Source: an optimization exercise on an open RTL-to-GDS flow (aim: small area, a short achievable clock period and few clock cycles per item). Production flows keep margins and buffers that such runs may drop.
RTL that was checked went through simulation tests only; none was proved equivalent to the original.
Some runs may be left out. An edit can pass the tests and still lose a function that they never use.
Only the layout flow was run in runs 2 to 6 and 10; the RTL was not checked for function there.

$ cat design/flow/run.sh
#!/bin/bash
# synth_recipe.tcl (not shown) runs the flow's synth.tcl, then flattens the netlist and writes it again
# the make line also repeats each setting of config.mk as NAME=value (left out here)
make -C /OpenROAD-flow-scripts/flow DESIGN_CONFIG=/design/flow/config.mk WORK_HOME=/design/flow/orfs CLKGATE_MAP_FILE= SYNTH_SCRIPT=/design/flow/synth_recipe.tcl finish
$ cat design/flow/constraint.sdc
create_clock -name core_clock -period 10.0 [get_ports {clk}]
set_input_delay 2.0000 -clock core_clock [delete_from_list [all_inputs] [get_ports {clk}]]
set_output_delay 2.0000 -clock core_clock [all_outputs]
set_load 0.01 [all_outputs]
$ cat design/flow/rom_file_arctan.hex
3244
1dac
0fae
07f5
03ff
0200
0100
0080
0040
0020
0010
0008
0004
0002
0001
0000
$ cat design/flow/config.mk
export PLATFORM = sky130hd
export DESIGN_NAME = cordi_arch
export DESIGN_NICKNAME = cordi_arch
export VERILOG_FILES = /design/flow/design.v
export SDC_FILE = /design/flow/constraint.sdc
export NUM_CORES = 4
export LEC_CHECK = 0
export CAP_MARGIN = 20
export CORE_MARGIN = 2
export CORE_UTILIZATION = 40
export SLEW_MARGIN = 20
$ cat design/flow/design.v
`timescale 1ns / 1ps
module Add_Sub #(parameter dw = 'h10)
(	input [dw-1: 0] a, b,
	input add,
	output [dw-1: 0] c
    );
assign c = add ? a + b : a - b;
endmodule
`timescale 1ns / 1ps
module arith_rsh #(parameter dw = 'h10, shw = 4)
(  input [shw-1:0] p,
	input [dw-1:0] i,
	output [dw-1:0] o
    );
assign o = $signed(i) >>> p;
endmodule
`timescale 1ns / 1ps
module cntr #(parameter rndw = 4)
(  input clk, clr, c_up,
	output reg [rndw-1:0] q
    );
always @(posedge clk) begin
	if(clr) q <= 0;
	if(c_up) q <= q + 1;
end
endmodule
`timescale 1ns / 1ps
module mux_sel1 #(parameter dw='h10)
(  input [dw-1:0] IN_0, IN_1,
	input sel,
	output [dw-1:0] OUT
    );
assign OUT = sel ? IN_1 : IN_0;
endmodule
`timescale 1ns / 1ps
module rgst #(parameter dw = 'h10, clr_val = {dw{1'b0}})
(  input ld,
	input [dw-1:0] d,
	input clr,
	input clk,
	output reg [dw-1:0] q
    );
always @(posedge clk) begin
	if(clr) q <= clr_val;
	if(ld) q <= d;
end
endmodule
`timescale 1ns / 1ps
module ROM_Mem #(parameter aw='h10, dw=8)
(	input [aw-1:0] addr,
	output [dw-1:0] data
    );
reg [dw-1:0] mem[0:2**aw-1];
initial $readmemh("rom_file_arctan.hex", mem, 0, 2**aw-1);
assign data = mem[addr];
endmodule
`timescale 1ns / 1ps
module cordicctrl #(parameter rndw = 4)
(	input bgn, clk, rst_b,
	input [rndw-1:0] itr,
	output reg init, ld, fin
    );
localparam S_WAIT = 2'b00;
localparam S_EXEC = 2'b01;
localparam S_END = 2'b10;
reg[1:0] state, state_next;
always @(posedge clk, negedge rst_b) begin
	if(rst_b == 0) state <= S_WAIT;
	else state <= state_next;
end
always @(state, bgn, itr) begin
	ld = 1'b0;
	init = 1'b0;
	fin = 1'b0;
	state_next = S_WAIT;
	case(state)
		S_WAIT: 
			if(bgn) begin
				ld = 1'b1;
				init = 1'b1;
				state_next = S_EXEC;
			end
			else begin
				state_next = S_WAIT;
			end
		S_EXEC:
			if(itr == 15) begin
				ld = 1'b1;
				state_next = S_END;
			end
			else begin
				ld = 1'b1;
				state_next = S_EXEC;
			end
		S_END:
			begin
				fin = 1'b1;
				state_next = S_WAIT;
			end
		default:
			state_next = S_WAIT;
		endcase
end
endmodule
`timescale 1ns / 1ps
module cordi_arch
(
	input [15:0] theta, 
	input bgn,
	input clk,
	input rst_b,
	output [15:0] cos,
	output fin
);
wire[15:0] Xi, Xi_add, Xi_reg, Xi_sh, Yi, Yi_add, Yi_reg, Yi_sh, Zi, Zi_add, Zi_reg, arctan_const;
wire init, ld;
wire[3:0] iter;
mux_sel1 #(.dw(16)) MUX_X (.IN_1(16'h26dd), .IN_0(Xi_add), .sel(init), .OUT(Xi_reg));
mux_sel1 #(.dw(16)) MUX_Y (.IN_1(0), .IN_0(Yi_add), .sel(init), .OUT(Yi_reg));
mux_sel1 #(.dw(16)) MUX_Z (.IN_1(theta), .IN_0(Zi_add), .sel(init), .OUT(Zi_reg));
rgst #(.dw(16)) rgst_X (.d(Xi_reg), .clr(1'b0), .clk(clk), .ld(ld), .q(Xi));
rgst #(.dw(16)) rgst_Y (.d(Yi_reg), .clr(1'b0), .clk(clk), .ld(ld), .q(Yi));
rgst #(.dw(16)) rgst_Z (.d(Zi_reg), .clr(1'b0), .clk(clk), .ld(ld), .q(Zi));
cntr #(.rndw(4)) cntr_ (.clk(clk), .clr(init), .c_up(~init & ld), .q(iter));
cordicctrl #(.rndw(4)) ctrl_ (.clk(clk), .init(init), .ld(ld), .fin(fin), .bgn(bgn), .itr(iter), .rst_b(rst_b));
ROM_Mem #(.aw(4), .dw(16)) rom (.addr(iter), .data(arctan_const));
arith_rsh #(.dw(16), .shw(4)) arshX (.i(Xi), .p(iter), .o(Xi_sh));
arith_rsh #(.dw(16), .shw(4)) arshY (.i(Yi), .p(iter), .o(Yi_sh));
Add_Sub #(.dw(16)) AddSub_X (.a(Xi), .b(Yi_sh), .c(Xi_add), .add(Zi[15]));
Add_Sub #(.dw(16)) AddSub_Y (.a(Yi), .b(Xi_sh), .c(Yi_add), .add(~Zi[15]));
Add_Sub #(.dw(16)) AddSub_Z (.a(Zi), .b(arctan_const), .c(Zi_add), .add(Zi[15]));
assign cos = Xi;
endmodule
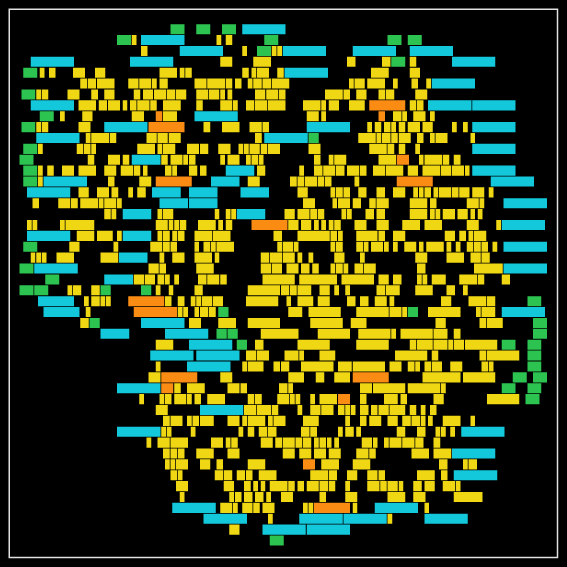
*Placed cells, one color a class, run 1*
Scale: 4 px per µm.
Key: remaining logic cells = yellow [cells 691, share of their area 66%]; remaining buffers and delay cells = green [cells 44, share of their area 5.5%]; sequential cells = cyan [cells 68, share of their area 25%]; clock drivers and dummy loads = orange [cells 16, share of their area 3.9%]

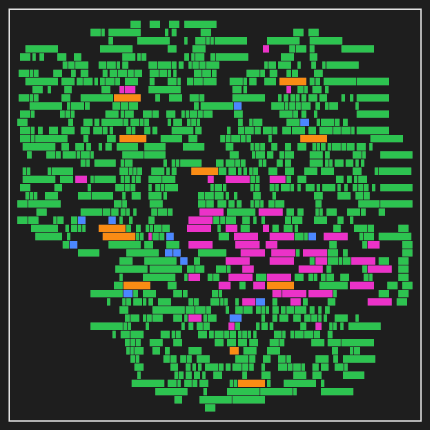
*Sizing map, run 1*
Scale: 3 px per µm.
Key: x1 and smaller = green [cells 748, most used nor2_1]; x3 and x4 = blue [cells 13, most used buf_4]; x2 = magenta [cells 47, most used mux4_2]; x6 and larger = orange [cells 11, most used clkbuf_16]

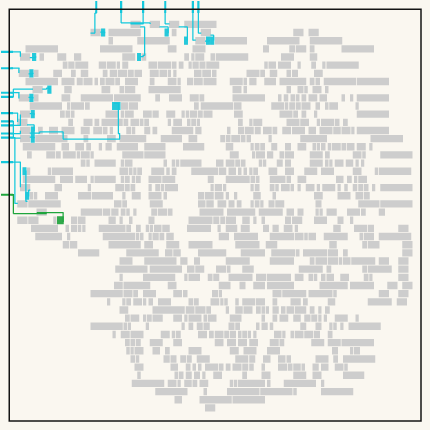
*Wires at chosen ports, followed through buffers, run 1*
Scale: 3 px per µm.
Key: theta = cyan [direction input, edge 10 left, 6 top, end cells 16, buffers 16, wire 245 µm]; fin = green [direction output, edge left, end cells 1, buffers 1, wire 29.8 µm]

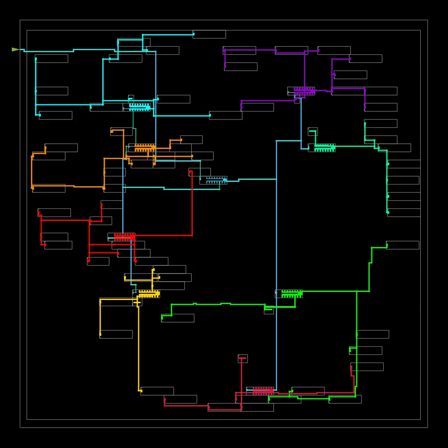
*Clock tree after CTS, run 1*
Clock Tree Root: sky130_fd_sc_hd__clkbuf_16
total clock buffers created by CTS: 9
number of levels the H-tree was split into: 3
sequential cells: 68
Clock Sinks: 68

==> impl_metrics.csv, run 1 <==
group,metric,value,unit
sta,slew_headroom,0.4487,
run,drv_cap,0,
clock_network,cts_max_path_buffers,2,
sta,final.min_clock_period,5.251,ns
clock_network,clock_network_latency_to_the_later_pin_of_the_worst_skew_pair,0.36,ns
global_routing,grt_first_pass_wirelength,29.32,mm
detailed_routing,avgViaCountPerCell,5.723,
detailed_routing,post_drt_wl_per_cell,17.28,µm
sta,fin_skew,0.01616,ns
sta,timing.final.ws_setup,4.749,ns
hold_path,min_path_type,"reg2reg",
yosys,synthesized_nets,873,
floorplanning,floorplan.die.width,136.7,µm
worst_setup_path,critical_path.slowest_cell,"sky130_fd_sc_hd__mux4_2",
worst_setup_path,path_class,"reg2reg",
yosys,synth_area,7046,µm²
yosys,post-synth-top-area-cell,"sky130_fd_sc_hd__edfxtp_1",
yosys,synth_async_sr_flop_share,0.02941,
layout,final_net_count,894,
yosys,synthTopCellsByCount,"95 x sky130_fd_sc_hd__nor2_1, 74 x sky130_fd_sc_hd__a21oi_1, 62 x sky130_fd_sc_hd__nand2_1, 58 x sky130_fd_sc_hd__ha_1, 52 x sky130_fd_sc_hd__edfxtp_1",
yosys,synth_edf_count,52,
detailed_routing,detailedRoute.firstPassIterationCount,5,
sta,finalHoldWorstSlack,0.6244,ns
clock_network,postCtsResizedCells,0,
worst_setup_path,critical-path-top-delay-family,"compound AO/OA/AOI/OAI gates",
yosys,synth.ff_latch_count,68,
status,run_status,"complete, no violations",
worst_setup_path,worst_setup_ep_type,"flop",
detailed_routing,route.met2.wl,8.241,mm
global_routing,grt_pass1_vias,5604,
worst_setup_path,cp.required,10.08,ns
sta,timing.final.max_slew_violations,0,
hold_path,hold_path.startpoint,"ctrl_.state[1]$_DFF_PN0_",
clock_network,tritoncts_clock_tree,"yes",
yosys,synth_area_per_cell,8.885,µm²
hold_path,min_delay_worst_endpoint,"ctrl_.state[0]$_DFF_PN0_",
floorplanning,die_height,136.7,µm
worst_setup_path,worst_path_most_repeated_cell,"sky130_fd_sc_hd__o21ai_0",
clock_network,post_cts_buffers,0,
layout,final_layout_size_suffix_gt1_frac,0.08669,
worst_setup_path,reg2reg_setup_slack,4.75,ns
global_routing,gr-usage-all-layers,0.2007,
sta,period_share,0.5251,
yosys,synth.lib_cells_used.distinct,70,
clock_network,cts_hold_repair.buffers,0,
layout,area_delta_synth_final,11.97,%
sta,setup-tns-final,0,ns
worst_setup_path,worst_ep_arrival_time,5.33,ns
worst_setup_path,r2r.worst_path.cells,17,
detailed_routing,wirelength_met1,8.571,mm
place,place_ws,4.813,ns
place,gp_routability_congestion,0.8907,
floorplanning,rows,48,
detailed_routing,routed-wl-met3,879,µm
floorplanning,initial_standard_cell_utilization_of_the_core,0.4088,
yosys,yosysWarnings,5,
detailed_routing,antenna_left,0,
yosys,synth.top_cells.by_area,"sky130_fd_sc_hd__edfxtp_1 22%, sky130_fd_sc_hd__ha_1 10%, sky130_fd_sc_hd__mux4_2 7.7%, sky130_fd_sc_hd__xor2_1 5.5%, sky130_fd_sc_hd__a21oi_1 5.3%",
place,io_buffer_count,35,
global_routing,remaining_global_route_overflow,0,
layout,final_core_util,0.4577,
floorplanning,fp.dieArea,18690,µm²
hold_path,worst_hold_path.num_cells,3,
sta,setup_violations,0,
worst_setup_path,worst_r2r_startpoint,"cntr_.q[1]$_DFFE_PN_",
worst_setup_path,crit_path_cell_trace,"buf_4 > mux4_2 > nand2_1 > o21ai_0 > o21ai_0 > ha_1 > nor3b_1 > a21oi_1 > xnor2_1 > ha_1 > or3_1 > a21oi_1 > o21ai_0 > o41ai_1 > o21ai_0 > xnor2_1 > nor2_1",
detailed_routing,drc,0,
worst_setup_path,setup.worst_path.start_class,"flop",
detailed_routing,finalWirelength,18.04,mm
detailed_routing,dr_total_vias,5975,
detailed_routing,number_of_violations_reported_at_the_end_of_detailed_routing_iteration_0,550,
worst_setup_path,critical_path.reg2reg.endpoint,"rgst_Y.q[14]$_SDFFCE_PP0P_",
yosys,ys.flop_type,"sky130_fd_sc_hd__edfxtp_1",
sta,worst_slew_pin_slew,0.8166,ns
floorplanning,io-pin-count,36,
sta,max_clock_freq,190.5,MHz
yosys,syn-instance-count,793,
place,dp.final_hpwl,13.10,mm
worst_setup_path,slowest_delay,0.57,ns
detailed_routing,highest-signal-layer,"met4",
yosys,yosys.cell_count.top_type,"sky130_fd_sc_hd__nor2_1",
floorplanning,placeableCoreArea,17240,µm²
global_routing,antenna_found_initial,0,
sta,grt_setup_unrepaired,"no",
clock_network,clk_pin_slew_worst_paths,0.06,ns
yosys,yosysTopAreaCellShare,0.2216,
global_routing,grt_max_degree,52,
layout,antennaDiodeCount,0,
yosys,synth_sequential_area_ratio,0.2685,
worst_setup_path,path_max_fanout,51,
sta,hold_viol_final,0,
worst_setup_path,worstPathBufferInverterCount,1,
Testbench counts for the RTL of run 1, summed over its fixed seeds: cycles 36,864, items 2,048.
run 1: worst reg2reg max path, cell delays in order, from the launching register on:
cell and delay (ns):
sky130_fd_sc_hd__edfxtp_1 0.32, sky130_fd_sc_hd__buf_4 0.49, sky130_fd_sc_hd__mux4_2 0.60, sky130_fd_sc_hd__nand2_1 0.07, sky130_fd_sc_hd__o21ai_0 0.16, sky130_fd_sc_hd__o21ai_0 0.35
sky130_fd_sc_hd__ha_1 0.26, sky130_fd_sc_hd__nor3b_1 0.56, sky130_fd_sc_hd__a21oi_1 0.16, sky130_fd_sc_hd__xnor2_1 0.16, sky130_fd_sc_hd__ha_1 0.19, sky130_fd_sc_hd__or3_1 0.40
sky130_fd_sc_hd__a21oi_1 0.21, sky130_fd_sc_hd__o21ai_0 0.17, sky130_fd_sc_hd__o41ai_1 0.47, sky130_fd_sc_hd__o21ai_0 0.21, sky130_fd_sc_hd__xnor2_1 0.16, sky130_fd_sc_hd__nor2_1 0.05
run 1: layout by cell type (no fill, tap or decap), drive strengths merged, types with 10 or more instances in the layout:
master,synthesis,layout
a21o,15,15
a21oi,74,74
a31oi,11,11
clkdlybuf4s50,0,35
dfxtp,14,14
edfxtp,52,52
ha,58,58
inv,37,38
mux2i,10,10
mux4,27,27
nand2,63,63
nand2b,10,10
nand3,11,11
nor2,95,95
nor2b,11,11
nor3,19,19
o21ai,38,38
xnor2,35,35
xor2,44,44
run 1: sequential cells by signal, indices dropped and copies added (netlist names):
register and flops:
ctrl_.state 2, AddSub_Z.b 14, rgst_Y.q 16, cntr_.q 4, rgst_Z.q 16, rgst_X.q 16
run 1: routing by layer:
metal | vias to the layer above | global-route usage
met5 | - | 0
met4 | 0 | 0.07060
met3 | 25 | 0.02407
met2 | 183 | 0.3169
met1 | 2791 | 0.2831
li1 | 2976 | -
run 1: layout make-up:
type                       instances  area (µm²)
clock buffer                       9       225.2
clock inverter                     7       75.07
fill                            1674        9348
inverter                          37       138.9
multi-input combinational        654        4858
sequential                        68        1892
tap                              225       281.5
timing repair buffer              44       417.9
run 1: worst max-delay path by stage:
stage / from / to / slack, ns / cells past startpoint
2_1_floorplan: cntr_.q[3]$_DFFE_PN_ / rgst_Y.q[15]$_SDFFCE_PP0P_ / 5.39 / 21
3_3_place_gp: cntr_.q[1]$_DFFE_PN_ / rgst_X.q[14]$_SDFFCE_PP0P_ / 4.94 / 16
3_5_place_dp: cntr_.q[1]$_DFFE_PN_ / rgst_X.q[14]$_SDFFCE_PP0P_ / 4.81 / 16
4_1_cts: cntr_.q[1]$_DFFE_PN_ / rgst_X.q[14]$_SDFFCE_PP0P_ / 4.80 / 16
5_1_grt: cntr_.q[1]$_DFFE_PN_ / rgst_Y.q[15]$_SDFFCE_PP0P_ / 4.28 / 17
6_report: cntr_.q[1]$_DFFE_PN_ / rgst_Y.q[14]$_SDFFCE_PP0P_ / 4.75 / 17
run 1: through the flow:
step / area [µm²] / instances
final: 7889 / 1044
after global routing: 7889 / 1044
after CTS: 7889 / 1044
after detailed placement: 7589 / 1028
after global placement: 7589 / 1028
after floorplan: 7046 / 793
run 1: cells by family after synthesis:
family / Yosys count / share of synthesized area
adder cells (fa/ha/maj): 61 / 0.1115
AND/OR/NAND/NOR: 254 / 0.1703
AO/OA/AOI/OAI: 214 / 0.1930
XOR/XNOR: 79 / 0.09821
flip-flops: 68 / 0.2685
multiplexers: 46 / 0.1165
buffers and inverters: 71 / 0.04191
==> run 1 -> run 2 <==
==> design/flow/design.v (replaced) <==
module cordi_arch
(
	input [15:0] theta,
	input bgn,
	input clk,
	input rst_b,
	output [15:0] cos,
	output fin
);
reg [15:0] x, y, z;
reg [3:0] i;
reg busy, first, fin_r;
reg [15:0] atan;
always @(*) begin
	case (i)
	4'd0: atan = 16'h3244;
	4'd1: atan = 16'h1dac;
	4'd2: atan = 16'h0fae;
	4'd3: atan = 16'h07f5;
	4'd4: atan = 16'h03ff;
	4'd5: atan = 16'h0200;
	4'd6: atan = 16'h0100;
	4'd7: atan = 16'h0080;
	4'd8: atan = 16'h0040;
	4'd9: atan = 16'h0020;
	4'd10: atan = 16'h0010;
	4'd11: atan = 16'h0008;
	4'd12: atan = 16'h0004;
	4'd13: atan = 16'h0002;
	4'd14: atan = 16'h0001;
	default: atan = 16'h0000;
	endcase
end
wire neg = z[15];
wire [15:0] xs = $signed(x) >>> i;
wire [15:0] ys = $signed(y) >>> i;
wire [15:0] x_add = x + (ys ^ {16{~neg}}) + {15'd0, ~neg};
wire [15:0] y_add = y + (xs ^ {16{neg}}) + {15'd0, neg};
wire [15:0] z_add = z + (atan ^ {16{~neg}}) + {15'd0, ~neg};
always @(posedge clk) begin
	if (busy) x <= first ? 16'h26dd : x_add;
	y <= first ? (neg ? 16'hd923 : 16'h26dd) : y_add;
	z <= busy ? z_add : theta;
	i <= busy ? i + 4'd1 : 4'd0;
	first <= bgn & ~busy;
end
always @(posedge clk or negedge rst_b) begin
	if (!rst_b) begin
		busy <= 1'b0;
		fin_r <= 1'b0;
	end else begin
		busy <= busy ? (i != 4'd15) : bgn;
		fin_r <= busy & (i == 4'd15);
	end
end
assign cos = x;
assign fin = fin_r;
endmodule
removed: design/flow/rom_file_arctan.hex
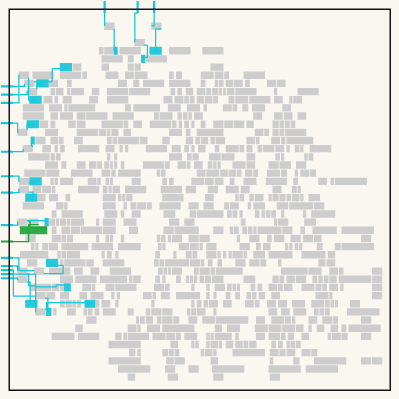
*Wires at chosen ports, followed through buffers, run 2*
Scale: 3 px per µm.
Key: fin = green [direction output, edge left, end cells 1, buffers 1, wire 22.6 µm]; theta = cyan [direction input, edge 13 left, 3 top, end cells 16, buffers 16, wire 256 µm]

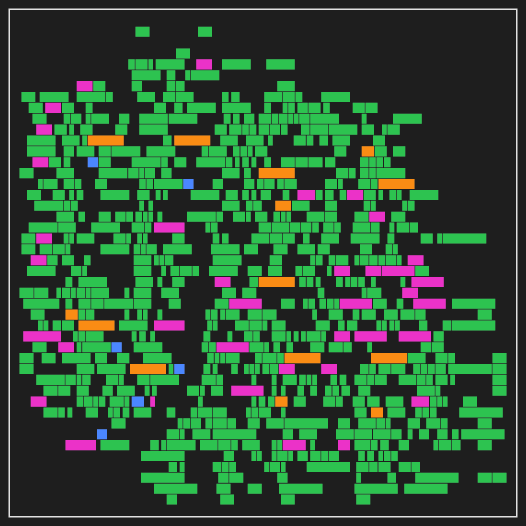
*Sizing map, run 2*
Scale: 4 px per µm.
Key: x6 and larger = orange [cells 14, most used clkbuf_16]; x1 and smaller = green [cells 664, most used nand2_1]; x3 and x4 = blue [cells 6, most used buf_4]; x2 = magenta [cells 37, most used mux2_2]

==> run 2 against run 1 <==
Effect of this change: non-clock buffer count down 5; cell area down 14%; die area down 14%; synthesized area down 15%; clock-buffer cell count unchanged; hold slack worse by 0.12 ns; global-route usage down 0.85 points; flip-flop and latch count up 1; largest cell class unchanged; highest routed layer unchanged.
==> impl_metrics.csv, run 2 <==
group,metric,value,unit
global_routing,antenna_found_initial,0,
yosys,yosys.cell_count.top_type,"sky130_fd_sc_hd__nand2_1",
worst_setup_path,path_max_fanout,42,
yosys,synth.ff_latch_count,69,
sta,hold_viol_final,0,
yosys,syn-instance-count,700,
sta,period_share,0.4572,
place,io_buffer_count,35,
detailed_routing,number_of_violations_reported_at_the_end_of_detailed_routing_iteration_0,312,
yosys,ys.flop_type,"sky130_fd_sc_hd__dfxtp_1",
clock_network,cts_hold_repair.buffers,0,
sta,max_clock_freq,218.7,MHz
place,gp_routability_congestion,0.8556,
place,dp.final_hpwl,10.87,mm
sta,grt_setup_unrepaired,"no",
clock_network,post_cts_buffers,0,
worst_setup_path,cp_launch_point,"i[1]$_SDFF_PN0_",
run,drv_cap,0,
worst_setup_path,critical_path.slowest_cell,"sky130_fd_sc_hd__dfxtp_2",
layout,final_cells,905,
clock_network,clock_network_latency_to_the_later_pin_of_the_worst_skew_pair,0.35,ns
sta,setup_violations,0,
worst_setup_path,slowest_delay,1.00,ns
detailed_routing,finalWirelength,14.88,mm
yosys,synth_area,6000,µm²
layout,layout.cells.most_common,"sky130_fd_sc_hd__nand2_1",
yosys,synth_edf_count,16,
clock_network,tritoncts_clock_tree,"yes",
floorplanning,io-pin-count,36,
layout,final_net_count,788,
sta,worst_slew_pin_slew,1.015,ns
floorplanning,floorplan.die.width,126.5,µm
floorplanning,rows,44,
floorplanning,fp.dieArea,15990,µm²
hold_path,hold_path.startpoint,"z[0]$_DFF_P_",
yosys,synth_async_sr_flop_share,0.02899,
worst_setup_path,worst_ep_arrival_time,4.80,ns
global_routing,grt_max_degree,55,
clock_network,cts_buffers,9,
status,run_status,"complete, no violations",
global_routing,grt_pass1_vias,5002,
sta,timing.final.max_slew_violations,0,
worst_setup_path,cp.required,10.23,ns
clock_network,cts_max_path_buffers,2,
detailed_routing,drc,0,
yosys,synthesized_nets,772,
detailed_routing,avgViaCountPerCell,5.634,
clock_network,postCtsResizedCells,0,
yosys,synth_sequential_area_ratio,0.2586,
sta,fin_skew,0.007729,ns
worst_setup_path,setup.worst_path.start_class,"flop",
worst_setup_path,path_class,"reg2reg",
clock_network,cts-root-buf,"sky130_fd_sc_hd__clkbuf_16",
clock_network,clk_pin_slew_worst_paths,0.07,ns
worst_setup_path,worstPathBufferInverterCount,0,
worst_setup_path,worst_r2r_startpoint,"i[1]$_SDFF_PN0_",
worst_setup_path,worst_setup_ep_type,"flop",
sta,final.min_clock_period,4.572,ns
yosys,synth_area_per_cell,8.571,µm²
yosys,yosysWarnings,1,
layout,final_layout_size_suffix_gt1_frac,0.07906,
global_routing,remaining_global_route_overflow,0,
yosys,synth.top_cells.by_area,"sky130_fd_sc_hd__dfxtp_1 17%, sky130_fd_sc_hd__ha_1 10%, sky130_fd_sc_hd__xnor2_1 8.9%, sky130_fd_sc_hd__edfxtp_1 8.0%, sky130_fd_sc_hd__mux2i_1 6.2%",
clock_network,clock_sinks,69,
global_routing,gr-usage-all-layers,0.1921,
hold_path,min_path_type,"reg2reg",
layout,area_delta_synth_final,12.47,%
layout,top_regs,"x: 16 flops, y: 16 flops, z: 16 flops",
layout,final_cell_mix,"67 x sky130_fd_sc_hd__nand2_1, 61 x sky130_fd_sc_hd__xnor2_1, 52 x sky130_fd_sc_hd__a21oi_1",
yosys,synth.lib_cells_used.distinct,60,
yosys,synthTopCellsByCount,"67 x sky130_fd_sc_hd__nand2_1, 61 x sky130_fd_sc_hd__xnor2_1, 52 x sky130_fd_sc_hd__a21oi_1, 51 x sky130_fd_sc_hd__dfxtp_1, 51 x sky130_fd_sc_hd__nor2_1",
detailed_routing,post_drt_wl_per_cell,16.44,µm
yosys,post-synth-top-area-cell,"sky130_fd_sc_hd__dfxtp_1",
yosys,yosysTopAreaCellShare,0.1702,
place,placed_cells,889,
worst_setup_path,crit_path_cell_trace,"mux4_2 > mux2_2 > nand2_1 > o21ai_1 > nand2_1 > o21ai_0 > fa_1 > a21o_1 > a21oi_1 > o21ai_1 > a21o_1 > a21oi_1 > o211ai_1 > a31oi_1 > xor2_1 > o21ai_1",
layout,num-fill-cells,1407,
detailed_routing,detailedRoute.firstPassIterationCount,5,
floorplanning,die_height,126.5,µm
detailed_routing,antenna_left,0,
floorplanning,placeableCoreArea,14590,µm²
sta,setup-tns-final,0,ns
floorplanning,initial_standard_cell_utilization_of_the_core,0.4112,
worst_setup_path,critical-path-top-delay-family,"compound AO/OA/AOI/OAI gates",
global_routing,grt_first_pass_wirelength,25.02,mm
layout,antennaDiodeCount,0,
worst_setup_path,worst_path_most_repeated_cell,"sky130_fd_sc_hd__o21ai_1",
clock_network,htreeDepth,3,
detailed_routing,dr_total_vias,5099,
sta,slew_headroom,0.3230,
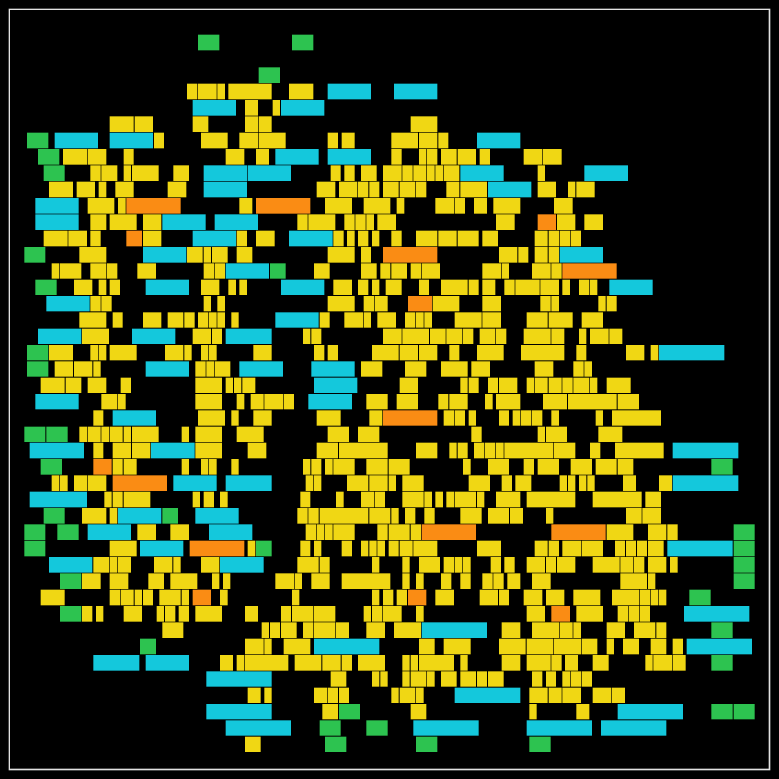
*Placed cells, one color a class, run 2*
Scale: 6 px per µm.
Key: remaining buffers and delay cells = green [cells 39, share of their area 5.8%]; clock drivers and dummy loads = orange [cells 16, share of their area 4.4%]; remaining logic cells = yellow [cells 597, share of their area 66%]; sequential cells = cyan [cells 69, share of their area 24%]

==> run 2: cell types whose count changed in the layout (fill, tap and decap cells not counted), moves of 17 or more <==
cell | previous run | this run
sky130_fd_sc_hd__a21oi_1 | 74 | 52
sky130_fd_sc_hd__nor2_1 | 95 | 51
sky130_fd_sc_hd__edfxtp_1 | 52 | 16
sky130_fd_sc_hd__dfxtp_1 | 14 | 48
sky130_fd_sc_hd__xor2_1 | 44 | 18
sky130_fd_sc_hd__xnor2_1 | 35 | 61
sky130_fd_sc_hd__mux2i_1 | 10 | 37
sky130_fd_sc_hd__o21ai_1 | 0 | 17
==> run 2: metal layers <==
layer / global-route usage / up-vias / share of wire
met5: 0 / - / 0
met4: 0.04202 / 0 / 0.014
met3: 0.04133 / 17 / 0.044
met2: 0.3325 / 137 / 0.49
met1: 0.2460 / 2417 / 0.45
li1: - / 2528 / -
==> run 2: worst paths after layout <==
| check | slack, ns | cells past startpoint | endpoint |
|---|---|---|---|
| min in group asynchronous | 1.82 | 1 | fin_r$_DFF_PN0_ |
| max in group asynchronous | 8.05 | 1 | busy$_DFF_PN0_ |
| worst min register to register | 0.50 | 2 | z[0]$_DFF_P_ |
| worst max register to register | 5.43 | 16 | y[14]$_DFF_P_ |
| worst min-delay path | 0.50 | 2 | z[0]$_DFF_P_ |
| worst max-delay path | 5.43 | 16 | y[14]$_DFF_P_ |
==> run 2: cell families after synthesis <==
family / Yosys count / synth area share
flip-flops: 69 / 0.2586
buffers and inverters: 56 / 0.03962
multiplexers: 65 / 0.1312
adder cells (fa/ha/maj): 53 / 0.1143
AND/OR/NAND/NOR: 189 / 0.1452
AO/OA/AOI/OAI: 189 / 0.1958
XOR/XNOR: 79 / 0.1153
==> run 2: cell type report <==
type | count | area [µm²] | area share
timing repair buffer | 39 | 380.4 | 0.05637
multi-input combinational | 575 | 4210 | 0.6240
clock inverter | 7 | 62.56 | 0.009271
tap | 184 | 230.2 | 0.03412
sequential | 69 | 1556 | 0.2307
clock buffer | 9 | 225.2 | 0.03338
inverter | 22 | 82.58 | 0.01224
==> run 2: tightest hold or removal path, cell delays in order (launching register included) <==
cell and delay [ns]:
sky130_fd_sc_hd__dfxtp_1 0.32, sky130_fd_sc_hd__nand2b_1 0.06, sky130_fd_sc_hd__a31oi_1 0.08
==> run 2: through the flow <==
stage / util / area, µm² / hold slack [ns] / worst slack (ns)
final: 0.4625 / 6748 / 0.5031 / 5.428
after global routing: 0.4625 / 6748 / 0.5401 / 5.089
after CTS: 0.4625 / 6748 / 0.5029 / 5.456
after detailed placement: 0.4428 / 6460 / 0.4869 / 5.465
after global placement: 0.4428 / 6460 / 0.4739 / 5.605
after floorplan: - / 6000 / 0.4587 / 6.133
==> run 2 -> run 3 <==
--- a/design/flow/config.mk
+++ b/design/flow/config.mk
@@ -7,2 +7,3 @@
 export LEC_CHECK = 0
+export ABC_CLOCK_PERIOD_IN_PS = 2500
 export CAP_MARGIN = 20
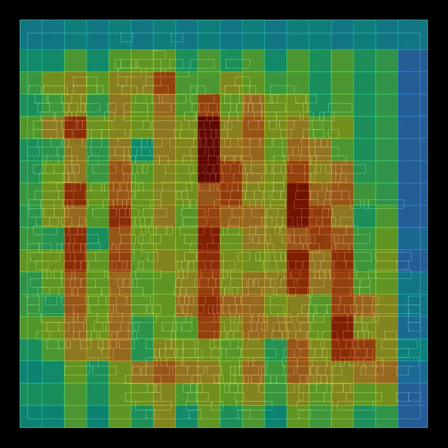
*Routing congestion map, run 3*
busiest layer in global routing: met2
wire length per cell after detailed routing: 16.44 µm
met1 routing resource usage after global routing: 0.2460
share of the core filled with cells in the final layout: 0.4625

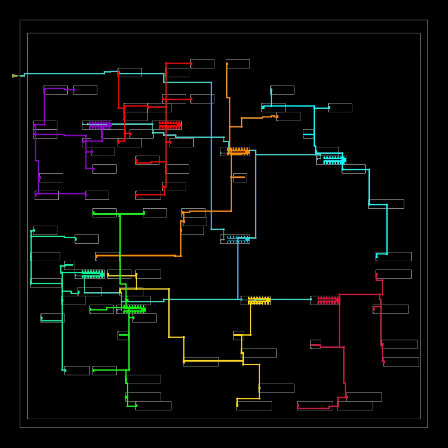
*Clock tree after CTS, run 3*
sequential cells: 69
Clock Sinks: 69

==> run 3 against run 2 <==
Effect of this change: hold slack did not move; setup slack unchanged; via count unchanged; final cell count unchanged; synthesized cell count is the same; clock-buffer cell count did not move; clock skew unchanged; die area unchanged; fmax unchanged; largest cell class unchanged.
==> impl_metrics.csv, run 3 <==
group,metric,value,unit
place,placed_cells,889,
layout,stdcell_area,6748,µm²
sta,setup_violations,0,
status,run_status,"complete, no violations",
sta,period_share,0.4572,
yosys,synth_edf_count,16,
yosys,syn-instance-count,700,
worst_setup_path,setup.worst_path.end,"y[14]$_DFF_P_",
worst_setup_path,path_class,"reg2reg",
yosys,yosysWarnings,1,
clock_network,post_cts_buffers,0,
detailed_routing,routed-wl-met3,658,µm
layout,final_layout_size_suffix_gt1_frac,0.07906,
run,drv_cap,0,
detailed_routing,detailedRoute.firstPassIterationCount,5,
sta,setup-tns-final,0,ns
clock_network,tritoncts_clock_tree,"yes",
layout,final_net_count,788,
sta,hold_viol_final,0,
sta,max_clock_freq,218.7,MHz
global_routing,grt_max_degree,55,
layout,area_delta_synth_final,12.47,%
global_routing,gr-usage-all-layers,0.1921,
clock_network,clk_pin_slew_worst_paths,0.07,ns
layout,final_cell_mix,"67 x sky130_fd_sc_hd__nand2_1, 61 x sky130_fd_sc_hd__xnor2_1, 52 x sky130_fd_sc_hd__a21oi_1",
yosys,post-synth-top-area-cell,"sky130_fd_sc_hd__dfxtp_1",
worst_setup_path,cp.required,10.23,ns
yosys,yosys.cell_count.top_type,"sky130_fd_sc_hd__nand2_1",
yosys,synth_area,6000,µm²
sta,worst_slew_pin_slew,1.015,ns
place,dp.final_hpwl,10.87,mm
detailed_routing,highest-signal-layer,"met4",
sta,grt_setup_unrepaired,"no",
hold_path,hold_path.startpoint,"z[0]$_DFF_P_",
detailed_routing,antenna_left,0,
yosys,synth_async_sr_flop_share,0.02899,
yosys,synthesized_nets,772,
clock_network,clock_network_latency_to_the_later_pin_of_the_worst_skew_pair,0.35,ns
layout,final_cells,905,
detailed_routing,avgViaCountPerCell,5.634,
sta,fin_skew,0.007729,ns
clock_network,postCtsResizedCells,0,
layout,antennaDiodeCount,0,
worst_setup_path,critical_path.slowest_cell,"sky130_fd_sc_hd__dfxtp_2",
detailed_routing,wirelength_met1,6.717,mm
global_routing,grt_pass1_vias,5002,
worst_setup_path,critical_path.reg2reg.endpoint,"y[14]$_DFF_P_",
clock_network,cts_buffers,9,
yosys,synth.lib_cells_used.distinct,60,
floorplanning,floorplan.die.width,126.5,µm
worst_setup_path,r2r.worst_path.cells,16,
yosys,synth.top_cells.by_area,"sky130_fd_sc_hd__dfxtp_1 17%, sky130_fd_sc_hd__ha_1 10%, sky130_fd_sc_hd__xnor2_1 8.9%, sky130_fd_sc_hd__edfxtp_1 8.0%, sky130_fd_sc_hd__mux2i_1 6.2%",
detailed_routing,drc,0,
place,io_buffer_count,35,
worst_setup_path,worst_path_most_repeated_cell,"sky130_fd_sc_hd__o21ai_1",
clock_network,cts_max_path_buffers,2,
clock_network,htreeDepth,3,
detailed_routing,route.met2.wl,7.291,mm
clock_network,cts_hold_repair.buffers,0,
yosys,synthTopCellsByCount,"67 x sky130_fd_sc_hd__nand2_1, 61 x sky130_fd_sc_hd__xnor2_1, 52 x sky130_fd_sc_hd__a21oi_1, 51 x sky130_fd_sc_hd__dfxtp_1, 51 x sky130_fd_sc_hd__nor2_1",
place,placedInstanceArea,6460,µm²
clock_network,cts-root-buf,"sky130_fd_sc_hd__clkbuf_16",
floorplanning,initial_standard_cell_utilization_of_the_core,0.4112,
layout,top_regs,"x: 16 flops, y: 16 flops, z: 16 flops",
worst_setup_path,setup.worst_path.start_class,"flop",
yosys,yosysTopAreaCellShare,0.1702,
yosys,synth.ff_latch_count,69,
worst_setup_path,crit_path_cell_trace,"mux4_2 > mux2_2 > nand2_1 > o21ai_1 > nand2_1 > o21ai_0 > fa_1 > a21o_1 > a21oi_1 > o21ai_1 > a21o_1 > a21oi_1 > o211ai_1 > a31oi_1 > xor2_1 > o21ai_1",
place,gp_routability_congestion,0.8556,
worst_setup_path,worst_setup_ep_type,"flop",
floorplanning,placeableCoreArea,14590,µm²
yosys,synth_area_per_cell,8.571,µm²
worst_setup_path,cp_launch_point,"i[1]$_SDFF_PN0_",
yosys,synth_sequential_area_ratio,0.2586,
floorplanning,fp.dieArea,15990,µm²
detailed_routing,number_of_violations_reported_at_the_end_of_detailed_routing_iteration_0,312,
sta,final.min_clock_period,4.572,ns
floorplanning,die_height,126.5,µm
global_routing,grt_first_pass_wirelength,25.02,mm
hold_path,min_path_type,"reg2reg",
global_routing,remaining_global_route_overflow,0,
yosys,ys.flop_type,"sky130_fd_sc_hd__dfxtp_1",
worst_setup_path,path_max_fanout,42,
worst_setup_path,slowest_delay,1.00,ns
sta,timing.final.max_slew_violations,0,
sta,slew_headroom,0.3230,
global_routing,antenna_found_initial,0,
worst_setup_path,reg2reg_setup_slack,5.43,ns
detailed_routing,dr_total_vias,5099,
worst_setup_path,worst_r2r_startpoint,"i[1]$_SDFF_PN0_",
floorplanning,io-pin-count,36,
detailed_routing,finalWirelength,14.88,mm
worst_setup_path,worst_ep_arrival_time,4.80,ns
floorplanning,rows,44,
layout,layout.cells.most_common,"sky130_fd_sc_hd__nand2_1",
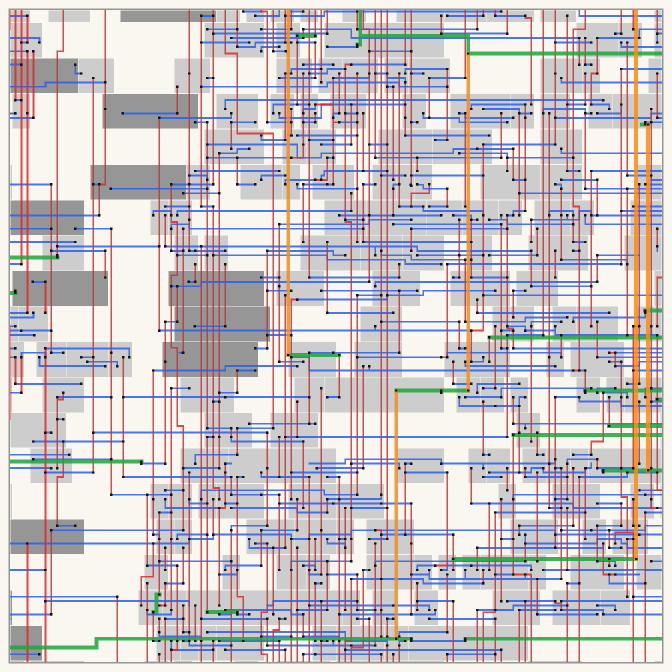
*A small window of the routed layout, run 3*
Region (38, 38) to (88, 88) µm. Cells in gray, sequential cells in the stronger gray; small squares are vias.
Key: M4 = orange; M1 = blue; M3 = green; M2 = red
162 logic cells have their middle in the window. Sequential cells in the window: 9. Most frequent: mux2i_1 (23), nand2_1 (22), a21oi_1 (18). Netlist names of flops here include y (5), i (3).

-- run 3: per-stage QoR --
stage                     hold WS, ns  setup WS, ns  utilization
after floorplan                0.4587         6.133            -
after global placement         0.4739         5.605       0.4428
after detailed placement       0.4869         5.465       0.4428
after CTS                      0.5029         5.456       0.4625
after global routing           0.5401         5.089       0.4625
final                          0.5031         5.428       0.4625
-- run 3: how the worst min path moves through the flow --
stage              endpoint  slack (ns)  depth (start not counted)
4_1_cts        z[0]$_DFF_P_        0.50                          2
5_1_grt        z[0]$_DFF_P_        0.54                          2
6_report       z[0]$_DFF_P_        0.50                          2
3_3_place_gp   z[0]$_DFF_P_        0.47                          2
2_1_floorplan  z[0]$_DFF_P_        0.46                          2
3_5_place_dp   z[0]$_DFF_P_        0.49                          2
-- run 3: layout make-up --
cell class	count	area, µm²
fill	1407	7841
multi-input combinational	575	4210
sequential	69	1556
timing repair buffer	39	380.4
tap	184	230.2
clock buffer	9	225.2
inverter	22	82.58
clock inverter	7	62.56
-- run 3: critical path: cells and delay by family, from the launching register on --
family	cells	cell delay (ns)
AO/OA/AOI/OAI	10	1.73
flip-flops	1	1.00
multiplexers	2	0.92
adder cells (fa/ha/maj)	1	0.44
AND/OR/NAND/NOR	2	0.18
XOR/XNOR	1	0.16
-- run 3: cells by family after synthesis --
logic type | after synthesis | share of synthesized area
AO/OA/AOI/OAI | 189 | 0.1958
XOR/XNOR | 79 | 0.1153
adder cells (fa/ha/maj) | 53 | 0.1143
buffers and inverters | 56 | 0.03962
flip-flops | 69 | 0.2586
multiplexers | 65 | 0.1312
AND/OR/NAND/NOR | 189 | 0.1452
-- run 3: per-layer routing --
metal	vias to the layer above	GRT usage
met5	-	0
met4	0	0.04202
met3	17	0.04133
met2	137	0.3325
met1	2417	0.2460
li1	2528	-
==> run 3 -> run 4 <==
--- a/design/flow/config.mk
+++ b/design/flow/config.mk
@@ -7,3 +7,3 @@
 export LEC_CHECK = 0
-export ABC_CLOCK_PERIOD_IN_PS = 2500
+export ABC_AREA = 1
 export CAP_MARGIN = 20
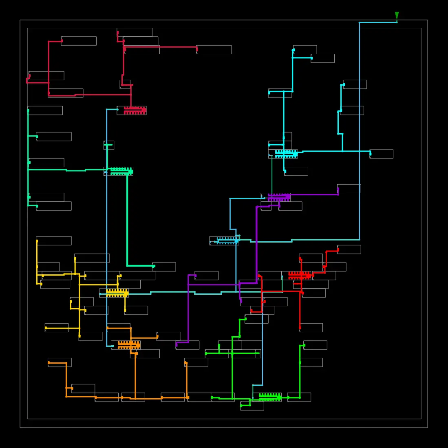
*Clock tree after CTS, run 4*

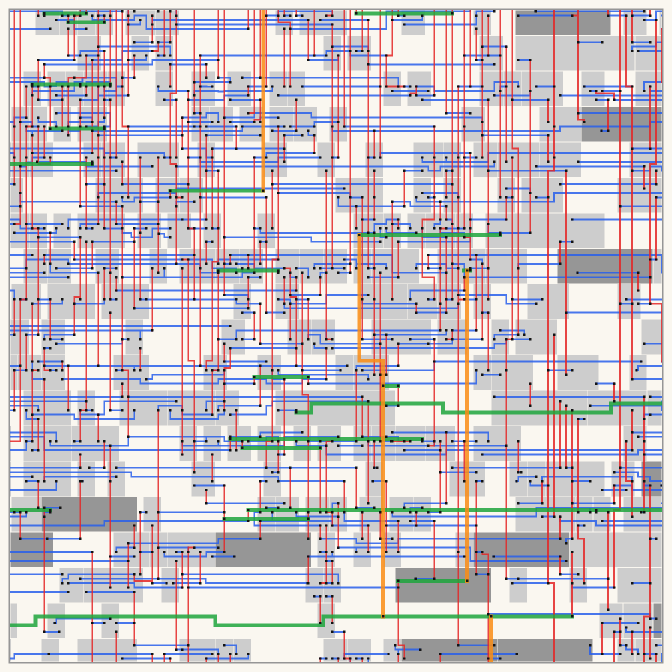
*A small window of the routed layout, run 4*
Region (39, 39) to (89, 89) µm. Cells in gray, sequential cells in the stronger gray; small squares are vias.

==> run 4 against run 3 <==
Effect of this change: critical path depth decreased by 1; flip-flop and latch count unchanged; highest routed layer unchanged; synthesized cell count grew 23%; critical endpoint is now x[12]$_SDFFCE_PP0P_; critical path type unchanged; global-route usage increased by 0.48 points; final cell count grew 18%.
==> impl_metrics.csv, run 4 <==
group,metric,value,unit
yosys,syn-instance-count,862,
yosys,synth_async_sr_flop_share,0.02899,
global_routing,grt_max_degree,41,
sta,setup_violations,0,
sta,max_clock_freq,238.6,MHz
global_routing,antenna_found_initial,0,
yosys,synth.ff_latch_count,69,
floorplanning,floorplan.die.width,127.6,µm
layout,area_delta_synth_final,12.00,%
clock_network,post_cts_buffers,0,
sta,worst_slew_pin_slew,0.9230,ns
worst_setup_path,cp.required,10.10,ns
worst_setup_path,worst_setup_ep_type,"flop",
place,gp_routability_congestion,0.8786,
clock_network,cts_max_path_buffers,2,
sta,grt_setup_unrepaired,"no",
layout,final_cell_mix,"209 x sky130_fd_sc_hd__nand2_1, 68 x sky130_fd_sc_hd__nand3_1, 66 x sky130_fd_sc_hd__inv_1",
sta,hold_viol_final,0,
detailed_routing,finalWirelength,15.21,mm
yosys,yosys.cell_count.top_type,"sky130_fd_sc_hd__nand2_1",
sta,slew_headroom,0.3838,
worst_setup_path,worst_ep_arrival_time,4.29,ns
yosys,synth_area_per_cell,7.091,µm²
floorplanning,placeableCoreArea,15090,µm²
detailed_routing,detailedRoute.firstPassIterationCount,5,
yosys,ys.flop_type,"sky130_fd_sc_hd__dfxtp_1",
clock_network,clock_network_latency_to_the_later_pin_of_the_worst_skew_pair,0.34,ns
layout,layout.cells.most_common,"sky130_fd_sc_hd__nand2_1",
global_routing,gr-usage-all-layers,0.1969,
detailed_routing,drc,0,
sta,fin_skew,0.008254,ns
yosys,synth_area,6112,µm²
layout,top_regs,"x: 16 flops, y: 16 flops, z: 16 flops",
clock_network,clock_sinks,69,
yosys,post-synth-top-area-cell,"sky130_fd_sc_hd__dfxtp_1",
layout,final_net_count,951,
hold_path,hold_path.startpoint,"atan[0]$_DFF_P_",
global_routing,remaining_global_route_overflow,0,
clock_network,postCtsResizedCells,0,
detailed_routing,antenna_left,0,
yosys,synth_edf_count,16,
global_routing,grt_first_pass_wirelength,25.70,mm
worst_setup_path,path_max_fanout,29,
place,io_buffer_count,35,
clock_network,cts_hold_repair.buffers,0,
sta,period_share,0.4192,
detailed_routing,number_of_violations_reported_at_the_end_of_detailed_routing_iteration_0,383,
floorplanning,io-pin-count,36,
place,dp.final_hpwl,11.38,mm
floorplanning,initial_standard_cell_utilization_of_the_core,0.4051,
yosys,synthesized_nets,934,
status,run_status,"complete, no violations",
worst_setup_path,reg2reg_setup_slack,5.81,ns
yosys,synth.lib_cells_used.distinct,49,
run,drv_cap,0,
sta,timing.final.max_slew_violations,0,
detailed_routing,post_drt_wl_per_cell,14.19,µm
yosys,synth.top_cells.by_area,"sky130_fd_sc_hd__dfxtp_1 17%, sky130_fd_sc_hd__nand2_1 13%, sky130_fd_sc_hd__ha_1 10%, sky130_fd_sc_hd__edfxtp_1 7.9%, sky130_fd_sc_hd__nand3_1 5.6%",
worst_setup_path,path_class,"reg2reg",
clock_network,cts_buffers,9,
floorplanning,fp.dieArea,16290,µm²
clock_network,tritoncts_clock_tree,"yes",
yosys,synth_sequential_area_ratio,0.2538,
clock_network,htreeDepth,3,
global_routing,grt_pass1_vias,5330,
sta,final.min_clock_period,4.192,ns
sta,setup-tns-final,0,ns
floorplanning,die_height,127.6,µm
yosys,yosysWarnings,1,
worst_setup_path,worst_r2r_startpoint,"i[2]$_SDFF_PN0_",
clock_network,cts-root-buf,"sky130_fd_sc_hd__clkbuf_16",
layout,antennaDiodeCount,0,
hold_path,min_path_type,"reg2reg",
yosys,synthTopCellsByCount,"209 x sky130_fd_sc_hd__nand2_1, 68 x sky130_fd_sc_hd__nand3_1, 66 x sky130_fd_sc_hd__inv_1, 57 x sky130_fd_sc_hd__a21oi_1, 51 x sky130_fd_sc_hd__dfxtp_1",
detailed_routing,avgViaCountPerCell,5.174,
clock_network,clk_pin_slew_worst_paths,0.06,ns
floorplanning,rows,45,
layout,final_layout_size_suffix_gt1_frac,0.09389,
worst_setup_path,cp_launch_point,"i[2]$_SDFF_PN0_",
worst_setup_path,setup.worst_path.start_class,"flop",
detailed_routing,dr_total_vias,5547,
yosys,yosysTopAreaCellShare,0.1670,
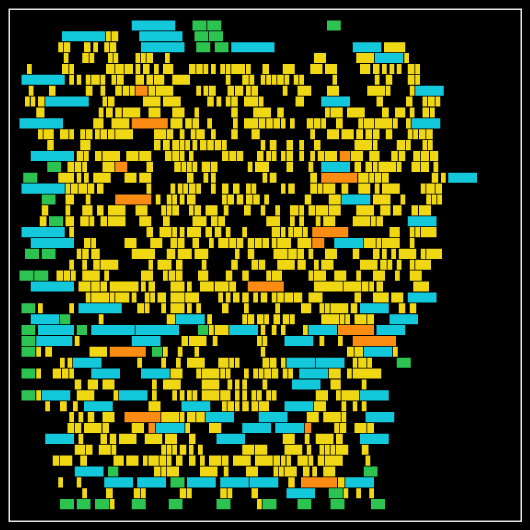
*Placed cells, one color a class, run 4*
Scale: 4 px per µm.
Key: sequential cells = cyan [cells 69, share of their area 23%]; clock drivers and dummy loads = orange [cells 16, share of their area 4.5%]; remaining logic cells = yellow [cells 759, share of their area 66%]; remaining buffers and delay cells = green [cells 40, share of their area 5.9%]

-- run 4: worst paths after layout --
path	endpoint	cells past startpoint
worst max register to register	x[12]$_SDFFCE_PP0P_	15
max in group asynchronous	busy$_DFF_PN0_	1
worst min-delay path	z[0]$_DFF_P_	2
min in group asynchronous	fin_r$_DFF_PN0_	1
worst min register to register	z[0]$_DFF_P_	2
worst max-delay path	x[12]$_SDFFCE_PP0P_	15
-- run 4: critical path, stage by stage (launching register included) --
cell and delay (ns):
sky130_fd_sc_hd__dfxtp_1 0.93, sky130_fd_sc_hd__inv_1 0.67, sky130_fd_sc_hd__nand2_1 0.24, sky130_fd_sc_hd__o21ai_2 0.08
sky130_fd_sc_hd__o22a_1 0.25, sky130_fd_sc_hd__xor2_2 0.17, sky130_fd_sc_hd__fa_1 0.43, sky130_fd_sc_hd__o21ai_1 0.14
sky130_fd_sc_hd__inv_1 0.07, sky130_fd_sc_hd__o21a_1 0.20, sky130_fd_sc_hd__o21ai_1 0.21, sky130_fd_sc_hd__a31oi_1 0.17
sky130_fd_sc_hd__o21ai_1 0.19, sky130_fd_sc_hd__nand2_1 0.07, sky130_fd_sc_hd__nand2_1 0.06, sky130_fd_sc_hd__nor2_1 0.05
-- run 4: cell families after synthesis --
kind of cell,count (synthesis),synth area share
xor gates and xnor gates,63,0.09151
DFF,69,0.2538
adders and majority gates,53,0.1122
AOI/OAI and AO/OA,183,0.1685
and+or+nand+nor,384,0.2923
muxes,4,0.006551
buffers and inverters,106,0.07513
-- run 4: metrics by stage --
step	utilization	area, µm²	instances	hold WS, ns	setup WS, ns
after floorplan	-	6112	862	0.4713	6.871
after global placement	0.4338	6546	1056	0.4954	5.947
after detailed placement	0.4338	6546	1056	0.5018	5.835
after CTS	0.4536	6845	1072	0.5096	5.835
after global routing	0.4536	6845	1072	0.5649	5.340
final	0.4536	6845	1072	0.5065	5.808
-- run 4: per-layer routing --
metal	up-vias	GRT usage	wire (µm)
met5	-	0	0
met4	0	0.08016	322
met3	23	0.03015	486
met2	110	0.2998	6473
met1	2484	0.2787	7925
li1	2930	-	-
-- run 4: cell type report --
class | instances | area [µm²]
clock buffer | 9 | 225.2
clock inverter | 7 | 73.82
fill | 1597 | 8244
inverter | 72 | 270.3
multi-input combinational | 687 | 4101
sequential | 69 | 1551
tap | 188 | 235.2
timing repair buffer | 40 | 387.9
==> run 4 -> run 5 <==
--- a/design/flow/config.mk
+++ b/design/flow/config.mk
@@ -11,2 +11,3 @@
 export CORE_UTILIZATION = 40
+export GPL_TIMING_DRIVEN = 0
 export SLEW_MARGIN = 20
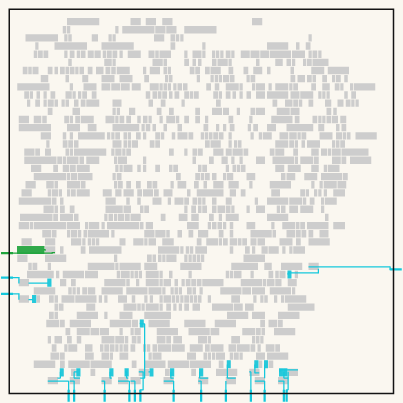
*Wires at chosen ports, followed through buffers, run 5*
Scale: 3 px per µm.
Key: fin = green [direction output, edge left, end cells 1, buffers 1, wire 15.5 µm]; theta = cyan [direction input, edge 13 bottom, 2 left, 1 right, end cells 16, buffers 16, wire 208 µm]

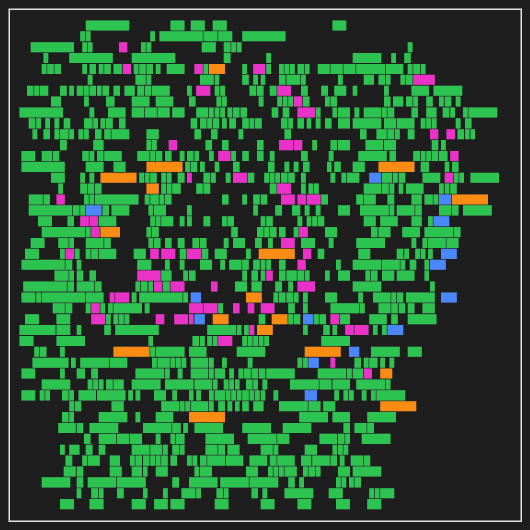
*Sizing map, run 5*
Scale: 4 px per µm.
Key: x6 and larger = orange [cells 17, most used clkbuf_16]; x3 and x4 = blue [cells 14, most used nand2_4]; x2 = magenta [cells 60, most used nand2_2]; x1 and smaller = green [cells 822, most used nand2_1]

==> run 5 against run 4 <==
Effect of this change: still clean on timing, DRC and antenna; synthesized cell count unchanged; die area unchanged; non-clock buffer count increased by 29; cell area increased by 2.0%; fmax increased by 9.7%; routed wire length increased by 14%; critical endpoint is now y[12]$_DFF_P_; highest routed layer unchanged.
==> impl_metrics.csv, run 5 <==
group,metric,value,unit
worst_setup_path,cp.required,10.21,ns
worst_setup_path,setup.worst_path.start_class,"flop",
worst_setup_path,worst_setup_ep_type,"flop",
clock_network,htreeDepth,3,
layout,seq_area,1551,µm²
floorplanning,initial_standard_cell_utilization_of_the_core,0.4051,
sta,setup_violations,0,
clock_network,tritoncts_clock_tree,"yes",
yosys,synth_edf_count,16,
floorplanning,die_height,127.6,µm
place,gp_routability_congestion,0.9491,
worst_setup_path,critical-path-top-delay-family,"compound AO/OA/AOI/OAI gates",
worst_setup_path,slowest_delay,0.51,ns
sta,hold_viol_final,0,
global_routing,grt_pass1_vias,5493,
detailed_routing,antenna_left,0,
detailed_routing,detailedRoute.firstPassIterationCount,5,
layout,layout.cells.most_common,"sky130_fd_sc_hd__nand2_1",
yosys,synth.top_cells.by_area,"sky130_fd_sc_hd__dfxtp_1 17%, sky130_fd_sc_hd__nand2_1 13%, sky130_fd_sc_hd__ha_1 10%, sky130_fd_sc_hd__edfxtp_1 7.9%, sky130_fd_sc_hd__nand3_1 5.6%",
detailed_routing,number_of_violations_reported_at_the_end_of_detailed_routing_iteration_0,516,
yosys,synthesized_nets,934,
sta,period_share,0.3823,
yosys,synth_area_per_cell,7.091,µm²
sta,fin_skew,0.01472,ns
clock_network,clock_sinks,69,
place,dp.final_hpwl,13.40,mm
global_routing,remaining_global_route_overflow,0,
yosys,synth_area,6112,µm²
detailed_routing,post_drt_wl_per_cell,15.72,µm
status,run_status,"complete, no violations",
sta,grt_setup_unrepaired,"no",
floorplanning,fp.dieArea,16290,µm²
yosys,ys.flop_type,"sky130_fd_sc_hd__dfxtp_1",
clock_network,clock_network_latency_to_the_later_pin_of_the_worst_skew_pair,0.35,ns
yosys,synth.lib_cells_used.distinct,49,
clock_network,cts-root-buf,"sky130_fd_sc_hd__clkbuf_16",
yosys,yosysTopAreaCellShare,0.1670,
yosys,synth_async_sr_flop_share,0.02899,
worst_setup_path,worstPathBufferInverterCount,3,
yosys,synthTopCellsByCount,"209 x sky130_fd_sc_hd__nand2_1, 68 x sky130_fd_sc_hd__nand3_1, 66 x sky130_fd_sc_hd__inv_1, 57 x sky130_fd_sc_hd__a21oi_1, 51 x sky130_fd_sc_hd__dfxtp_1",
yosys,syn-instance-count,862,
detailed_routing,avgViaCountPerCell,5.195,
yosys,synth_sequential_area_ratio,0.2538,
global_routing,gr-usage-all-layers,0.2226,
floorplanning,io-pin-count,36,
layout,top_regs,"x: 16 flops, y: 16 flops, z: 16 flops",
sta,timing.final.max_slew_violations,0,
worst_setup_path,critical_path.slowest_cell,"sky130_fd_sc_hd__dfxtp_1",
sta,setup-tns-final,0,ns
floorplanning,rows,45,
global_routing,antenna_found_initial,0,
clock_network,clk_pin_slew_worst_paths,0.06,ns
hold_path,min_path_type,"reg2reg",
place,io_buffer_count,35,
sta,slew_headroom,0.4715,
layout,final_net_count,980,
yosys,post-synth-top-area-cell,"sky130_fd_sc_hd__dfxtp_1",
floorplanning,floorplan.die.width,127.6,µm
sta,worst_slew_pin_slew,0.7927,ns
layout,num-fill-cells,1568,
yosys,yosys.cell_count.top_type,"sky130_fd_sc_hd__nand2_1",
layout,final_layout_size_suffix_gt1_frac,0.09967,
global_routing,grt_first_pass_wirelength,28.30,mm
detailed_routing,finalWirelength,17.30,mm
clock_network,post_cts_buffers,0,
clock_network,cts_max_path_buffers,2,
run,drv_cap,0,
sta,max_clock_freq,261.6,MHz
detailed_routing,drc,0,
yosys,yosysWarnings,1,
worst_setup_path,path_class,"reg2reg",
yosys,synth.ff_latch_count,69,
global_routing,grt_max_degree,19,
worst_setup_path,worst_path_most_repeated_cell,"sky130_fd_sc_hd__nand2_1",
clock_network,cts_hold_repair.buffers,0,
worst_setup_path,worst_ep_arrival_time,4.04,ns
worst_setup_path,crit_path_cell_trace,"buf_6 > buf_4 > buf_6 > nand2_1 > nand2_1 > nor2_1 > a31oi_1 > nand2_1 > nand3_1 > nand2_1 > xor2_1 > fa_1 > nand3_1 > nand2_1 > a21oi_1 > o21ai_1 > a21boi_1 > o21ai_1 > xor2_1 > o21ai_1",
layout,area_delta_synth_final,14.27,%
sta,final.min_clock_period,3.823,ns
layout,multi_input_comb_area,4101,µm²
floorplanning,placeableCoreArea,15090,µm²
clock_network,postCtsResizedCells,0,
clock_network,cts_buffers,9,
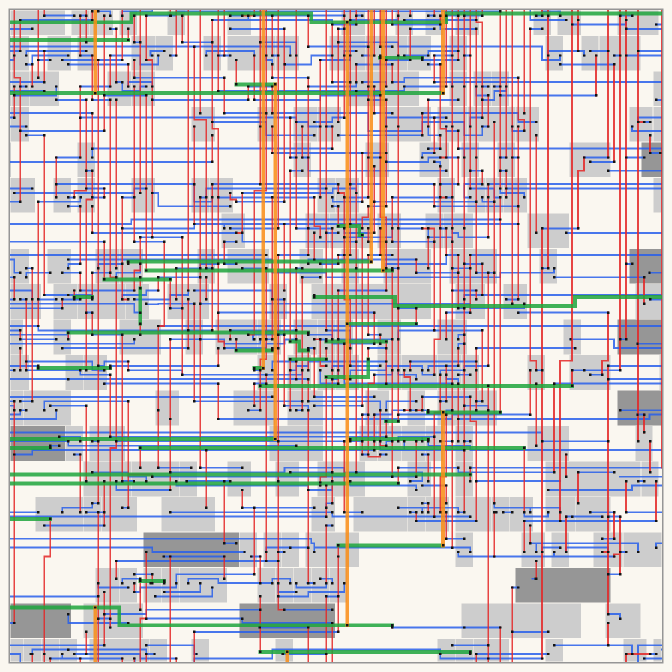
*A small window of the routed layout, run 5*
Region (39, 39) to (89, 89) µm. Cells in gray, sequential cells in the stronger gray; small squares are vias.
Key: M2 = red; M3 = green; M4 = orange; M1 = blue
200 logic cells have their middle in the window. Most frequent: nand2_1 (49), nand3_1 (28), nand3_2 (13). Sequential cells in the window: 4. Netlist names of flops here include i (3), y (1).

==> run 5: layout make-up <==
cell class	instances	share of cell area
Multi-Input combinational cell	687	0.5872
Sequential cell	69	0.2221
Timing Repair Buffer	35	0.05016
Inverter	72	0.03870
Clock buffer	11	0.03475
Tap cell	188	0.03368
Buffer	34	0.02705
Clock inverter	5	0.006270
==> run 5: through the flow <==
stage | area [µm²] | worst slack [ns] | hold slack, ns | std cells | util
4_1_cts | 6984 | 6.218 | 0.5033 | 1101 | 0.4629
5_1_grt | 6984 | 5.834 | 0.5358 | 1101 | 0.4629
3_5_place_dp | 6698 | 6.285 | 0.4949 | 1085 | 0.4439
2_1_floorplan | 6112 | 6.871 | 0.4713 | 862 | -
6_report | 6984 | 6.177 | 0.5010 | 1101 | 0.4629
3_3_place_gp | 6698 | 6.269 | 0.4900 | 1085 | 0.4439
==> run 5: cell families (layout without fill, tap and decap cells) <==
logic type	count (synthesis)	after routing	share of synthesized area
XOR/XNOR	63	63	0.09151
AO/OA/AOI/OAI	183	183	0.1685
multiplexers	4	4	0.006551
AND/OR/NAND/NOR	384	384	0.2923
adder cells (fa/ha/maj)	53	53	0.1122
buffers and inverters	106	157	0.07513
flip-flops	69	69	0.2538
==> run 5: path summary, 6_finish.rpt <==
check | slack, ns | depth (start not counted) | start | endpoint
setup reg to reg | 6.18 | 20 | i[0]$_SDFF_PN0_ | y[12]$_DFF_P_
min in group asynchronous | 1.81 | 1 | rst_b | fin_r$_DFF_PN0_
max in group asynchronous | 8.08 | 1 | rst_b | busy$_DFF_PN0_
hold reg to reg | 0.50 | 2 | y[0]$_SDFF_PP1_ | y[0]$_SDFF_PP1_
hold / removal | 0.50 | 2 | y[0]$_SDFF_PP1_ | y[0]$_SDFF_PP1_
setup / recovery | 6.18 | 20 | i[0]$_SDFF_PN0_ | y[12]$_DFF_P_
==> run 5: worst register-to-register path, cell delays in order (launching register included) <==
cell and delay [ns]:
sky130_fd_sc_hd__dfxtp_1 0.51, sky130_fd_sc_hd__buf_6 0.21, sky130_fd_sc_hd__buf_4 0.21, sky130_fd_sc_hd__buf_6 0.17
sky130_fd_sc_hd__nand2_1 0.08, sky130_fd_sc_hd__nand2_1 0.07, sky130_fd_sc_hd__nor2_1 0.04, sky130_fd_sc_hd__a31oi_1 0.27
sky130_fd_sc_hd__nand2_1 0.11, sky130_fd_sc_hd__nand3_1 0.14, sky130_fd_sc_hd__nand2_1 0.09, sky130_fd_sc_hd__xor2_1 0.17
sky130_fd_sc_hd__fa_1 0.45, sky130_fd_sc_hd__nand3_1 0.09, sky130_fd_sc_hd__nand2_1 0.08, sky130_fd_sc_hd__a21oi_1 0.30
sky130_fd_sc_hd__o21ai_1 0.15, sky130_fd_sc_hd__a21boi_1 0.22, sky130_fd_sc_hd__o21ai_1 0.10, sky130_fd_sc_hd__xor2_1 0.16
sky130_fd_sc_hd__o21ai_1 0.07
==> run 5: routing by layer <==
metal,track usage,routed length (µm)
met5,0,0
met1,0.3133,8743
met3,0.05193,873
met4,0.06076,308
met2,0.3422,7377
==> run 5 -> run 6 <==
==> design/flow/flow/run.sh (new file) <==
#!/bin/bash
# Standard ORFS layout, with repair_timing aiming for a larger setup margin.
set -euo pipefail
bash standard.sh SETUP_SLACK_MARGIN=7.5 finish > standard_flow.log 2>&1
==> design/flow/standard.sh (new file) <==
#!/bin/bash
# synth_recipe.tcl (not shown) runs the flow's synth.tcl, then flattens the netlist and writes it again
# the make line also repeats each setting of config.mk as NAME=value (left out here)
make -C /OpenROAD-flow-scripts/flow DESIGN_CONFIG=/design/flow/config.mk WORK_HOME=/design/flow/orfs CLKGATE_MAP_FILE= SYNTH_SCRIPT=/design/flow/synth_recipe.tcl "${@:-finish}"
--- a/design/flow/config.mk
+++ b/design/flow/config.mk
@@ -7,3 +7,2 @@
 export LEC_CHECK = 0
-export ABC_AREA = 1
 export CAP_MARGIN = 20
@@ -11,3 +10,2 @@
 export CORE_UTILIZATION = 40
-export GPL_TIMING_DRIVEN = 0
 export SLEW_MARGIN = 20
removed: design/flow/run.sh
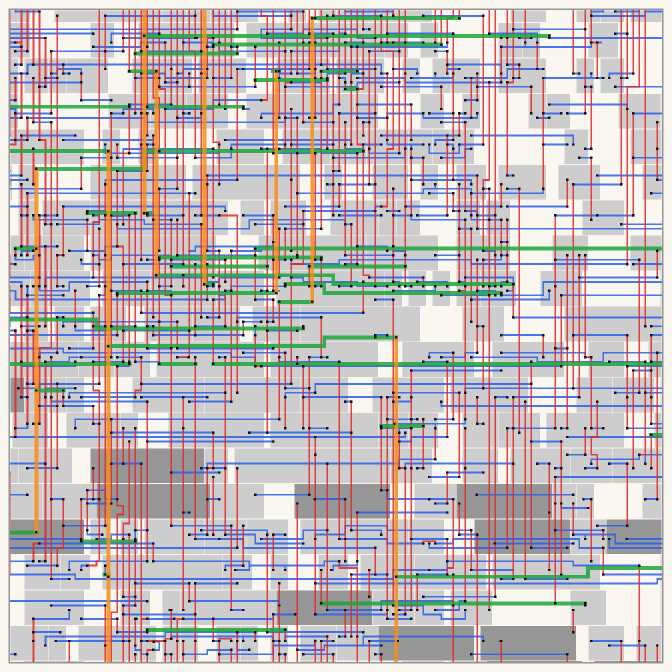
*A small window of the routed layout, run 6*
Region (38, 38) to (88, 88) µm. Cells in gray, sequential cells in the stronger gray; small squares are vias.
Key: M2 = red; M3 = green; M1 = blue; M4 = orange
Most frequent: nand2_1 (29), buf_4 (17), mux2i_1 (14). Sequential cells in the window: 10. Netlist names of flops here include i (4), y (4). 194 logic cells have their middle in the window.

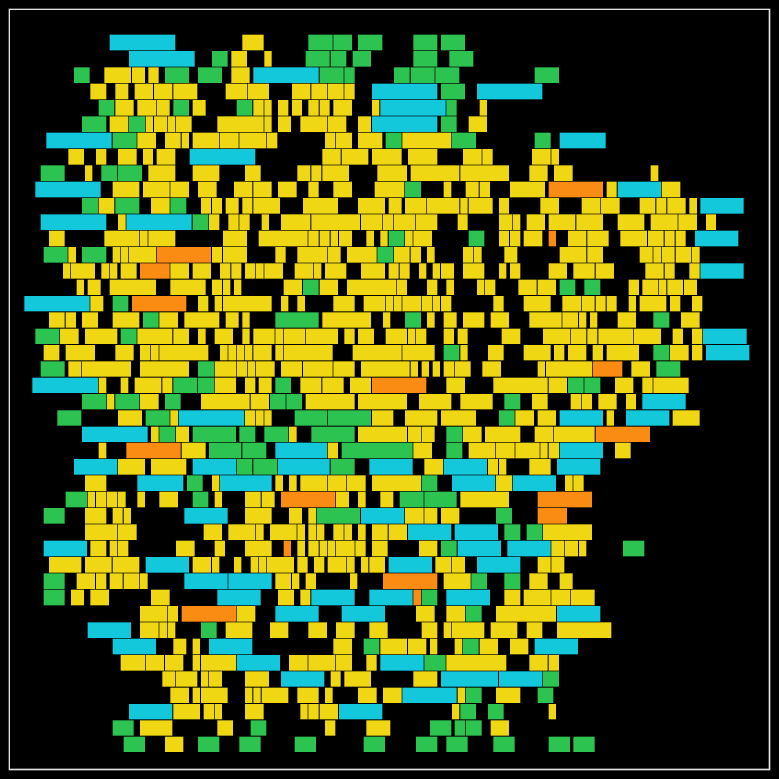
*Placed cells, one color a class, run 6*
Scale: 6 px per µm.
Key: clock drivers and dummy loads = orange [cells 16, share of their area 3.8%]; remaining buffers and delay cells = green [cells 132, share of their area 16%]; sequential cells = cyan [cells 69, share of their area 19%]; remaining logic cells = yellow [cells 599, share of their area 61%]

==> run 6 against run 5 <==
Effect of this change: still clean on timing, DRC and antenna; clock-buffer cell count up 5; setup slack gained 0.21 ns; synthesized area is 1.8% lower; utilization grew 11 points; cell area up 19%; highest routed layer unchanged.
==> impl_metrics.csv, run 6 <==
group,metric,value,unit
status,run_status,"complete, no violations",
place,placed_cells,889,
yosys,synth.lib_cells_used.distinct,60,
detailed_routing,drc,0,
detailed_routing,antenna_left,0,
clock_network,cts_hold_repair.buffers,0,
layout,final_cell_mix,"65 x sky130_fd_sc_hd__buf_4, 63 x sky130_fd_sc_hd__nand2_1, 56 x sky130_fd_sc_hd__xnor2_1",
worst_setup_path,setup.worst_path.start_class,"flop",
layout,antennaDiodeCount,0,
layout,final_net_count,883,
yosys,synth_async_sr_flop_share,0.02899,
clock_network,tritoncts_clock_tree,"yes",
clock_network,clock_network_latency_to_the_later_pin_of_the_worst_skew_pair,0.35,ns
yosys,synth_area,6000,µm²
sta,setup-tns-final,0,ns
yosys,syn-instance-count,700,
global_routing,gr-usage-all-layers,0.2170,
layout,top_regs,"x: 16 flops, y: 16 flops, z: 16 flops",
yosys,synthesized_nets,772,
floorplanning,io-pin-count,36,
detailed_routing,dr_total_vias,5619,
yosys,yosys.cell_count.top_type,"sky130_fd_sc_hd__nand2_1",
detailed_routing,detailedRoute.firstPassIterationCount,5,
layout,final_layout_size_suffix_gt1_frac,0.3162,
yosys,synth_area_per_cell,8.571,µm²
layout,num-fill-cells,1240,
global_routing,grt_first_pass_wirelength,27.97,mm
worst_setup_path,worst_setup_ep_type,"flop",
detailed_routing,finalWirelength,17.18,mm
layout,final_core_util,0.5684,
detailed_routing,number_of_violations_reported_at_the_end_of_detailed_routing_iteration_0,339,
clock_network,cts-root-buf,"sky130_fd_sc_hd__clkbuf_16",
floorplanning,placeableCoreArea,14590,µm²
worst_setup_path,path_max_fanout,6,
clock_network,cts_max_path_buffers,2,
yosys,yosysTopAreaCellShare,0.1702,
yosys,yosysWarnings,1,
sta,worst_slew_pin_slew,0.6032,ns
place,gp_routability_congestion,0.9356,
yosys,ys.flop_type,"sky130_fd_sc_hd__dfxtp_1",
floorplanning,rows,44,
yosys,post-synth-top-area-cell,"sky130_fd_sc_hd__dfxtp_1",
floorplanning,fp.dieArea,15990,µm²
detailed_routing,avgViaCountPerCell,5.619,
place,io_buffer_count,35,
yosys,synthTopCellsByCount,"67 x sky130_fd_sc_hd__nand2_1, 61 x sky130_fd_sc_hd__xnor2_1, 52 x sky130_fd_sc_hd__a21oi_1, 51 x sky130_fd_sc_hd__dfxtp_1, 51 x sky130_fd_sc_hd__nor2_1",
floorplanning,die_height,126.5,µm
global_routing,grt_max_degree,55,
yosys,synth_sequential_area_ratio,0.2586,
sta,hold_viol_final,0,
global_routing,antenna_found_initial,0,
yosys,synth_edf_count,16,
worst_setup_path,reg2reg_setup_slack,6.39,ns
sta,max_clock_freq,277.0,MHz
clock_network,clock_sinks,69,
detailed_routing,post_drt_wl_per_cell,17.18,µm
clock_network,clk_pin_slew_worst_paths,0.06,ns
floorplanning,initial_standard_cell_utilization_of_the_core,0.4112,
worst_setup_path,cp.required,10.21,ns
place,dp.final_hpwl,10.75,mm
sta,fin_skew,0.007210,ns
global_routing,remaining_global_route_overflow,0,
sta,setup_violations,0,
yosys,synth.ff_latch_count,69,
layout,layout.cells.most_common,"sky130_fd_sc_hd__buf_4",
yosys,synth.top_cells.by_area,"sky130_fd_sc_hd__dfxtp_1 17%, sky130_fd_sc_hd__ha_1 10%, sky130_fd_sc_hd__xnor2_1 8.9%, sky130_fd_sc_hd__edfxtp_1 8.0%, sky130_fd_sc_hd__mux2i_1 6.2%",
clock_network,htreeDepth,3,
worst_setup_path,worst_ep_arrival_time,3.82,ns
layout,area_delta_synth_final,38.21,%
sta,timing.final.max_slew_violations,0,
sta,grt_setup_unrepaired,"yes",
sta,period_share,0.3610,
sta,slew_headroom,0.5979,
global_routing,grt_pass1_vias,5688,
hold_path,min_path_type,"reg2reg",
run,drv_cap,0,
sta,final.min_clock_period,3.610,ns
floorplanning,floorplan.die.width,126.5,µm
worst_setup_path,path_class,"reg2reg",
clock_network,cts_buffers,9,
layout,final_cells,1000,
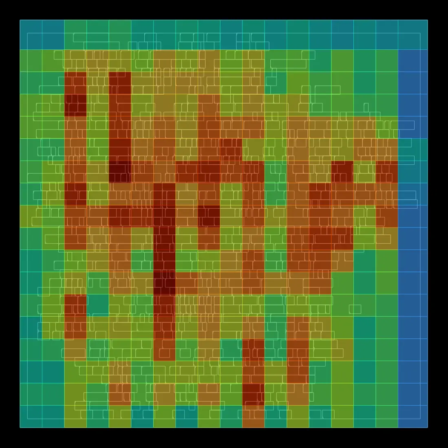
*Routing congestion map, run 6*
met1 routing resource usage after global routing: 0.2885
met3 demand-to-capacity share in global routing: 0.03501

==> run 6: cell count changes in the layout (fill, tap and decap cells not counted), moves of 17 or more <==
cell | previous run | this run
sky130_fd_sc_hd__nand3_1 | 68 | 11
sky130_fd_sc_hd__clkdlybuf4s50_1 | 35 | 18
sky130_fd_sc_hd__o21ai_1 | 44 | 13
sky130_fd_sc_hd__nand2_1 | 209 | 63
sky130_fd_sc_hd__inv_1 | 66 | 20
sky130_fd_sc_hd__nand2_2 | 23 | 4
sky130_fd_sc_hd__xor2_1 | 36 | 18
sky130_fd_sc_hd__buf_6 | 5 | 35
sky130_fd_sc_hd__a21oi_1 | 57 | 34
sky130_fd_sc_hd__buf_4 | 5 | 65
sky130_fd_sc_hd__xnor2_1 | 26 | 56
==> run 6: cell families (layout without fill, tap and decap cells) <==
| logic type | Yosys count | count (layout) | synth area share |
|---|---|---|---|
| xor+xnor | 79 | 79 | 0.1153 |
| mux | 65 | 65 | 0.1312 |
| buf+inv | 56 | 172 | 0.03962 |
| compound gates | 189 | 189 | 0.1958 |
| flops | 69 | 69 | 0.2586 |
| fa+ha+maj | 53 | 53 | 0.1143 |
| simple gates | 189 | 189 | 0.1452 |
==> run 6: path summary, 6_finish.rpt <==
path                            startpoint  cells past startpoint              end
max                        i[0]$_SDFF_PN0_                     13    y[15]$_DFF_P_
min                           z[0]$_DFF_P_                      2     z[0]$_DFF_P_
max reg2reg                i[0]$_SDFF_PN0_                     13    y[15]$_DFF_P_
min reg2reg                   z[0]$_DFF_P_                      2     z[0]$_DFF_P_
max in group asynchronous            rst_b                      1   busy$_DFF_PN0_
min in group asynchronous            rst_b                      1  fin_r$_DFF_PN0_
==> run 6: stage by stage <==
| stage | worst slack, ns | cell area [µm²] | hold WS (ns) |
|---|---|---|---|
| 2_1_floorplan | 6.585 | 6206 | 0.4587 |
| 3_3_place_gp | 5.828 | 6608 | 0.4717 |
| 3_5_place_dp | 5.736 | 6608 | 0.4779 |
| 4_1_cts | 6.456 | 7880 | 0.4870 |
| 5_1_grt | 6.236 | 8292 | 0.5218 |
| 6_report | 6.390 | 8292 | 0.4906 |
==> run 6: critical path, cell delays in order, from the launching register on <==
cell and delay [ns]:
sky130_fd_sc_hd__dfxtp_4 0.42, sky130_fd_sc_hd__buf_4 0.14, sky130_fd_sc_hd__mux4_2 0.52, sky130_fd_sc_hd__mux4_2 0.51
sky130_fd_sc_hd__xnor2_2 0.21, sky130_fd_sc_hd__ha_4 0.25, sky130_fd_sc_hd__o21a_1 0.20, sky130_fd_sc_hd__nor2_4 0.16
sky130_fd_sc_hd__and4b_1 0.21, sky130_fd_sc_hd__a221o_1 0.31, sky130_fd_sc_hd__a31oi_2 0.19, sky130_fd_sc_hd__xor2_1 0.16
sky130_fd_sc_hd__nor2_1 0.06, sky130_fd_sc_hd__xnor2_1 0.13
==> run 6: area by class of cell <==
cell class / count / area (µm²) / share of cell area
Multi-Input combinational cell: 575 / 4821 / 0.5814
Sequential cell: 69 / 1567 / 0.1889
Timing Repair Buffer: 132 / 1272 / 0.1535
Clock buffer: 16 / 302.8 / 0.03652
Tap cell: 184 / 230.2 / 0.02777
Inverter: 22 / 86.33 / 0.01041
Timing Repair inverter: 2 / 12.51 / 0.001509
==> run 6: what timing repair did <==
action                                  CTS  global route
gates cloned                              3             0
pin swaps                                46            34
endpoints found under the setup margin   58            58
gates resized for setup                 150            68
buffers inserted                         77            15
==> run 6: layer usage <==
layer  vias up  part of all wire  GRT usage
li1       2733                 -          -
met1      2685              0.44     0.2885
met2       158              0.47     0.3501
met3        43             0.058    0.03501
met4         0             0.024    0.09179
met5         -                 0          0
==> run 6 -> run 7 <==
--- a/design/flow/design.v
+++ b/design/flow/design.v
@@ -11,3 +11,3 @@
 reg [3:0] i;
-reg busy, first, fin_r;
+reg busy, first, last, fin_r;
 reg [15:0] atan;
@@ -34,4 +34,26 @@
 wire neg = z[15];
-wire [15:0] xs = $signed(x) >>> i;
-wire [15:0] ys = $signed(y) >>> i;
+reg [3:0] hsx, lsx, hsy, lsy;
+function [15:0] ash;
+	input [15:0] v;
+	input [3:0] h, l;
+	reg [15:0] m;
+	integer j;
+	begin
+		for (j = 0; j < 16; j = j + 1)
+			m[j] = (h[0] & v[j]) | (h[1] & v[j+4 > 15 ? 15 : j+4]) |
+			       (h[2] & v[j+8 > 15 ? 15 : j+8]) | (h[3] & v[j+12 > 15 ? 15 : j+12]);
+		for (j = 0; j < 16; j = j + 1)
+			ash[j] = (l[0] & m[j]) | (l[1] & m[j+1 > 15 ? 15 : j+1]) |
+			         (l[2] & m[j+2 > 15 ? 15 : j+2]) | (l[3] & m[j+3 > 15 ? 15 : j+3]);
+	end
+endfunction
+wire [3:0] in = busy ? i + 4'd1 : 4'd0;
+wire [3:0] hn = 4'b0001 << in[3:2];
+wire [3:0] ln = 4'b0001 << in[1:0];
+always @(posedge clk) begin
+	hsx <= hn; lsx <= ln;
+	hsy <= ~hn; lsy <= ~ln;
+end
+wire [15:0] xs = ash(x, hsx, lsx);
+wire [15:0] ys = ash(y, ~hsy, ~lsy);
 wire [15:0] x_add = x + (ys ^ {16{~neg}}) + {15'd0, ~neg};
@@ -40,7 +62,8 @@
 always @(posedge clk) begin
-	if (busy) x <= first ? 16'h26dd : x_add;
-	y <= first ? (neg ? 16'hd923 : 16'h26dd) : y_add;
+	x <= first ? 16'h26dd : x_add;
+	y <= first ? (neg ? 16'hd923 : 16'h26dd) : ((busy & ~last) ? y_add : 16'h0000);
 	z <= busy ? z_add : theta;
-	i <= busy ? i + 4'd1 : 4'd0;
+	i <= in;
 	first <= bgn & ~busy;
+	last <= busy & (i == 4'd14);
 end
@@ -51,4 +74,4 @@
 	end else begin
-		busy <= busy ? (i != 4'd15) : bgn;
-		fin_r <= busy & (i == 4'd15);
+		busy <= busy ? ~last : bgn;
+		fin_r <= busy & last;
 	end
==> design/flow/run.sh (new file) <==
#!/bin/bash
# synth_recipe.tcl (not shown) runs the flow's synth.tcl, then flattens the netlist and writes it again
# the make line also repeats each setting of config.mk as NAME=value (left out here)
make -C /OpenROAD-flow-scripts/flow DESIGN_CONFIG=/design/flow/config.mk WORK_HOME=/design/flow/orfs CLKGATE_MAP_FILE= SYNTH_SCRIPT=/design/flow/synth_recipe.tcl finish
--- a/design/flow/config.mk
+++ b/design/flow/config.mk
@@ -7,2 +7,3 @@
 export LEC_CHECK = 0
+export ABC_AREA = 1
 export CAP_MARGIN = 20
@@ -10,2 +11,3 @@
 export CORE_UTILIZATION = 40
+export GPL_TIMING_DRIVEN = 0
 export SLEW_MARGIN = 20
removed: design/flow/flow/run.sh
removed: design/flow/standard.sh
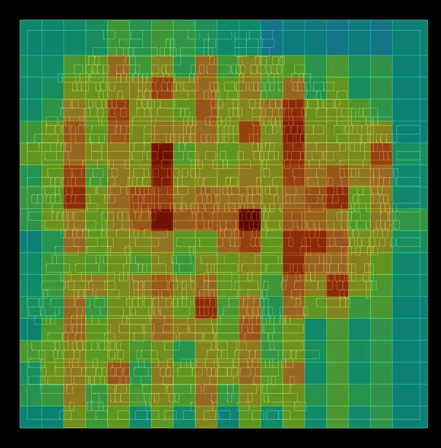
*Routing congestion map, run 7*
GR met2 Demand/Resource: 0.3110
met1 routing resource usage after global routing: 0.2891
wire length per cell after detailed routing: 14.47 µm
share of the core filled with cells in the final layout: 0.4658
met3 demand-to-capacity share in global routing: 0.04366

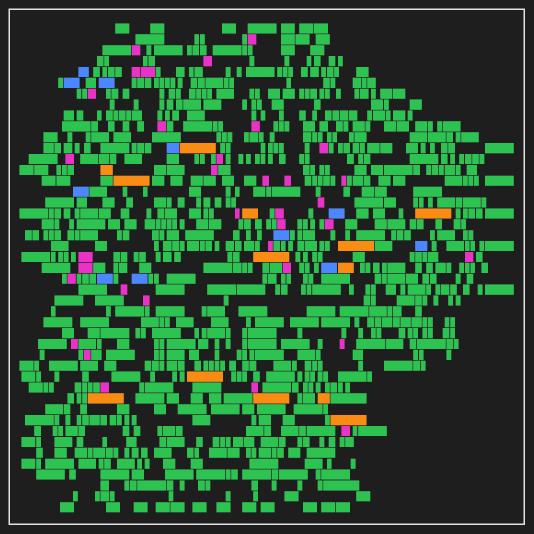
*Sizing map, run 7*
Scale: 4 px per µm.
Key: x6 and larger = orange [cells 13, most used clkbuf_16]; x2 = magenta [cells 34, most used nand2_2]; x3 and x4 = blue [cells 11]; x1 and smaller = green [cells 878, most used nand2_1]

==> run 7 against run 6 <==
Effect of this change: still clean; sequential share of layout area increased by 5.7 points; clock-buffer cell count fell by 7; cell area down 15%; via count grew 4.1%; setup slack worse by 0.15 ns; critical path type unchanged; critical endpoint is now x[12]$_SDFF_PP0_.
==> impl_metrics.csv, run 7 <==
group,metric,value,unit
clock_network,htreeDepth,3,
yosys,synthTopCellsByCount,"213 x sky130_fd_sc_hd__nand2_1, 98 x sky130_fd_sc_hd__inv_1, 84 x sky130_fd_sc_hd__dfxtp_1, 73 x sky130_fd_sc_hd__nor2_1, 68 x sky130_fd_sc_hd__o21ai_0",
global_routing,grt_max_degree,17,
sta,period_share,0.3759,
place,io_buffer_count,35,
layout,area_delta_synth_final,14.01,%
worst_setup_path,worst_setup_ep_type,"flop",
status,run_status,"complete, no violations",
global_routing,grt_first_pass_wirelength,26.33,mm
worst_setup_path,path_max_fanout,10,
clock_network,cts_max_path_buffers,2,
sta,grt_setup_unrepaired,"no",
layout,layout.cells.most_common,"sky130_fd_sc_hd__nand2_1",
detailed_routing,avgViaCountPerCell,5.203,
global_routing,antenna_found_initial,0,
worst_setup_path,cp.required,10.26,ns
place,place_ws,6.345,ns
worst_setup_path,worst_path_most_repeated_cell,"sky130_fd_sc_hd__nand2_1",
yosys,synth.top_cells.by_area,"sky130_fd_sc_hd__dfxtp_1 27%, sky130_fd_sc_hd__nand2_1 13%, sky130_fd_sc_hd__ha_1 11%, sky130_fd_sc_hd__inv_1 5.9%, sky130_fd_sc_hd__o21ai_0 5.5%",
layout,final_cell_mix,"213 x sky130_fd_sc_hd__nand2_1, 98 x sky130_fd_sc_hd__inv_1, 84 x sky130_fd_sc_hd__dfxtp_1",
yosys,post-synth-top-area-cell,"sky130_fd_sc_hd__dfxtp_1",
yosys,synth_area_per_cell,6.993,µm²
clock_network,tritoncts_clock_tree,"yes",
detailed_routing,antenna_left,0,
yosys,synth.lib_cells_used.distinct,45,
floorplanning,fp.dieArea,16480,µm²
yosys,synth_async_sr_flop_share,0.02326,
sta,finalHoldWorstSlack,0.4392,ns
sta,timing.final.ws_setup,6.241,ns
worst_setup_path,reg2reg_setup_slack,6.24,ns
detailed_routing,dr_total_vias,5848,
yosys,synth_area,6188,µm²
worst_setup_path,critical_path.slowest_cell,"sky130_fd_sc_hd__fa_1",
sta,slew_headroom,0.3979,
floorplanning,die_height,128.4,µm
floorplanning,initial_standard_cell_utilization_of_the_core,0.4086,
yosys,yosysWarnings,1,
clock_network,clk_pin_slew_worst_paths,0.07,ns
clock_network,cts-root-buf,"sky130_fd_sc_hd__clkbuf_16",
detailed_routing,drc,0,
sta,hold_viol_final,0,
floorplanning,rows,45,
layout,final_net_count,1006,
place,gp_routability_congestion,0.9367,
detailed_routing,number_of_violations_reported_at_the_end_of_detailed_routing_iteration_0,444,
run,drv_cap,0,
layout,seq_area,1732,µm²
yosys,yosys.cell_count.top_type,"sky130_fd_sc_hd__nand2_1",
global_routing,grt_pass1_vias,5254,
layout,antennaDiodeCount,0,
detailed_routing,finalWirelength,16.27,mm
sta,setup-tns-final,0,ns
clock_network,cts_hold_repair.buffers,0,
hold_path,min_path_type,"reg2reg",
yosys,ys.flop_type,"sky130_fd_sc_hd__dfxtp_1",
sta,final.min_clock_period,3.759,ns
sta,fin_skew,0.009963,ns
detailed_routing,detailedRoute.firstPassIterationCount,5,
floorplanning,floorplan.die.width,128.4,µm
yosys,synth_sequential_area_ratio,0.2798,
global_routing,gr-usage-all-layers,0.2026,
worst_setup_path,setup.worst_path.start_class,"flop",
layout,final_layout_size_suffix_gt1_frac,0.06197,
layout,num-fill-cells,1515,
sta,timing.final.max_slew_violations,0,
hold_path,worst_hold_path.num_cells,2,
floorplanning,placeableCoreArea,15150,µm²
worst_setup_path,slowest_delay,0.42,ns
sta,max_clock_freq,266.0,MHz
layout,multi_input_comb_area,3978,µm²
yosys,synth.ff_latch_count,86,
yosys,synth_edf_count,0,
global_routing,remaining_global_route_overflow,0,
worst_setup_path,worst_ep_arrival_time,4.01,ns
yosys,yosysTopAreaCellShare,0.2717,
worst_setup_path,r2r.worst_path.cells,18,
yosys,syn-instance-count,885,
sta,setup_violations,0,
layout,top_regs,"x: 16 flops, y: 16 flops, z: 16 flops",
clock_network,post_cts_buffers,0,
yosys,synthesized_nets,960,
clock_network,cts_buffers,9,
place,dp.final_hpwl,12.76,mm
sta,worst_slew_pin_slew,0.9032,ns
clock_network,clock_network_latency_to_the_later_pin_of_the_worst_skew_pair,0.35,ns
floorplanning,io-pin-count,36,
worst_setup_path,path_class,"reg2reg",
worst_setup_path,crit_path_cell_trace,"inv_2 > buf_6 > nand2_1 > nand2_1 > a221oi_1 > inv_1 > a21oi_1 > o221ai_1 > xor2_1 > fa_1 > o21ai_0 > a31oi_1 > o21ai_0 > a21boi_0 > o21ai_0 > nand2_1 > nand2_1 > nor2_1",
clock_network,postCtsResizedCells,0,
clock_network,clock_sinks,86,
Testbench counts for the RTL of run 7, summed over its fixed seeds: cycles 36,864, items 2,048.
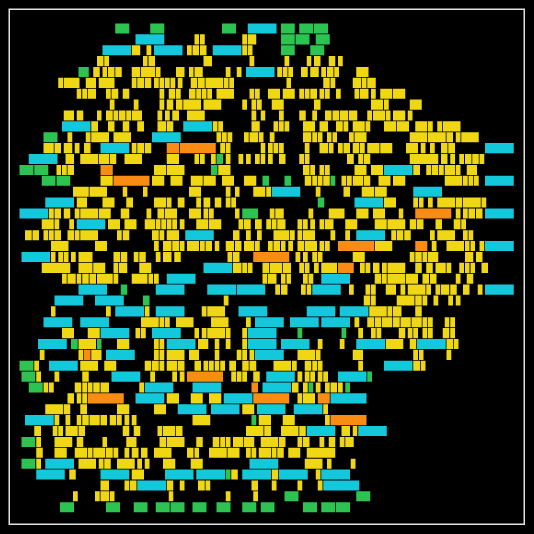
*Placed cells, one color a class, run 7*
Scale: 4 px per µm.
Key: sequential cells = cyan [cells 86, share of their area 25%]; clock drivers and dummy loads = orange [cells 16, share of their area 4.1%]; remaining buffers and delay cells = green [cells 54, share of their area 6.5%]; remaining logic cells = yellow [cells 780, share of their area 64%]

==> run 7: cell count changes after synthesis, moves of 16 or more <==
cell	delta
sky130_fd_sc_hd__mux2_2	-19
sky130_fd_sc_hd__edfxtp_1	-16
sky130_fd_sc_hd__xnor2_1	-41
sky130_fd_sc_hd__o21ai_0	+23
sky130_fd_sc_hd__inv_1	+77
sky130_fd_sc_hd__mux2i_1	-37
sky130_fd_sc_hd__a221oi_1	+19
sky130_fd_sc_hd__xor2_1	+20
sky130_fd_sc_hd__nor2_1	+22
sky130_fd_sc_hd__dfxtp_1	+33
sky130_fd_sc_hd__nand2_1	+146
sky130_fd_sc_hd__nand3_1	+17
==> run 7: final cells by class <==
cell class | instances | share of cell area
Clock inverter | 7 | 0.007980
Sequential cell | 86 | 0.2454
Clock buffer | 9 | 0.03192
Buffer | 19 | 0.01312
Tap cell | 188 | 0.03334
Timing Repair Buffer | 35 | 0.04965
Inverter | 103 | 0.05480
Multi-Input combinational cell | 677 | 0.5638
==> run 7: final timing paths <==
| path | from | end |
|---|---|---|
| setup / recovery | hsy[0]$_DFF_P_ | x[12]$_SDFF_PP0_ |
| hold / removal | last$_DFF_P_ | fin_r$_DFF_PN0_ |
| setup reg to reg | hsy[0]$_DFF_P_ | x[12]$_SDFF_PP0_ |
| hold reg to reg | last$_DFF_P_ | fin_r$_DFF_PN0_ |
| max in group asynchronous | rst_b | fin_r$_DFF_PN0_ |
| min in group asynchronous | rst_b | busy$_DFF_PN0_ |
==> run 7: worst max-delay path: cells and delay by family, from the launching register on <==
kind            cells  cell delay, ns
fa+ha+maj           1            0.42
xor+xnor            1            0.19
simple gates        5            0.29
compound gates      8            1.96
flops               1            0.41
buf+inv             3            0.38
==> run 7: per-layer routing <==
layer  GRT usage  routed length (µm)  up-vias
met2      0.3110                7009      156
li1            -                   -     3044
met1      0.2891                8267     2628
met4     0.05236                 244        0
met5           0                   0        -
met3     0.04366                 744       20
==> run 7: logic make-up after synthesis <==
logic type / share of synthesized area
adder cells (fa/ha/maj): 0.1169
AO/OA/AOI/OAI: 0.2022
flip-flops: 0.2798
buffers and inverters: 0.07743
AND/OR/NAND/NOR: 0.2416
XOR/XNOR: 0.08209
==> run 7: stage by stage <==
step	area [µm²]	instances	utilization
after floorplan	6188	885	-
after global placement	6774	1108	0.4473
after detailed placement	6774	1108	0.4473
after CTS	7056	1124	0.4658
after global routing	7056	1124	0.4658
final	7056	1124	0.4658
==> run 7 -> run 8 <==
==> design/flow/flow/run.sh (new file) <==
#!/bin/bash
# Standard ORFS layout; repair_timing aims for a larger setup margin.
set -euo pipefail
bash standard.sh SETUP_SLACK_MARGIN=7.2 finish > standard_flow.log 2>&1
==> design/flow/standard.sh (new file) <==
#!/bin/bash
# synth_recipe.tcl (not shown) runs the flow's synth.tcl, then flattens the netlist and writes it again
# the make line also repeats each setting of config.mk as NAME=value (left out here)
make -C /OpenROAD-flow-scripts/flow DESIGN_CONFIG=/design/flow/config.mk WORK_HOME=/design/flow/orfs CLKGATE_MAP_FILE= SYNTH_SCRIPT=/design/flow/synth_recipe.tcl "${@:-finish}"
removed: design/flow/run.sh
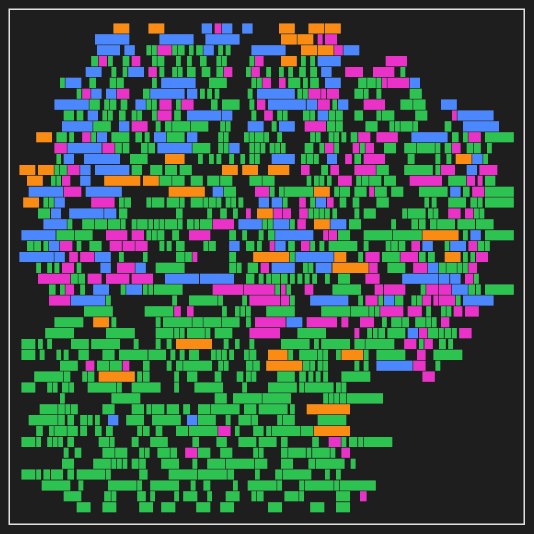
*Sizing map, run 8*
Scale: 4 px per µm.
Key: x6 and larger = orange [cells 39, most used buf_6]; x1 and smaller = green [cells 697, most used nand2_1]; x3 and x4 = blue [cells 105, most used buf_4]; x2 = magenta [cells 145, most used nand2_2]

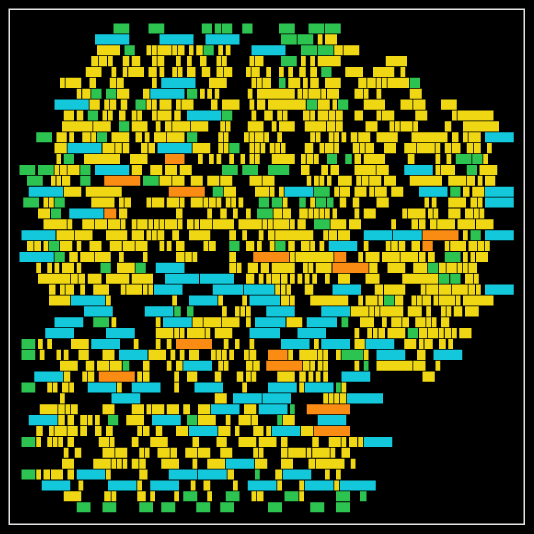
*Placed cells, one color a class, run 8*
Scale: 4 px per µm.
summed area of non-filler cells in the final layout: 8338 µm²
share of the core filled with cells in the final layout: 0.5505
floorplan core area: 15150 µm²
sequential share of cell area: 0.2167

==> run 8 against run 7 <==
Effect of this change: still clean on timing, DRC and antenna; synthesized cell count did not move; flip-flop and latch count stayed put; utilization grew 8.5 points; register-to-register slack gained 0.74 ns; critical path type unchanged; largest cell class unchanged; highest routed layer unchanged.
==> impl_metrics.csv, run 8 <==
group,metric,value,unit
sta,grt_setup_unrepaired,"yes",
layout,area_delta_synth_final,34.74,%
yosys,synth_area_per_cell,6.993,µm²
layout,top_regs,"x: 16 flops, y: 16 flops, z: 16 flops",
run,drv_cap,0,
detailed_routing,number_of_violations_reported_at_the_end_of_detailed_routing_iteration_0,325,
yosys,post-synth-top-area-cell,"sky130_fd_sc_hd__dfxtp_1",
global_routing,use_met2,0.3698,
worst_setup_path,critical_path.slowest_cell,"sky130_fd_sc_hd__ha_2",
clock_network,cts_buffers,9,
worst_setup_path,crit_path_cell_trace,"buf_8 > o21ai_4 > o21ai_2 > inv_2 > o21ai_4 > nand2_2 > o21ai_2 > a221oi_2 > xor2_1 > ha_2 > a21oi_2 > inv_2 > a31oi_4 > nor2_2 > a211oi_2 > nand3_2 > nand3_2 > nand2_1",
yosys,synth-simple-area-share,0.2416,
clock_network,cts_max_path_buffers,2,
yosys,synth.lib_cells_used.distinct,45,
worst_setup_path,worstPathBufferInverterCount,3,
yosys,synth.mux.area_fraction,0,
yosys,ys.flop_type,"sky130_fd_sc_hd__dfxtp_1",
detailed_routing,finalWirelength,18.39,mm
yosys,synth_edf_count,0,
clock_network,htreeDepth,3,
sta,final.min_clock_period,3.018,ns
detailed_routing,dr_total_vias,6177,
clock_network,tritoncts_clock_tree,"yes",
sta,setup-tns-final,0,ns
global_routing,global_route.usage.met3,0.04366,
detailed_routing,avgViaCountPerCell,5.261,
clock_network,clk_pin_slew_worst_paths,0.07,ns
sta,finalHoldWorstSlack,0.4451,ns
hold_path,min_path_type,"reg2reg",
yosys,synth.ff_latch_count,86,
sta,period_share,0.3018,
layout,seq_area,1807,µm²
clock_network,cts-root-buf,"sky130_fd_sc_hd__clkbuf_16",
place,place_ws,6.565,ns
floorplanning,rows,45,
global_routing,antenna_found_initial,0,
place,gp_routability_congestion,0.9209,
sta,hold_viol_final,0,
yosys,synth.top_cells.by_area,"sky130_fd_sc_hd__dfxtp_1 27%, sky130_fd_sc_hd__nand2_1 13%, sky130_fd_sc_hd__ha_1 11%, sky130_fd_sc_hd__inv_1 5.9%, sky130_fd_sc_hd__o21ai_0 5.5%",
sta,max_clock_freq,331.4,MHz
yosys,synthTopCellsByCount,"213 x sky130_fd_sc_hd__nand2_1, 98 x sky130_fd_sc_hd__inv_1, 84 x sky130_fd_sc_hd__dfxtp_1, 73 x sky130_fd_sc_hd__nor2_1, 68 x sky130_fd_sc_hd__o21ai_0",
detailed_routing,drc,0,
detailed_routing,antenna_left,0,
sta,slew_headroom,0.5014,
clock_network,clock_network_latency_to_the_later_pin_of_the_worst_skew_pair,0.35,ns
clock_network,cts_hold_repair.buffers,0,
yosys,syn-instance-count,885,
yosys,synth_area,6188,µm²
worst_setup_path,path_max_fanout,8,
worst_setup_path,critical-path-top-delay-family,"compound AO/OA/AOI/OAI gates",
layout,final_cells,1174,
yosys,yosysTopAreaCellShare,0.2717,
global_routing,global_route.peak_usage_layer,"met2",
floorplanning,floorplan.die.width,128.4,µm
layout,num-fill-cells,1436,
worst_setup_path,worst_setup_ep_type,"flop",
yosys,yosysWarnings,1,
sta,fin_skew,0.006551,ns
worst_setup_path,cp.required,10.22,ns
yosys,synth_top_family_by_area,"simple AND/OR/NAND/NOR gates",
worst_setup_path,setup.worst_path.start_class,"flop",
yosys,synth_xor_xnor_area_share,0.08209,
yosys,synthesized_nets,960,
global_routing,gr-usage-all-layers,0.2223,
detailed_routing,post_drt_wl_per_cell,15.66,µm
place,placed_cells,1108,
sta,timing.final.max_slew_violations,0,
layout,final_net_count,1057,
sta,setup_violations,0,
yosys,yosys.cell_count.top_type,"sky130_fd_sc_hd__nand2_1",
worst_setup_path,worst_ep_arrival_time,3.24,ns
place,io_buffer_count,35,
yosys,yosys.area_share.adder,0.1169,
global_routing,remaining_global_route_overflow,0,
global_routing,grt_pass1_vias,5817,
floorplanning,die_height,128.4,µm
worst_setup_path,path_class,"reg2reg",
floorplanning,fp.dieArea,16480,µm²
floorplanning,io-pin-count,36,
layout,final_layout_size_suffix_gt1_frac,0.2931,
place,dp.final_hpwl,12.95,mm
global_routing,grt_max_degree,15,
yosys,fraction_of_the_mapped_netlist_area_in_compound_gates,0.2022,
global_routing,grt_first_pass_wirelength,29.03,mm
global_routing,met1_usage,0.2985,
floorplanning,initial_standard_cell_utilization_of_the_core,0.4086,
layout,layout.cells.most_common,"sky130_fd_sc_hd__nand2_1",
layout,antennaDiodeCount,0,
status,run_status,"complete, no violations",
sta,timing.final.ws_setup,6.982,ns
layout,multi_input_comb_area,4702,µm²
yosys,synth_sequential_area_ratio,0.2798,
yosys,synth_async_sr_flop_share,0.02326,
worst_setup_path,slowest_delay,0.34,ns
layout,final_cell_mix,"187 x sky130_fd_sc_hd__nand2_1, 88 x sky130_fd_sc_hd__inv_1, 61 x sky130_fd_sc_hd__nor2_1",
detailed_routing,detailedRoute.firstPassIterationCount,5,
sta,worst_slew_pin_slew,0.7479,ns
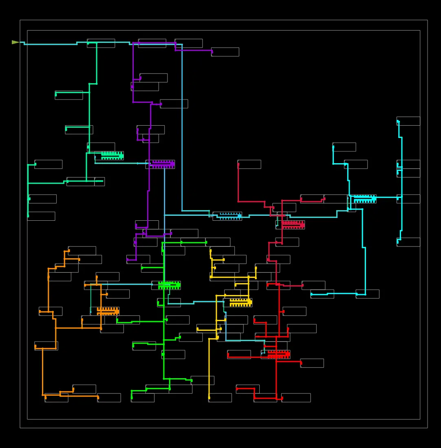
*Clock tree after CTS, run 8*
sequential cells: 86
Clock Sinks: 86

==> run 8: cell counts after synthesis <==
Identical to the previous run, type by type.
==> run 8: worst register-to-register path: cells and delay by family (launching register included) <==
kind | cells | cell delay, ns
AOI/OAI and AO/OA | 8 | 1.27
and+or+nand+nor | 5 | 0.38
adders and majority gates | 1 | 0.34
DFF | 1 | 0.33
buffers and inverters | 3 | 0.32
xor gates and xnor gates | 1 | 0.25
==> run 8: cell families after synthesis <==
group / count (synthesis)
AOI/OAI and AO/OA: 211
adders and majority gates: 56
and+or+nand+nor: 352
DFF: 86
buffers and inverters: 122
xor gates and xnor gates: 58
==> run 8: routing by layer <==
layer | wire length (µm) | vias to the layer above | part of all wire
met5 | 0 | - | 0
met4 | 247 | 0 | 0.013
met3 | 647 | 21 | 0.035
met2 | 8644 | 119 | 0.47
met1 | 8850 | 2893 | 0.48
li1 | - | 3144 | -
==> run 8: what timing repair did <==
| action | 4_1_cts | 5_1_grt |
|---|---|---|
| gates resized for setup | 219 | 114 |
| setup buffers | 39 | 11 |
| cloned | 1 | 0 |
| pin swaps | 38 | 52 |
| setup endpoints to repair | 49 | 46 |
==> run 8: final cells by class <==
class	count	share of cell area
Timing Repair Buffer	86	0.09139
Sequential cell	86	0.2167
Inverter	103	0.04697
Multi-Input combinational cell	677	0.5639
Tap cell	188	0.02821
Clock buffer	11	0.03031
Buffer	19	0.01591
Clock inverter	4	0.006603
==> run 8: path summary, 6_finish.rpt <==
check,start,end,slack [ns],cells after the start
setup / recovery,hsx[2]$_DFF_P_,y[15]$_DFF_P_,6.98,18
setup reg to reg,hsx[2]$_DFF_P_,y[15]$_DFF_P_,6.98,18
hold reg to reg,last$_DFF_P_,fin_r$_DFF_PN0_,0.45,2
hold / removal,last$_DFF_P_,fin_r$_DFF_PN0_,0.45,2
max in group asynchronous,rst_b,busy$_DFF_PN0_,8.05,1
min in group asynchronous,rst_b,fin_r$_DFF_PN0_,1.82,1
==> run 8: per-stage QoR <==
step	util	instance area, µm²
floorplan	-	6195
global placement	0.4477	6780
detailed placement	0.4477	6780
CTS	0.5178	7843
global route	0.5505	8338
finish	0.5505	8338
==> run 8 -> run 9 <==
==> design/flow/flow/run.sh (replaced) <==
#!/bin/bash
# Standard ORFS layout; repair_timing aims for a larger setup margin.
set -euo pipefail
bash standard.sh SETUP_SLACK_MARGIN=6.5 finish > standard_flow.log 2>&1
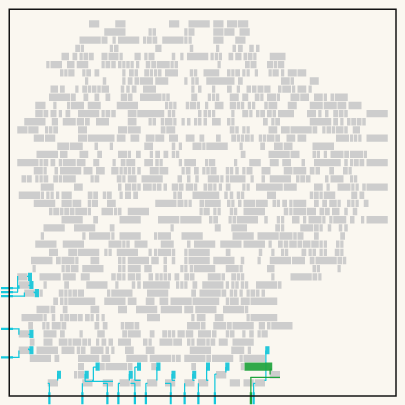
*Wires at chosen ports, followed through buffers, run 9*
Scale: 3 px per µm.
Key: theta = cyan [direction input, edge 11 bottom, 5 left, end cells 16, buffers 16, wire 133 µm]; fin = green [direction output, edge bottom, end cells 1, buffers 1, wire 17.4 µm]

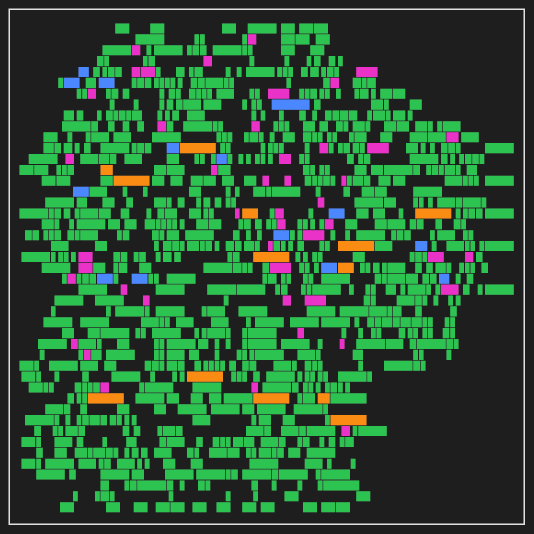
*Sizing map, run 9*
Scale: 4 px per µm.
non-clock buffer count in the final layout: 55
summed area of non-filler cells in the final layout: 7142 µm²
worst path setup slack after routing: 6.533 ns

==> run 9 against run 8 <==
Effect of this change: fmax is 13% lower; sequential share of layout area grew 2.6 points; flip-flop and latch count did not move; global-route usage decreased by 2.0 points; still clean on timing, DRC and antenna; register-to-register slack got worse by 0.29 ns; critical endpoint is now cos[8]; synthesized cell count is the same.
==> impl_metrics.csv, run 9 <==
group,metric,value,unit
worst_setup_path,path_class,"reg2out",
place,gp_routability_congestion,0.9367,
status,run_status,"complete, no violations",
worst_setup_path,r2r.worst_path.cells,18,
hold_path,min_path_type,"reg2reg",
detailed_routing,detailedRoute.firstPassIterationCount,5,
global_routing,grt_pass1_vias,5253,
layout,layout.cells.most_common,"sky130_fd_sc_hd__nand2_1",
floorplanning,rows,45,
floorplanning,fp.dieArea,16480,µm²
yosys,synth.ff_latch_count,86,
sta,timing.final.max_slew_violations,0,
detailed_routing,antenna_left,0,
detailed_routing,finalWirelength,16.49,mm
worst_setup_path,worstPathBufferInverterCount,1,
yosys,yosysTopAreaCellShare,0.2717,
yosys,yosysWarnings,1,
worst_setup_path,path_max_fanout,5,
floorplanning,initial_standard_cell_utilization_of_the_core,0.4086,
yosys,post-synth-top-area-cell,"sky130_fd_sc_hd__dfxtp_1",
detailed_routing,number_of_violations_reported_at_the_end_of_detailed_routing_iteration_0,405,
clock_network,cts-root-buf,"sky130_fd_sc_hd__clkbuf_16",
clock_network,cts_buffers,9,
sta,worst_slew_pin_slew,0.9028,ns
yosys,syn-instance-count,885,
yosys,synth_area,6188,µm²
yosys,yosys.cell_count.top_type,"sky130_fd_sc_hd__nand2_1",
clock_network,clock_network_latency_to_the_later_pin_of_the_worst_skew_pair,0.35,ns
global_routing,antenna_found_initial,0,
worst_setup_path,critical-path-top-delay-family,"buffers and inverters",
clock_network,clk_pin_slew_worst_paths,0.06,ns
layout,final_cell_mix,"213 x sky130_fd_sc_hd__nand2_1, 98 x sky130_fd_sc_hd__inv_1, 84 x sky130_fd_sc_hd__dfxtp_1",
floorplanning,placeableCoreArea,15150,µm²
detailed_routing,post_drt_wl_per_cell,14.66,µm
clock_network,tritoncts_clock_tree,"yes",
yosys,synth.lib_cells_used.distinct,45,
detailed_routing,avgViaCountPerCell,5.171,
layout,multi_input_comb_area,4053,µm²
global_routing,grt_max_degree,17,
worst_setup_path,slowest_delay,0.60,ns
floorplanning,floorplan.die.width,128.4,µm
yosys,synthesized_nets,960,
worst_setup_path,worst_setup_ep_type,"output port",
layout,area_delta_synth_final,15.41,%
global_routing,gr-usage-all-layers,0.2027,
detailed_routing,dr_total_vias,5817,
place,dp.final_hpwl,12.76,mm
place,io_buffer_count,35,
clock_network,htreeDepth,3,
sta,period_share,0.3467,
layout,top_regs,"x: 16 flops, y: 16 flops, z: 16 flops",
yosys,synth_sequential_area_ratio,0.2798,
floorplanning,io-pin-count,36,
layout,num-fill-cells,1517,
global_routing,grt_first_pass_wirelength,26.34,mm
clock_network,clock_sinks,86,
detailed_routing,drc,0,
sta,setup-tns-final,0,ns
global_routing,remaining_global_route_overflow,0,
worst_setup_path,cp.required,8.00,ns
layout,seq_area,1732,µm²
sta,slew_headroom,0.3981,
yosys,synth_async_sr_flop_share,0.02326,
sta,hold_viol_final,0,
clock_network,cts_max_path_buffers,2,
sta,fin_skew,0.01074,ns
worst_setup_path,crit_path_cell_trace,"clkdlybuf4s50_1",
sta,grt_setup_unrepaired,"yes",
sta,setup_violations,0,
floorplanning,die_height,128.4,µm
worst_setup_path,critical_path.slowest_cell,"sky130_fd_sc_hd__clkdlybuf4s50_1",
yosys,synth.top_cells.by_area,"sky130_fd_sc_hd__dfxtp_1 27%, sky130_fd_sc_hd__nand2_1 13%, sky130_fd_sc_hd__ha_1 11%, sky130_fd_sc_hd__inv_1 5.9%, sky130_fd_sc_hd__o21ai_0 5.5%",
worst_setup_path,worst-path-stages,1,
yosys,synth_area_per_cell,6.993,µm²
layout,final_core_util,0.4715,
yosys,ys.flop_type,"sky130_fd_sc_hd__dfxtp_1",
layout,final_net_count,1007,
yosys,synthTopCellsByCount,"213 x sky130_fd_sc_hd__nand2_1, 98 x sky130_fd_sc_hd__inv_1, 84 x sky130_fd_sc_hd__dfxtp_1, 73 x sky130_fd_sc_hd__nor2_1, 68 x sky130_fd_sc_hd__o21ai_0",
yosys,synth_edf_count,0,
worst_setup_path,setup.worst_path.start_class,"flop",
place,placedInstanceArea,6774,µm²
sta,max_clock_freq,288.4,MHz
layout,antennaDiodeCount,0,
sta,final.min_clock_period,3.467,ns
run,drv_cap,0,
layout,final_layout_size_suffix_gt1_frac,0.07684,
worst_setup_path,worst_ep_arrival_time,1.47,ns
hold_path,worst_hold_path.num_cells,2,
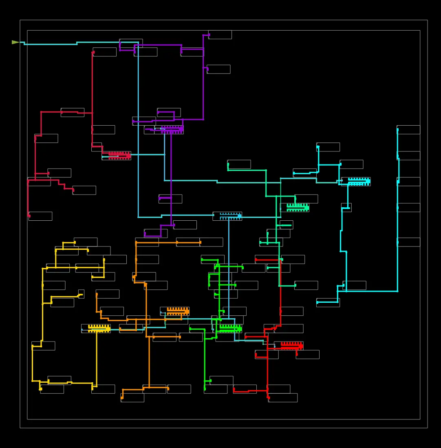
*Clock tree after CTS, run 9*

-- run 9: cell counts after synthesis --
Identical to the previous run, type by type.
-- run 9: area by class of cell --
class | instances | area share
buffer | 19 | 0.01349
sequential | 86 | 0.2425
multi-input combinational | 677 | 0.5674
tap | 188 | 0.03294
timing repair buffer | 36 | 0.05011
inverter | 103 | 0.05413
clock inverter | 7 | 0.007884
clock buffer | 9 | 0.03153
-- run 9: through the flow --
stage	cells	worst slack (ns)	hold WS (ns)
global placement	1108	6.276	0.4331
global route	1125	6.367	0.4625
finish	1125	6.533	0.4392
CTS	1124	6.517	0.4456
detailed placement	1108	6.345	0.4367
floorplan	885	7.019	0.4110
-- run 9: timing repair --
item | 4_1_cts | 5_1_grt
pin swaps | 0 | 2
gates resized for setup | 3 | 19
setup endpoints to repair | 3 | 15
buffers inserted | 0 | 1
hold endpoints to repair | 0 | 0
hold buffers | 0 | 0
-- run 9: per-layer routing --
layer / wire (µm) / share of wire / vias to the layer above / global-route usage
li1: - / - / 3044 / -
met1: 8452 / 0.51 / 2618 / 0.2893
met2: 7141 / 0.43 / 138 / 0.3110
met3: 678 / 0.041 / 17 / 0.04366
met4: 214 / 0.013 / 0 / 0.05236
met5: 0 / 0 / - / 0
-- run 9: final timing paths --
check / slack [ns] / startpoint / endpoint
min in group asynchronous: 1.82 / rst_b / busy$_DFF_PN0_
max in group asynchronous: 8.05 / rst_b / fin_r$_DFF_PN0_
worst min register to register: 0.44 / last$_DFF_P_ / fin_r$_DFF_PN0_
worst max-delay path: 6.53 / x[8]$_SDFF_PP0_ / cos[8]
worst max register to register: 6.69 / hsy[0]$_DFF_P_ / x[12]$_SDFF_PP0_
worst min-delay path: 0.44 / last$_DFF_P_ / fin_r$_DFF_PN0_
-- run 9: cells by family after synthesis --
| kind of cell | share of synthesized area |
|---|---|
| AND/OR/NAND/NOR | 0.2416 |
| flip-flops | 0.2798 |
| XOR/XNOR | 0.08209 |
| adder cells (fa/ha/maj) | 0.1169 |
| buffers and inverters | 0.07743 |
| AO/OA/AOI/OAI | 0.2022 |
==> run 9 -> run 10 <==
==> design/flow/design.v (replaced) <==
module cordi_arch
(
	input [15:0] theta,
	input bgn,
	input clk,
	input rst_b,
	output [15:0] cos,
	output fin
);
reg [15:0] x, y, z;
reg [3:0] i;
reg busy, first, last, fin_r;
reg xsub;
reg [3:0] hsx, lsx, hsy, lsy;
wire [3:0] in = busy ? i + 4'd1 : 4'd0;
wire [3:0] hn = 4'b0001 << in[3:2];
wire [3:0] ln = 4'b0001 << in[1:0];
wire [15:0] atan = (i == 4'd0) ? 16'h3244 :
                   (i == 4'd1) ? 16'h1dac :
                   (i == 4'd2) ? 16'h0fae :
                   (i == 4'd3) ? 16'h07f5 :
                   (i == 4'd4) ? 16'h03ff : (16'h4000 >> i);
function [15:0] ash;
	input [15:0] v;
	input [3:0] h, l;
	reg [15:0] m;
	integer j;
	begin
		for (j = 0; j < 16; j = j + 1)
			m[j] = (h[0] & v[j]) | (h[1] & v[j+4 > 15 ? 15 : j+4]) |
			       (h[2] & v[j+8 > 15 ? 15 : j+8]) | (h[3] & v[j+12 > 15 ? 15 : j+12]);
		for (j = 0; j < 16; j = j + 1)
			ash[j] = (l[0] & m[j]) | (l[1] & m[j+1 > 15 ? 15 : j+1]) |
			         (l[2] & m[j+2 > 15 ? 15 : j+2]) | (l[3] & m[j+3 > 15 ? 15 : j+3]);
	end
endfunction
wire neg = z[15];
wire [15:0] ysc = ash(y ^ {16{xsub}}, hsx, lsx);
wire [15:0] xsc = ash(x ^ {16{neg}}, ~hsy, ~lsy);
wire [15:0] x_add = x + ysc + {15'd0, xsub};
wire [15:0] y_add = y + xsc + {15'd0, neg};
wire [15:0] z_add = z + (atan ^ {16{~neg}}) + {15'd0, ~neg};
wire [15:0] z_nxt = busy ? z_add : theta;
always @(posedge clk) begin
	x <= first ? 16'h26dd : x_add;
	y <= first ? (neg ? 16'hd923 : 16'h26dd) : ((busy & ~last) ? y_add : 16'h0000);
	z <= z_nxt;
	xsub <= ~z_nxt[15];
	i <= in;
	hsx <= hn; lsx <= ln;
	hsy <= ~hn; lsy <= ~ln;
	first <= bgn & ~busy;
	last <= busy & (i == 4'd14);
end
always @(posedge clk or negedge rst_b) begin
	if (!rst_b) begin
		busy <= 1'b0;
		fin_r <= 1'b0;
	end else begin
		busy <= busy ? ~last : bgn;
		fin_r <= busy & last;
	end
end
assign cos = x;
assign fin = fin_r;
endmodule
==> design/flow/run.sh (new file) <==
#!/bin/bash
# synth_recipe.tcl (not shown) runs the flow's synth.tcl, then flattens the netlist and writes it again
# the make line also repeats each setting of config.mk as NAME=value (left out here)
make -C /OpenROAD-flow-scripts/flow DESIGN_CONFIG=/design/flow/config.mk WORK_HOME=/design/flow/orfs CLKGATE_MAP_FILE= SYNTH_SCRIPT=/design/flow/synth_recipe.tcl finish
removed: design/flow/flow/run.sh
removed: design/flow/standard.sh
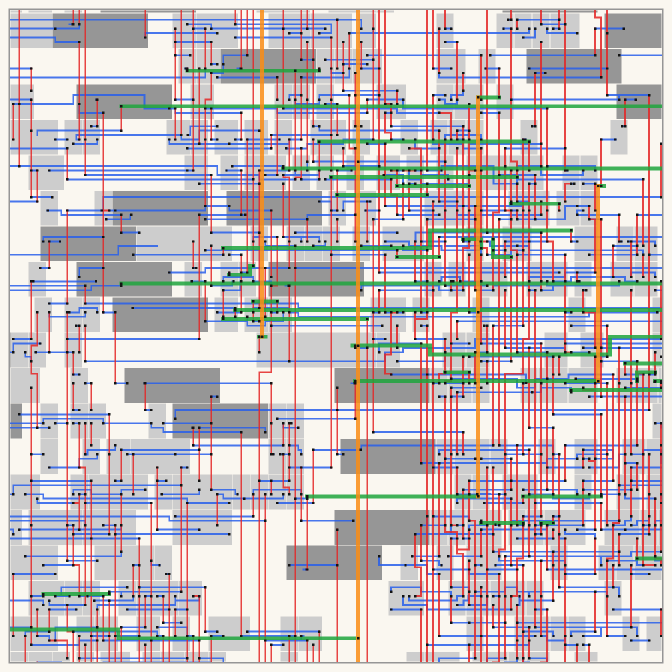
*A small window of the routed layout, run 10*
Region (40, 40) to (90, 90) µm. Cells in gray, sequential cells in the stronger gray; small squares are vias.
Key: M3 = green; M1 = blue; M4 = orange; M2 = red
Netlist names of flops here include hsx (4), lsx (4), y (4). Sequential cells in the window: 17. 218 logic cells have their middle in the window. Most frequent: nand2_1 (54), inv_1 (33), nor2_1 (22).

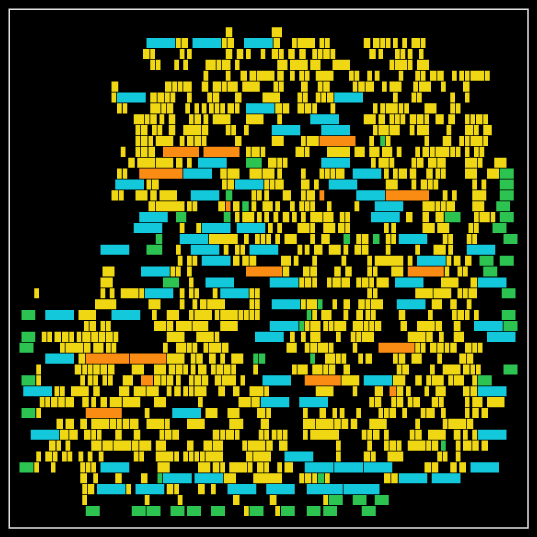
*Placed cells, one color a class, run 10*
Scale: 4 px per µm.
Key: remaining logic cells = yellow [cells 872, share of their area 67%]; remaining buffers and delay cells = green [cells 56, share of their area 6.8%]; sequential cells = cyan [cells 73, share of their area 21%]; clock drivers and dummy loads = orange [cells 16, share of their area 4.8%]

==> run 10 against run 9 <==
Effect of this change: flip-flop and latch count is 13 lower; clock skew is 0.00051 ns lower; cell area is 1.3% higher; die area is 1.5% higher; setup slack better by 0.014 ns; fmax is 0.39% higher; via count is 12% higher; critical path type is now reg2reg; highest routed layer unchanged.
==> impl_metrics.csv, run 10 <==
group,metric,value,unit
sta,finalHoldWorstSlack,0.4583,ns
status,run_status,"complete, no violations",
clock_network,post_cts_buffers,0,
sta,hold_viol_final,0,
floorplanning,die_height,129.3,µm
sta,grt_setup_unrepaired,"no",
yosys,ys.flop_type,"sky130_fd_sc_hd__dfxtp_1",
yosys,syn-instance-count,966,
layout,area_delta_synth_final,15.14,%
place,dp.final_hpwl,14.35,mm
yosys,synthesized_nets,1038,
worst_setup_path,worstPathBufferInverterCount,3,
yosys,synth.ff_latch_count,73,
yosys,yosys.cell_count.top_type,"sky130_fd_sc_hd__nand2_1",
clock_network,cts_hold_repair.buffers,0,
detailed_routing,avgViaCountPerCell,5.292,
layout,stdcell_area,7232,µm²
place,gp_routability_congestion,0.9751,
worst_setup_path,worst_setup_ep_type,"flop",
sta,worst_slew_pin_slew,0.6628,ns
clock_network,htreeDepth,3,
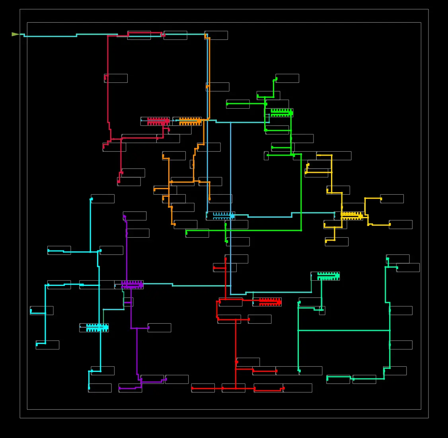
*Clock tree after CTS, run 10*
sequential cells: 73
Clock Sinks: 73

-- run 10: final timing paths --
| path | from | endpoint | slack, ns | cells after the start |
|---|---|---|---|---|
| min | last$_DFF_P_ | fin_r$_DFF_PN0_ | 0.46 | 2 |
| max | z[15]$_DFF_P_ | y[14]$_DFF_P_ | 6.55 | 16 |
| max in group asynchronous | rst_b | busy$_DFF_PN0_ | 8.06 | 1 |
| max reg2reg | z[15]$_DFF_P_ | y[14]$_DFF_P_ | 6.55 | 16 |
| min in group asynchronous | rst_b | fin_r$_DFF_PN0_ | 1.82 | 1 |
| min reg2reg | last$_DFF_P_ | fin_r$_DFF_PN0_ | 0.46 | 2 |
-- run 10: kinds of logic (layout without fill, tap and decap cells) --
kind of cell,after synthesis,in the layout,share of synthesized area
AND/OR/NAND/NOR,453,453,0.3076
AO/OA/AOI/OAI,212,212,0.2052
buffers and inverters,139,190,0.09004
flip-flops,73,73,0.2343
adder cells (fa/ha/maj),53,53,0.1116
XOR/XNOR,36,36,0.05140
-- run 10: area by class of cell --
| type | count | share of cell area |
|---|---|---|
| inverters | 118 | 0.06125 |
| clock buffers | 11 | 0.03218 |
| clock inverters | 5 | 0.01436 |
| multi-input cells | 754 | 0.5869 |
| well taps | 211 | 0.03651 |
| repair buffers | 35 | 0.04844 |
| flip-flops and latches | 73 | 0.2035 |
| plain buffers | 21 | 0.01696 |

==> layout pictures side by side <==
Wires at chosen ports, followed through buffers.
Scale: 3 px per µm.
Plate I
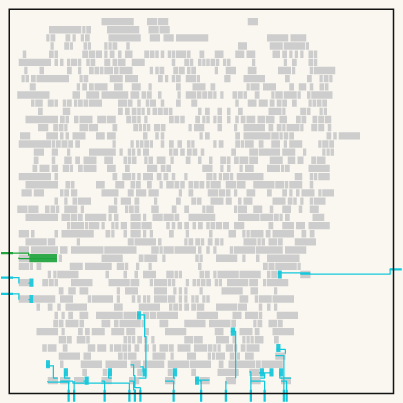
Plate II
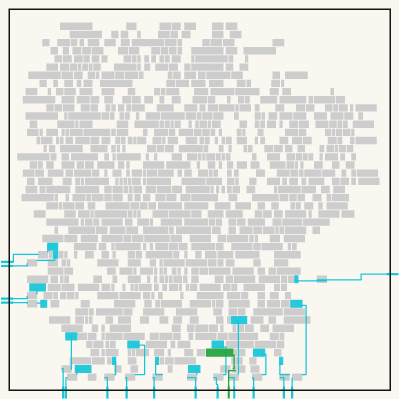
Plate III
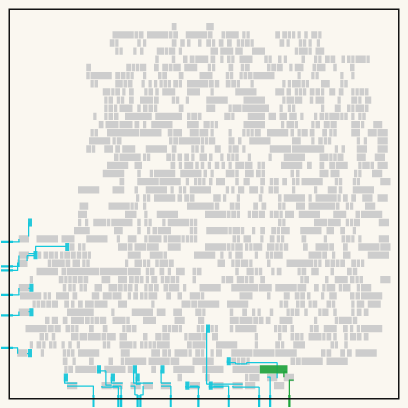
Plate III is run 10.
Plate I is run 4.
Plate II is run 6.


==> screenshots <==
Routing congestion map.
picture 1
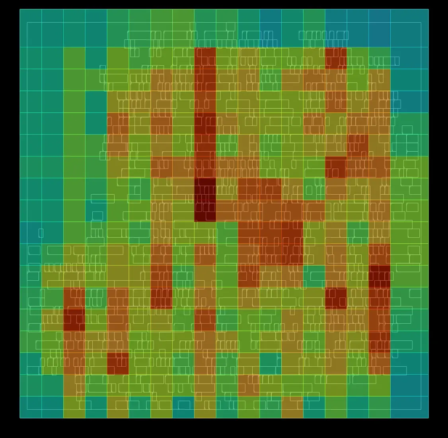
picture 2
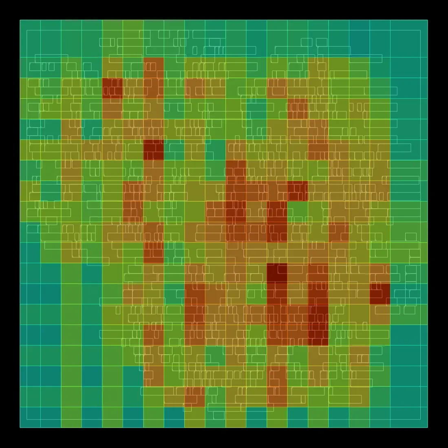
picture 3
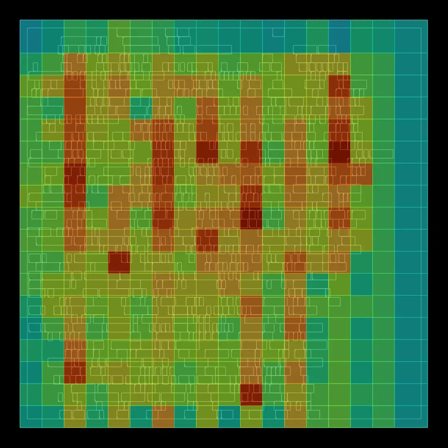
picture 4
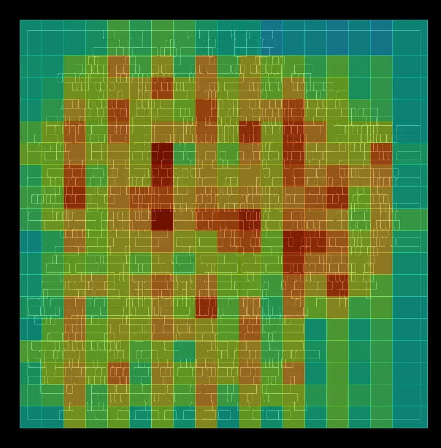
- picture 1 = run 10
- picture 2 = run 1
- picture 3 = run 4
- picture 4 = run 9
Of these, most wire per cell: picture 2

-- afterwards: timing with drivers on the ports --
The results above use ideal ports. As a check the final layouts listed here were re-extracted and re-timed, cells and wires unchanged. Step 1, drivers: a clkbuf_16 drives clk and a buf_2 each remaining input, both assumed. Step 2 adds t to the input delays and takes it off the output delays; t is the mean of the earliest and latest rising clock arrival at the registers after step 1. Input paths then give back, and output paths get back, about the clock's delay inside the block. Slacks: ideal ports / drivers / drivers and shift; pairs: ideal ports / drivers.
| run | t (ns) | slack for setup (ns) | worst hold slack (ns) | worst setup path at the end | clock arrival spread, ns |
|---|---|---|---|---|---|
| run 1 | 0.388 | 4.749 / 4.749 / 4.749 | 0.624 / 0.624 / 0.624 | register to register | 0.016 / 0.016 |
| run 2 | 0.384 | 5.428 / 5.428 / 5.428 | 0.503 / 0.503 / 0.503 | register to register | 0.008 / 0.008 |
| run 3 | 0.384 | 5.428 / 5.428 / 5.428 | 0.503 / 0.503 / 0.503 | register to register | 0.008 / 0.008 |
| run 4 | 0.382 | 5.808 / 5.808 / 5.808 | 0.507 / 0.507 / 0.507 | register to register | 0.009 / 0.008 |
| run 5 | 0.389 | 6.177 / 6.177 / 6.177 | 0.501 / 0.501 / 0.501 | register to register | 0.015 / 0.015 |
| run 6 | 0.389 | 6.390 / 6.390 / 6.390 | 0.491 / 0.491 / 0.491 | register to register | 0.007 / 0.007 |
| run 7 | 0.391 | 6.241 / 6.241 / 6.241 | 0.439 / 0.439 / 0.439 | register to register | 0.011 / 0.011 |
| run 8 | 0.388 | 6.982 / 6.982 / 6.982 | 0.445 / 0.445 / 0.445 | register to register | 0.007 / 0.007 |
| run 9 | 0.391 | 6.533 / 6.490 / 6.686 | 0.439 / 0.439 / 0.439 | register to register | 0.012 / 0.011 |
| run 10 | 0.384 | 6.546 / 6.541 / 6.546 | 0.458 / 0.458 / 0.458 | register to register | 0.011 / 0.011 |
After both steps setup and hold are still met in every run listed.
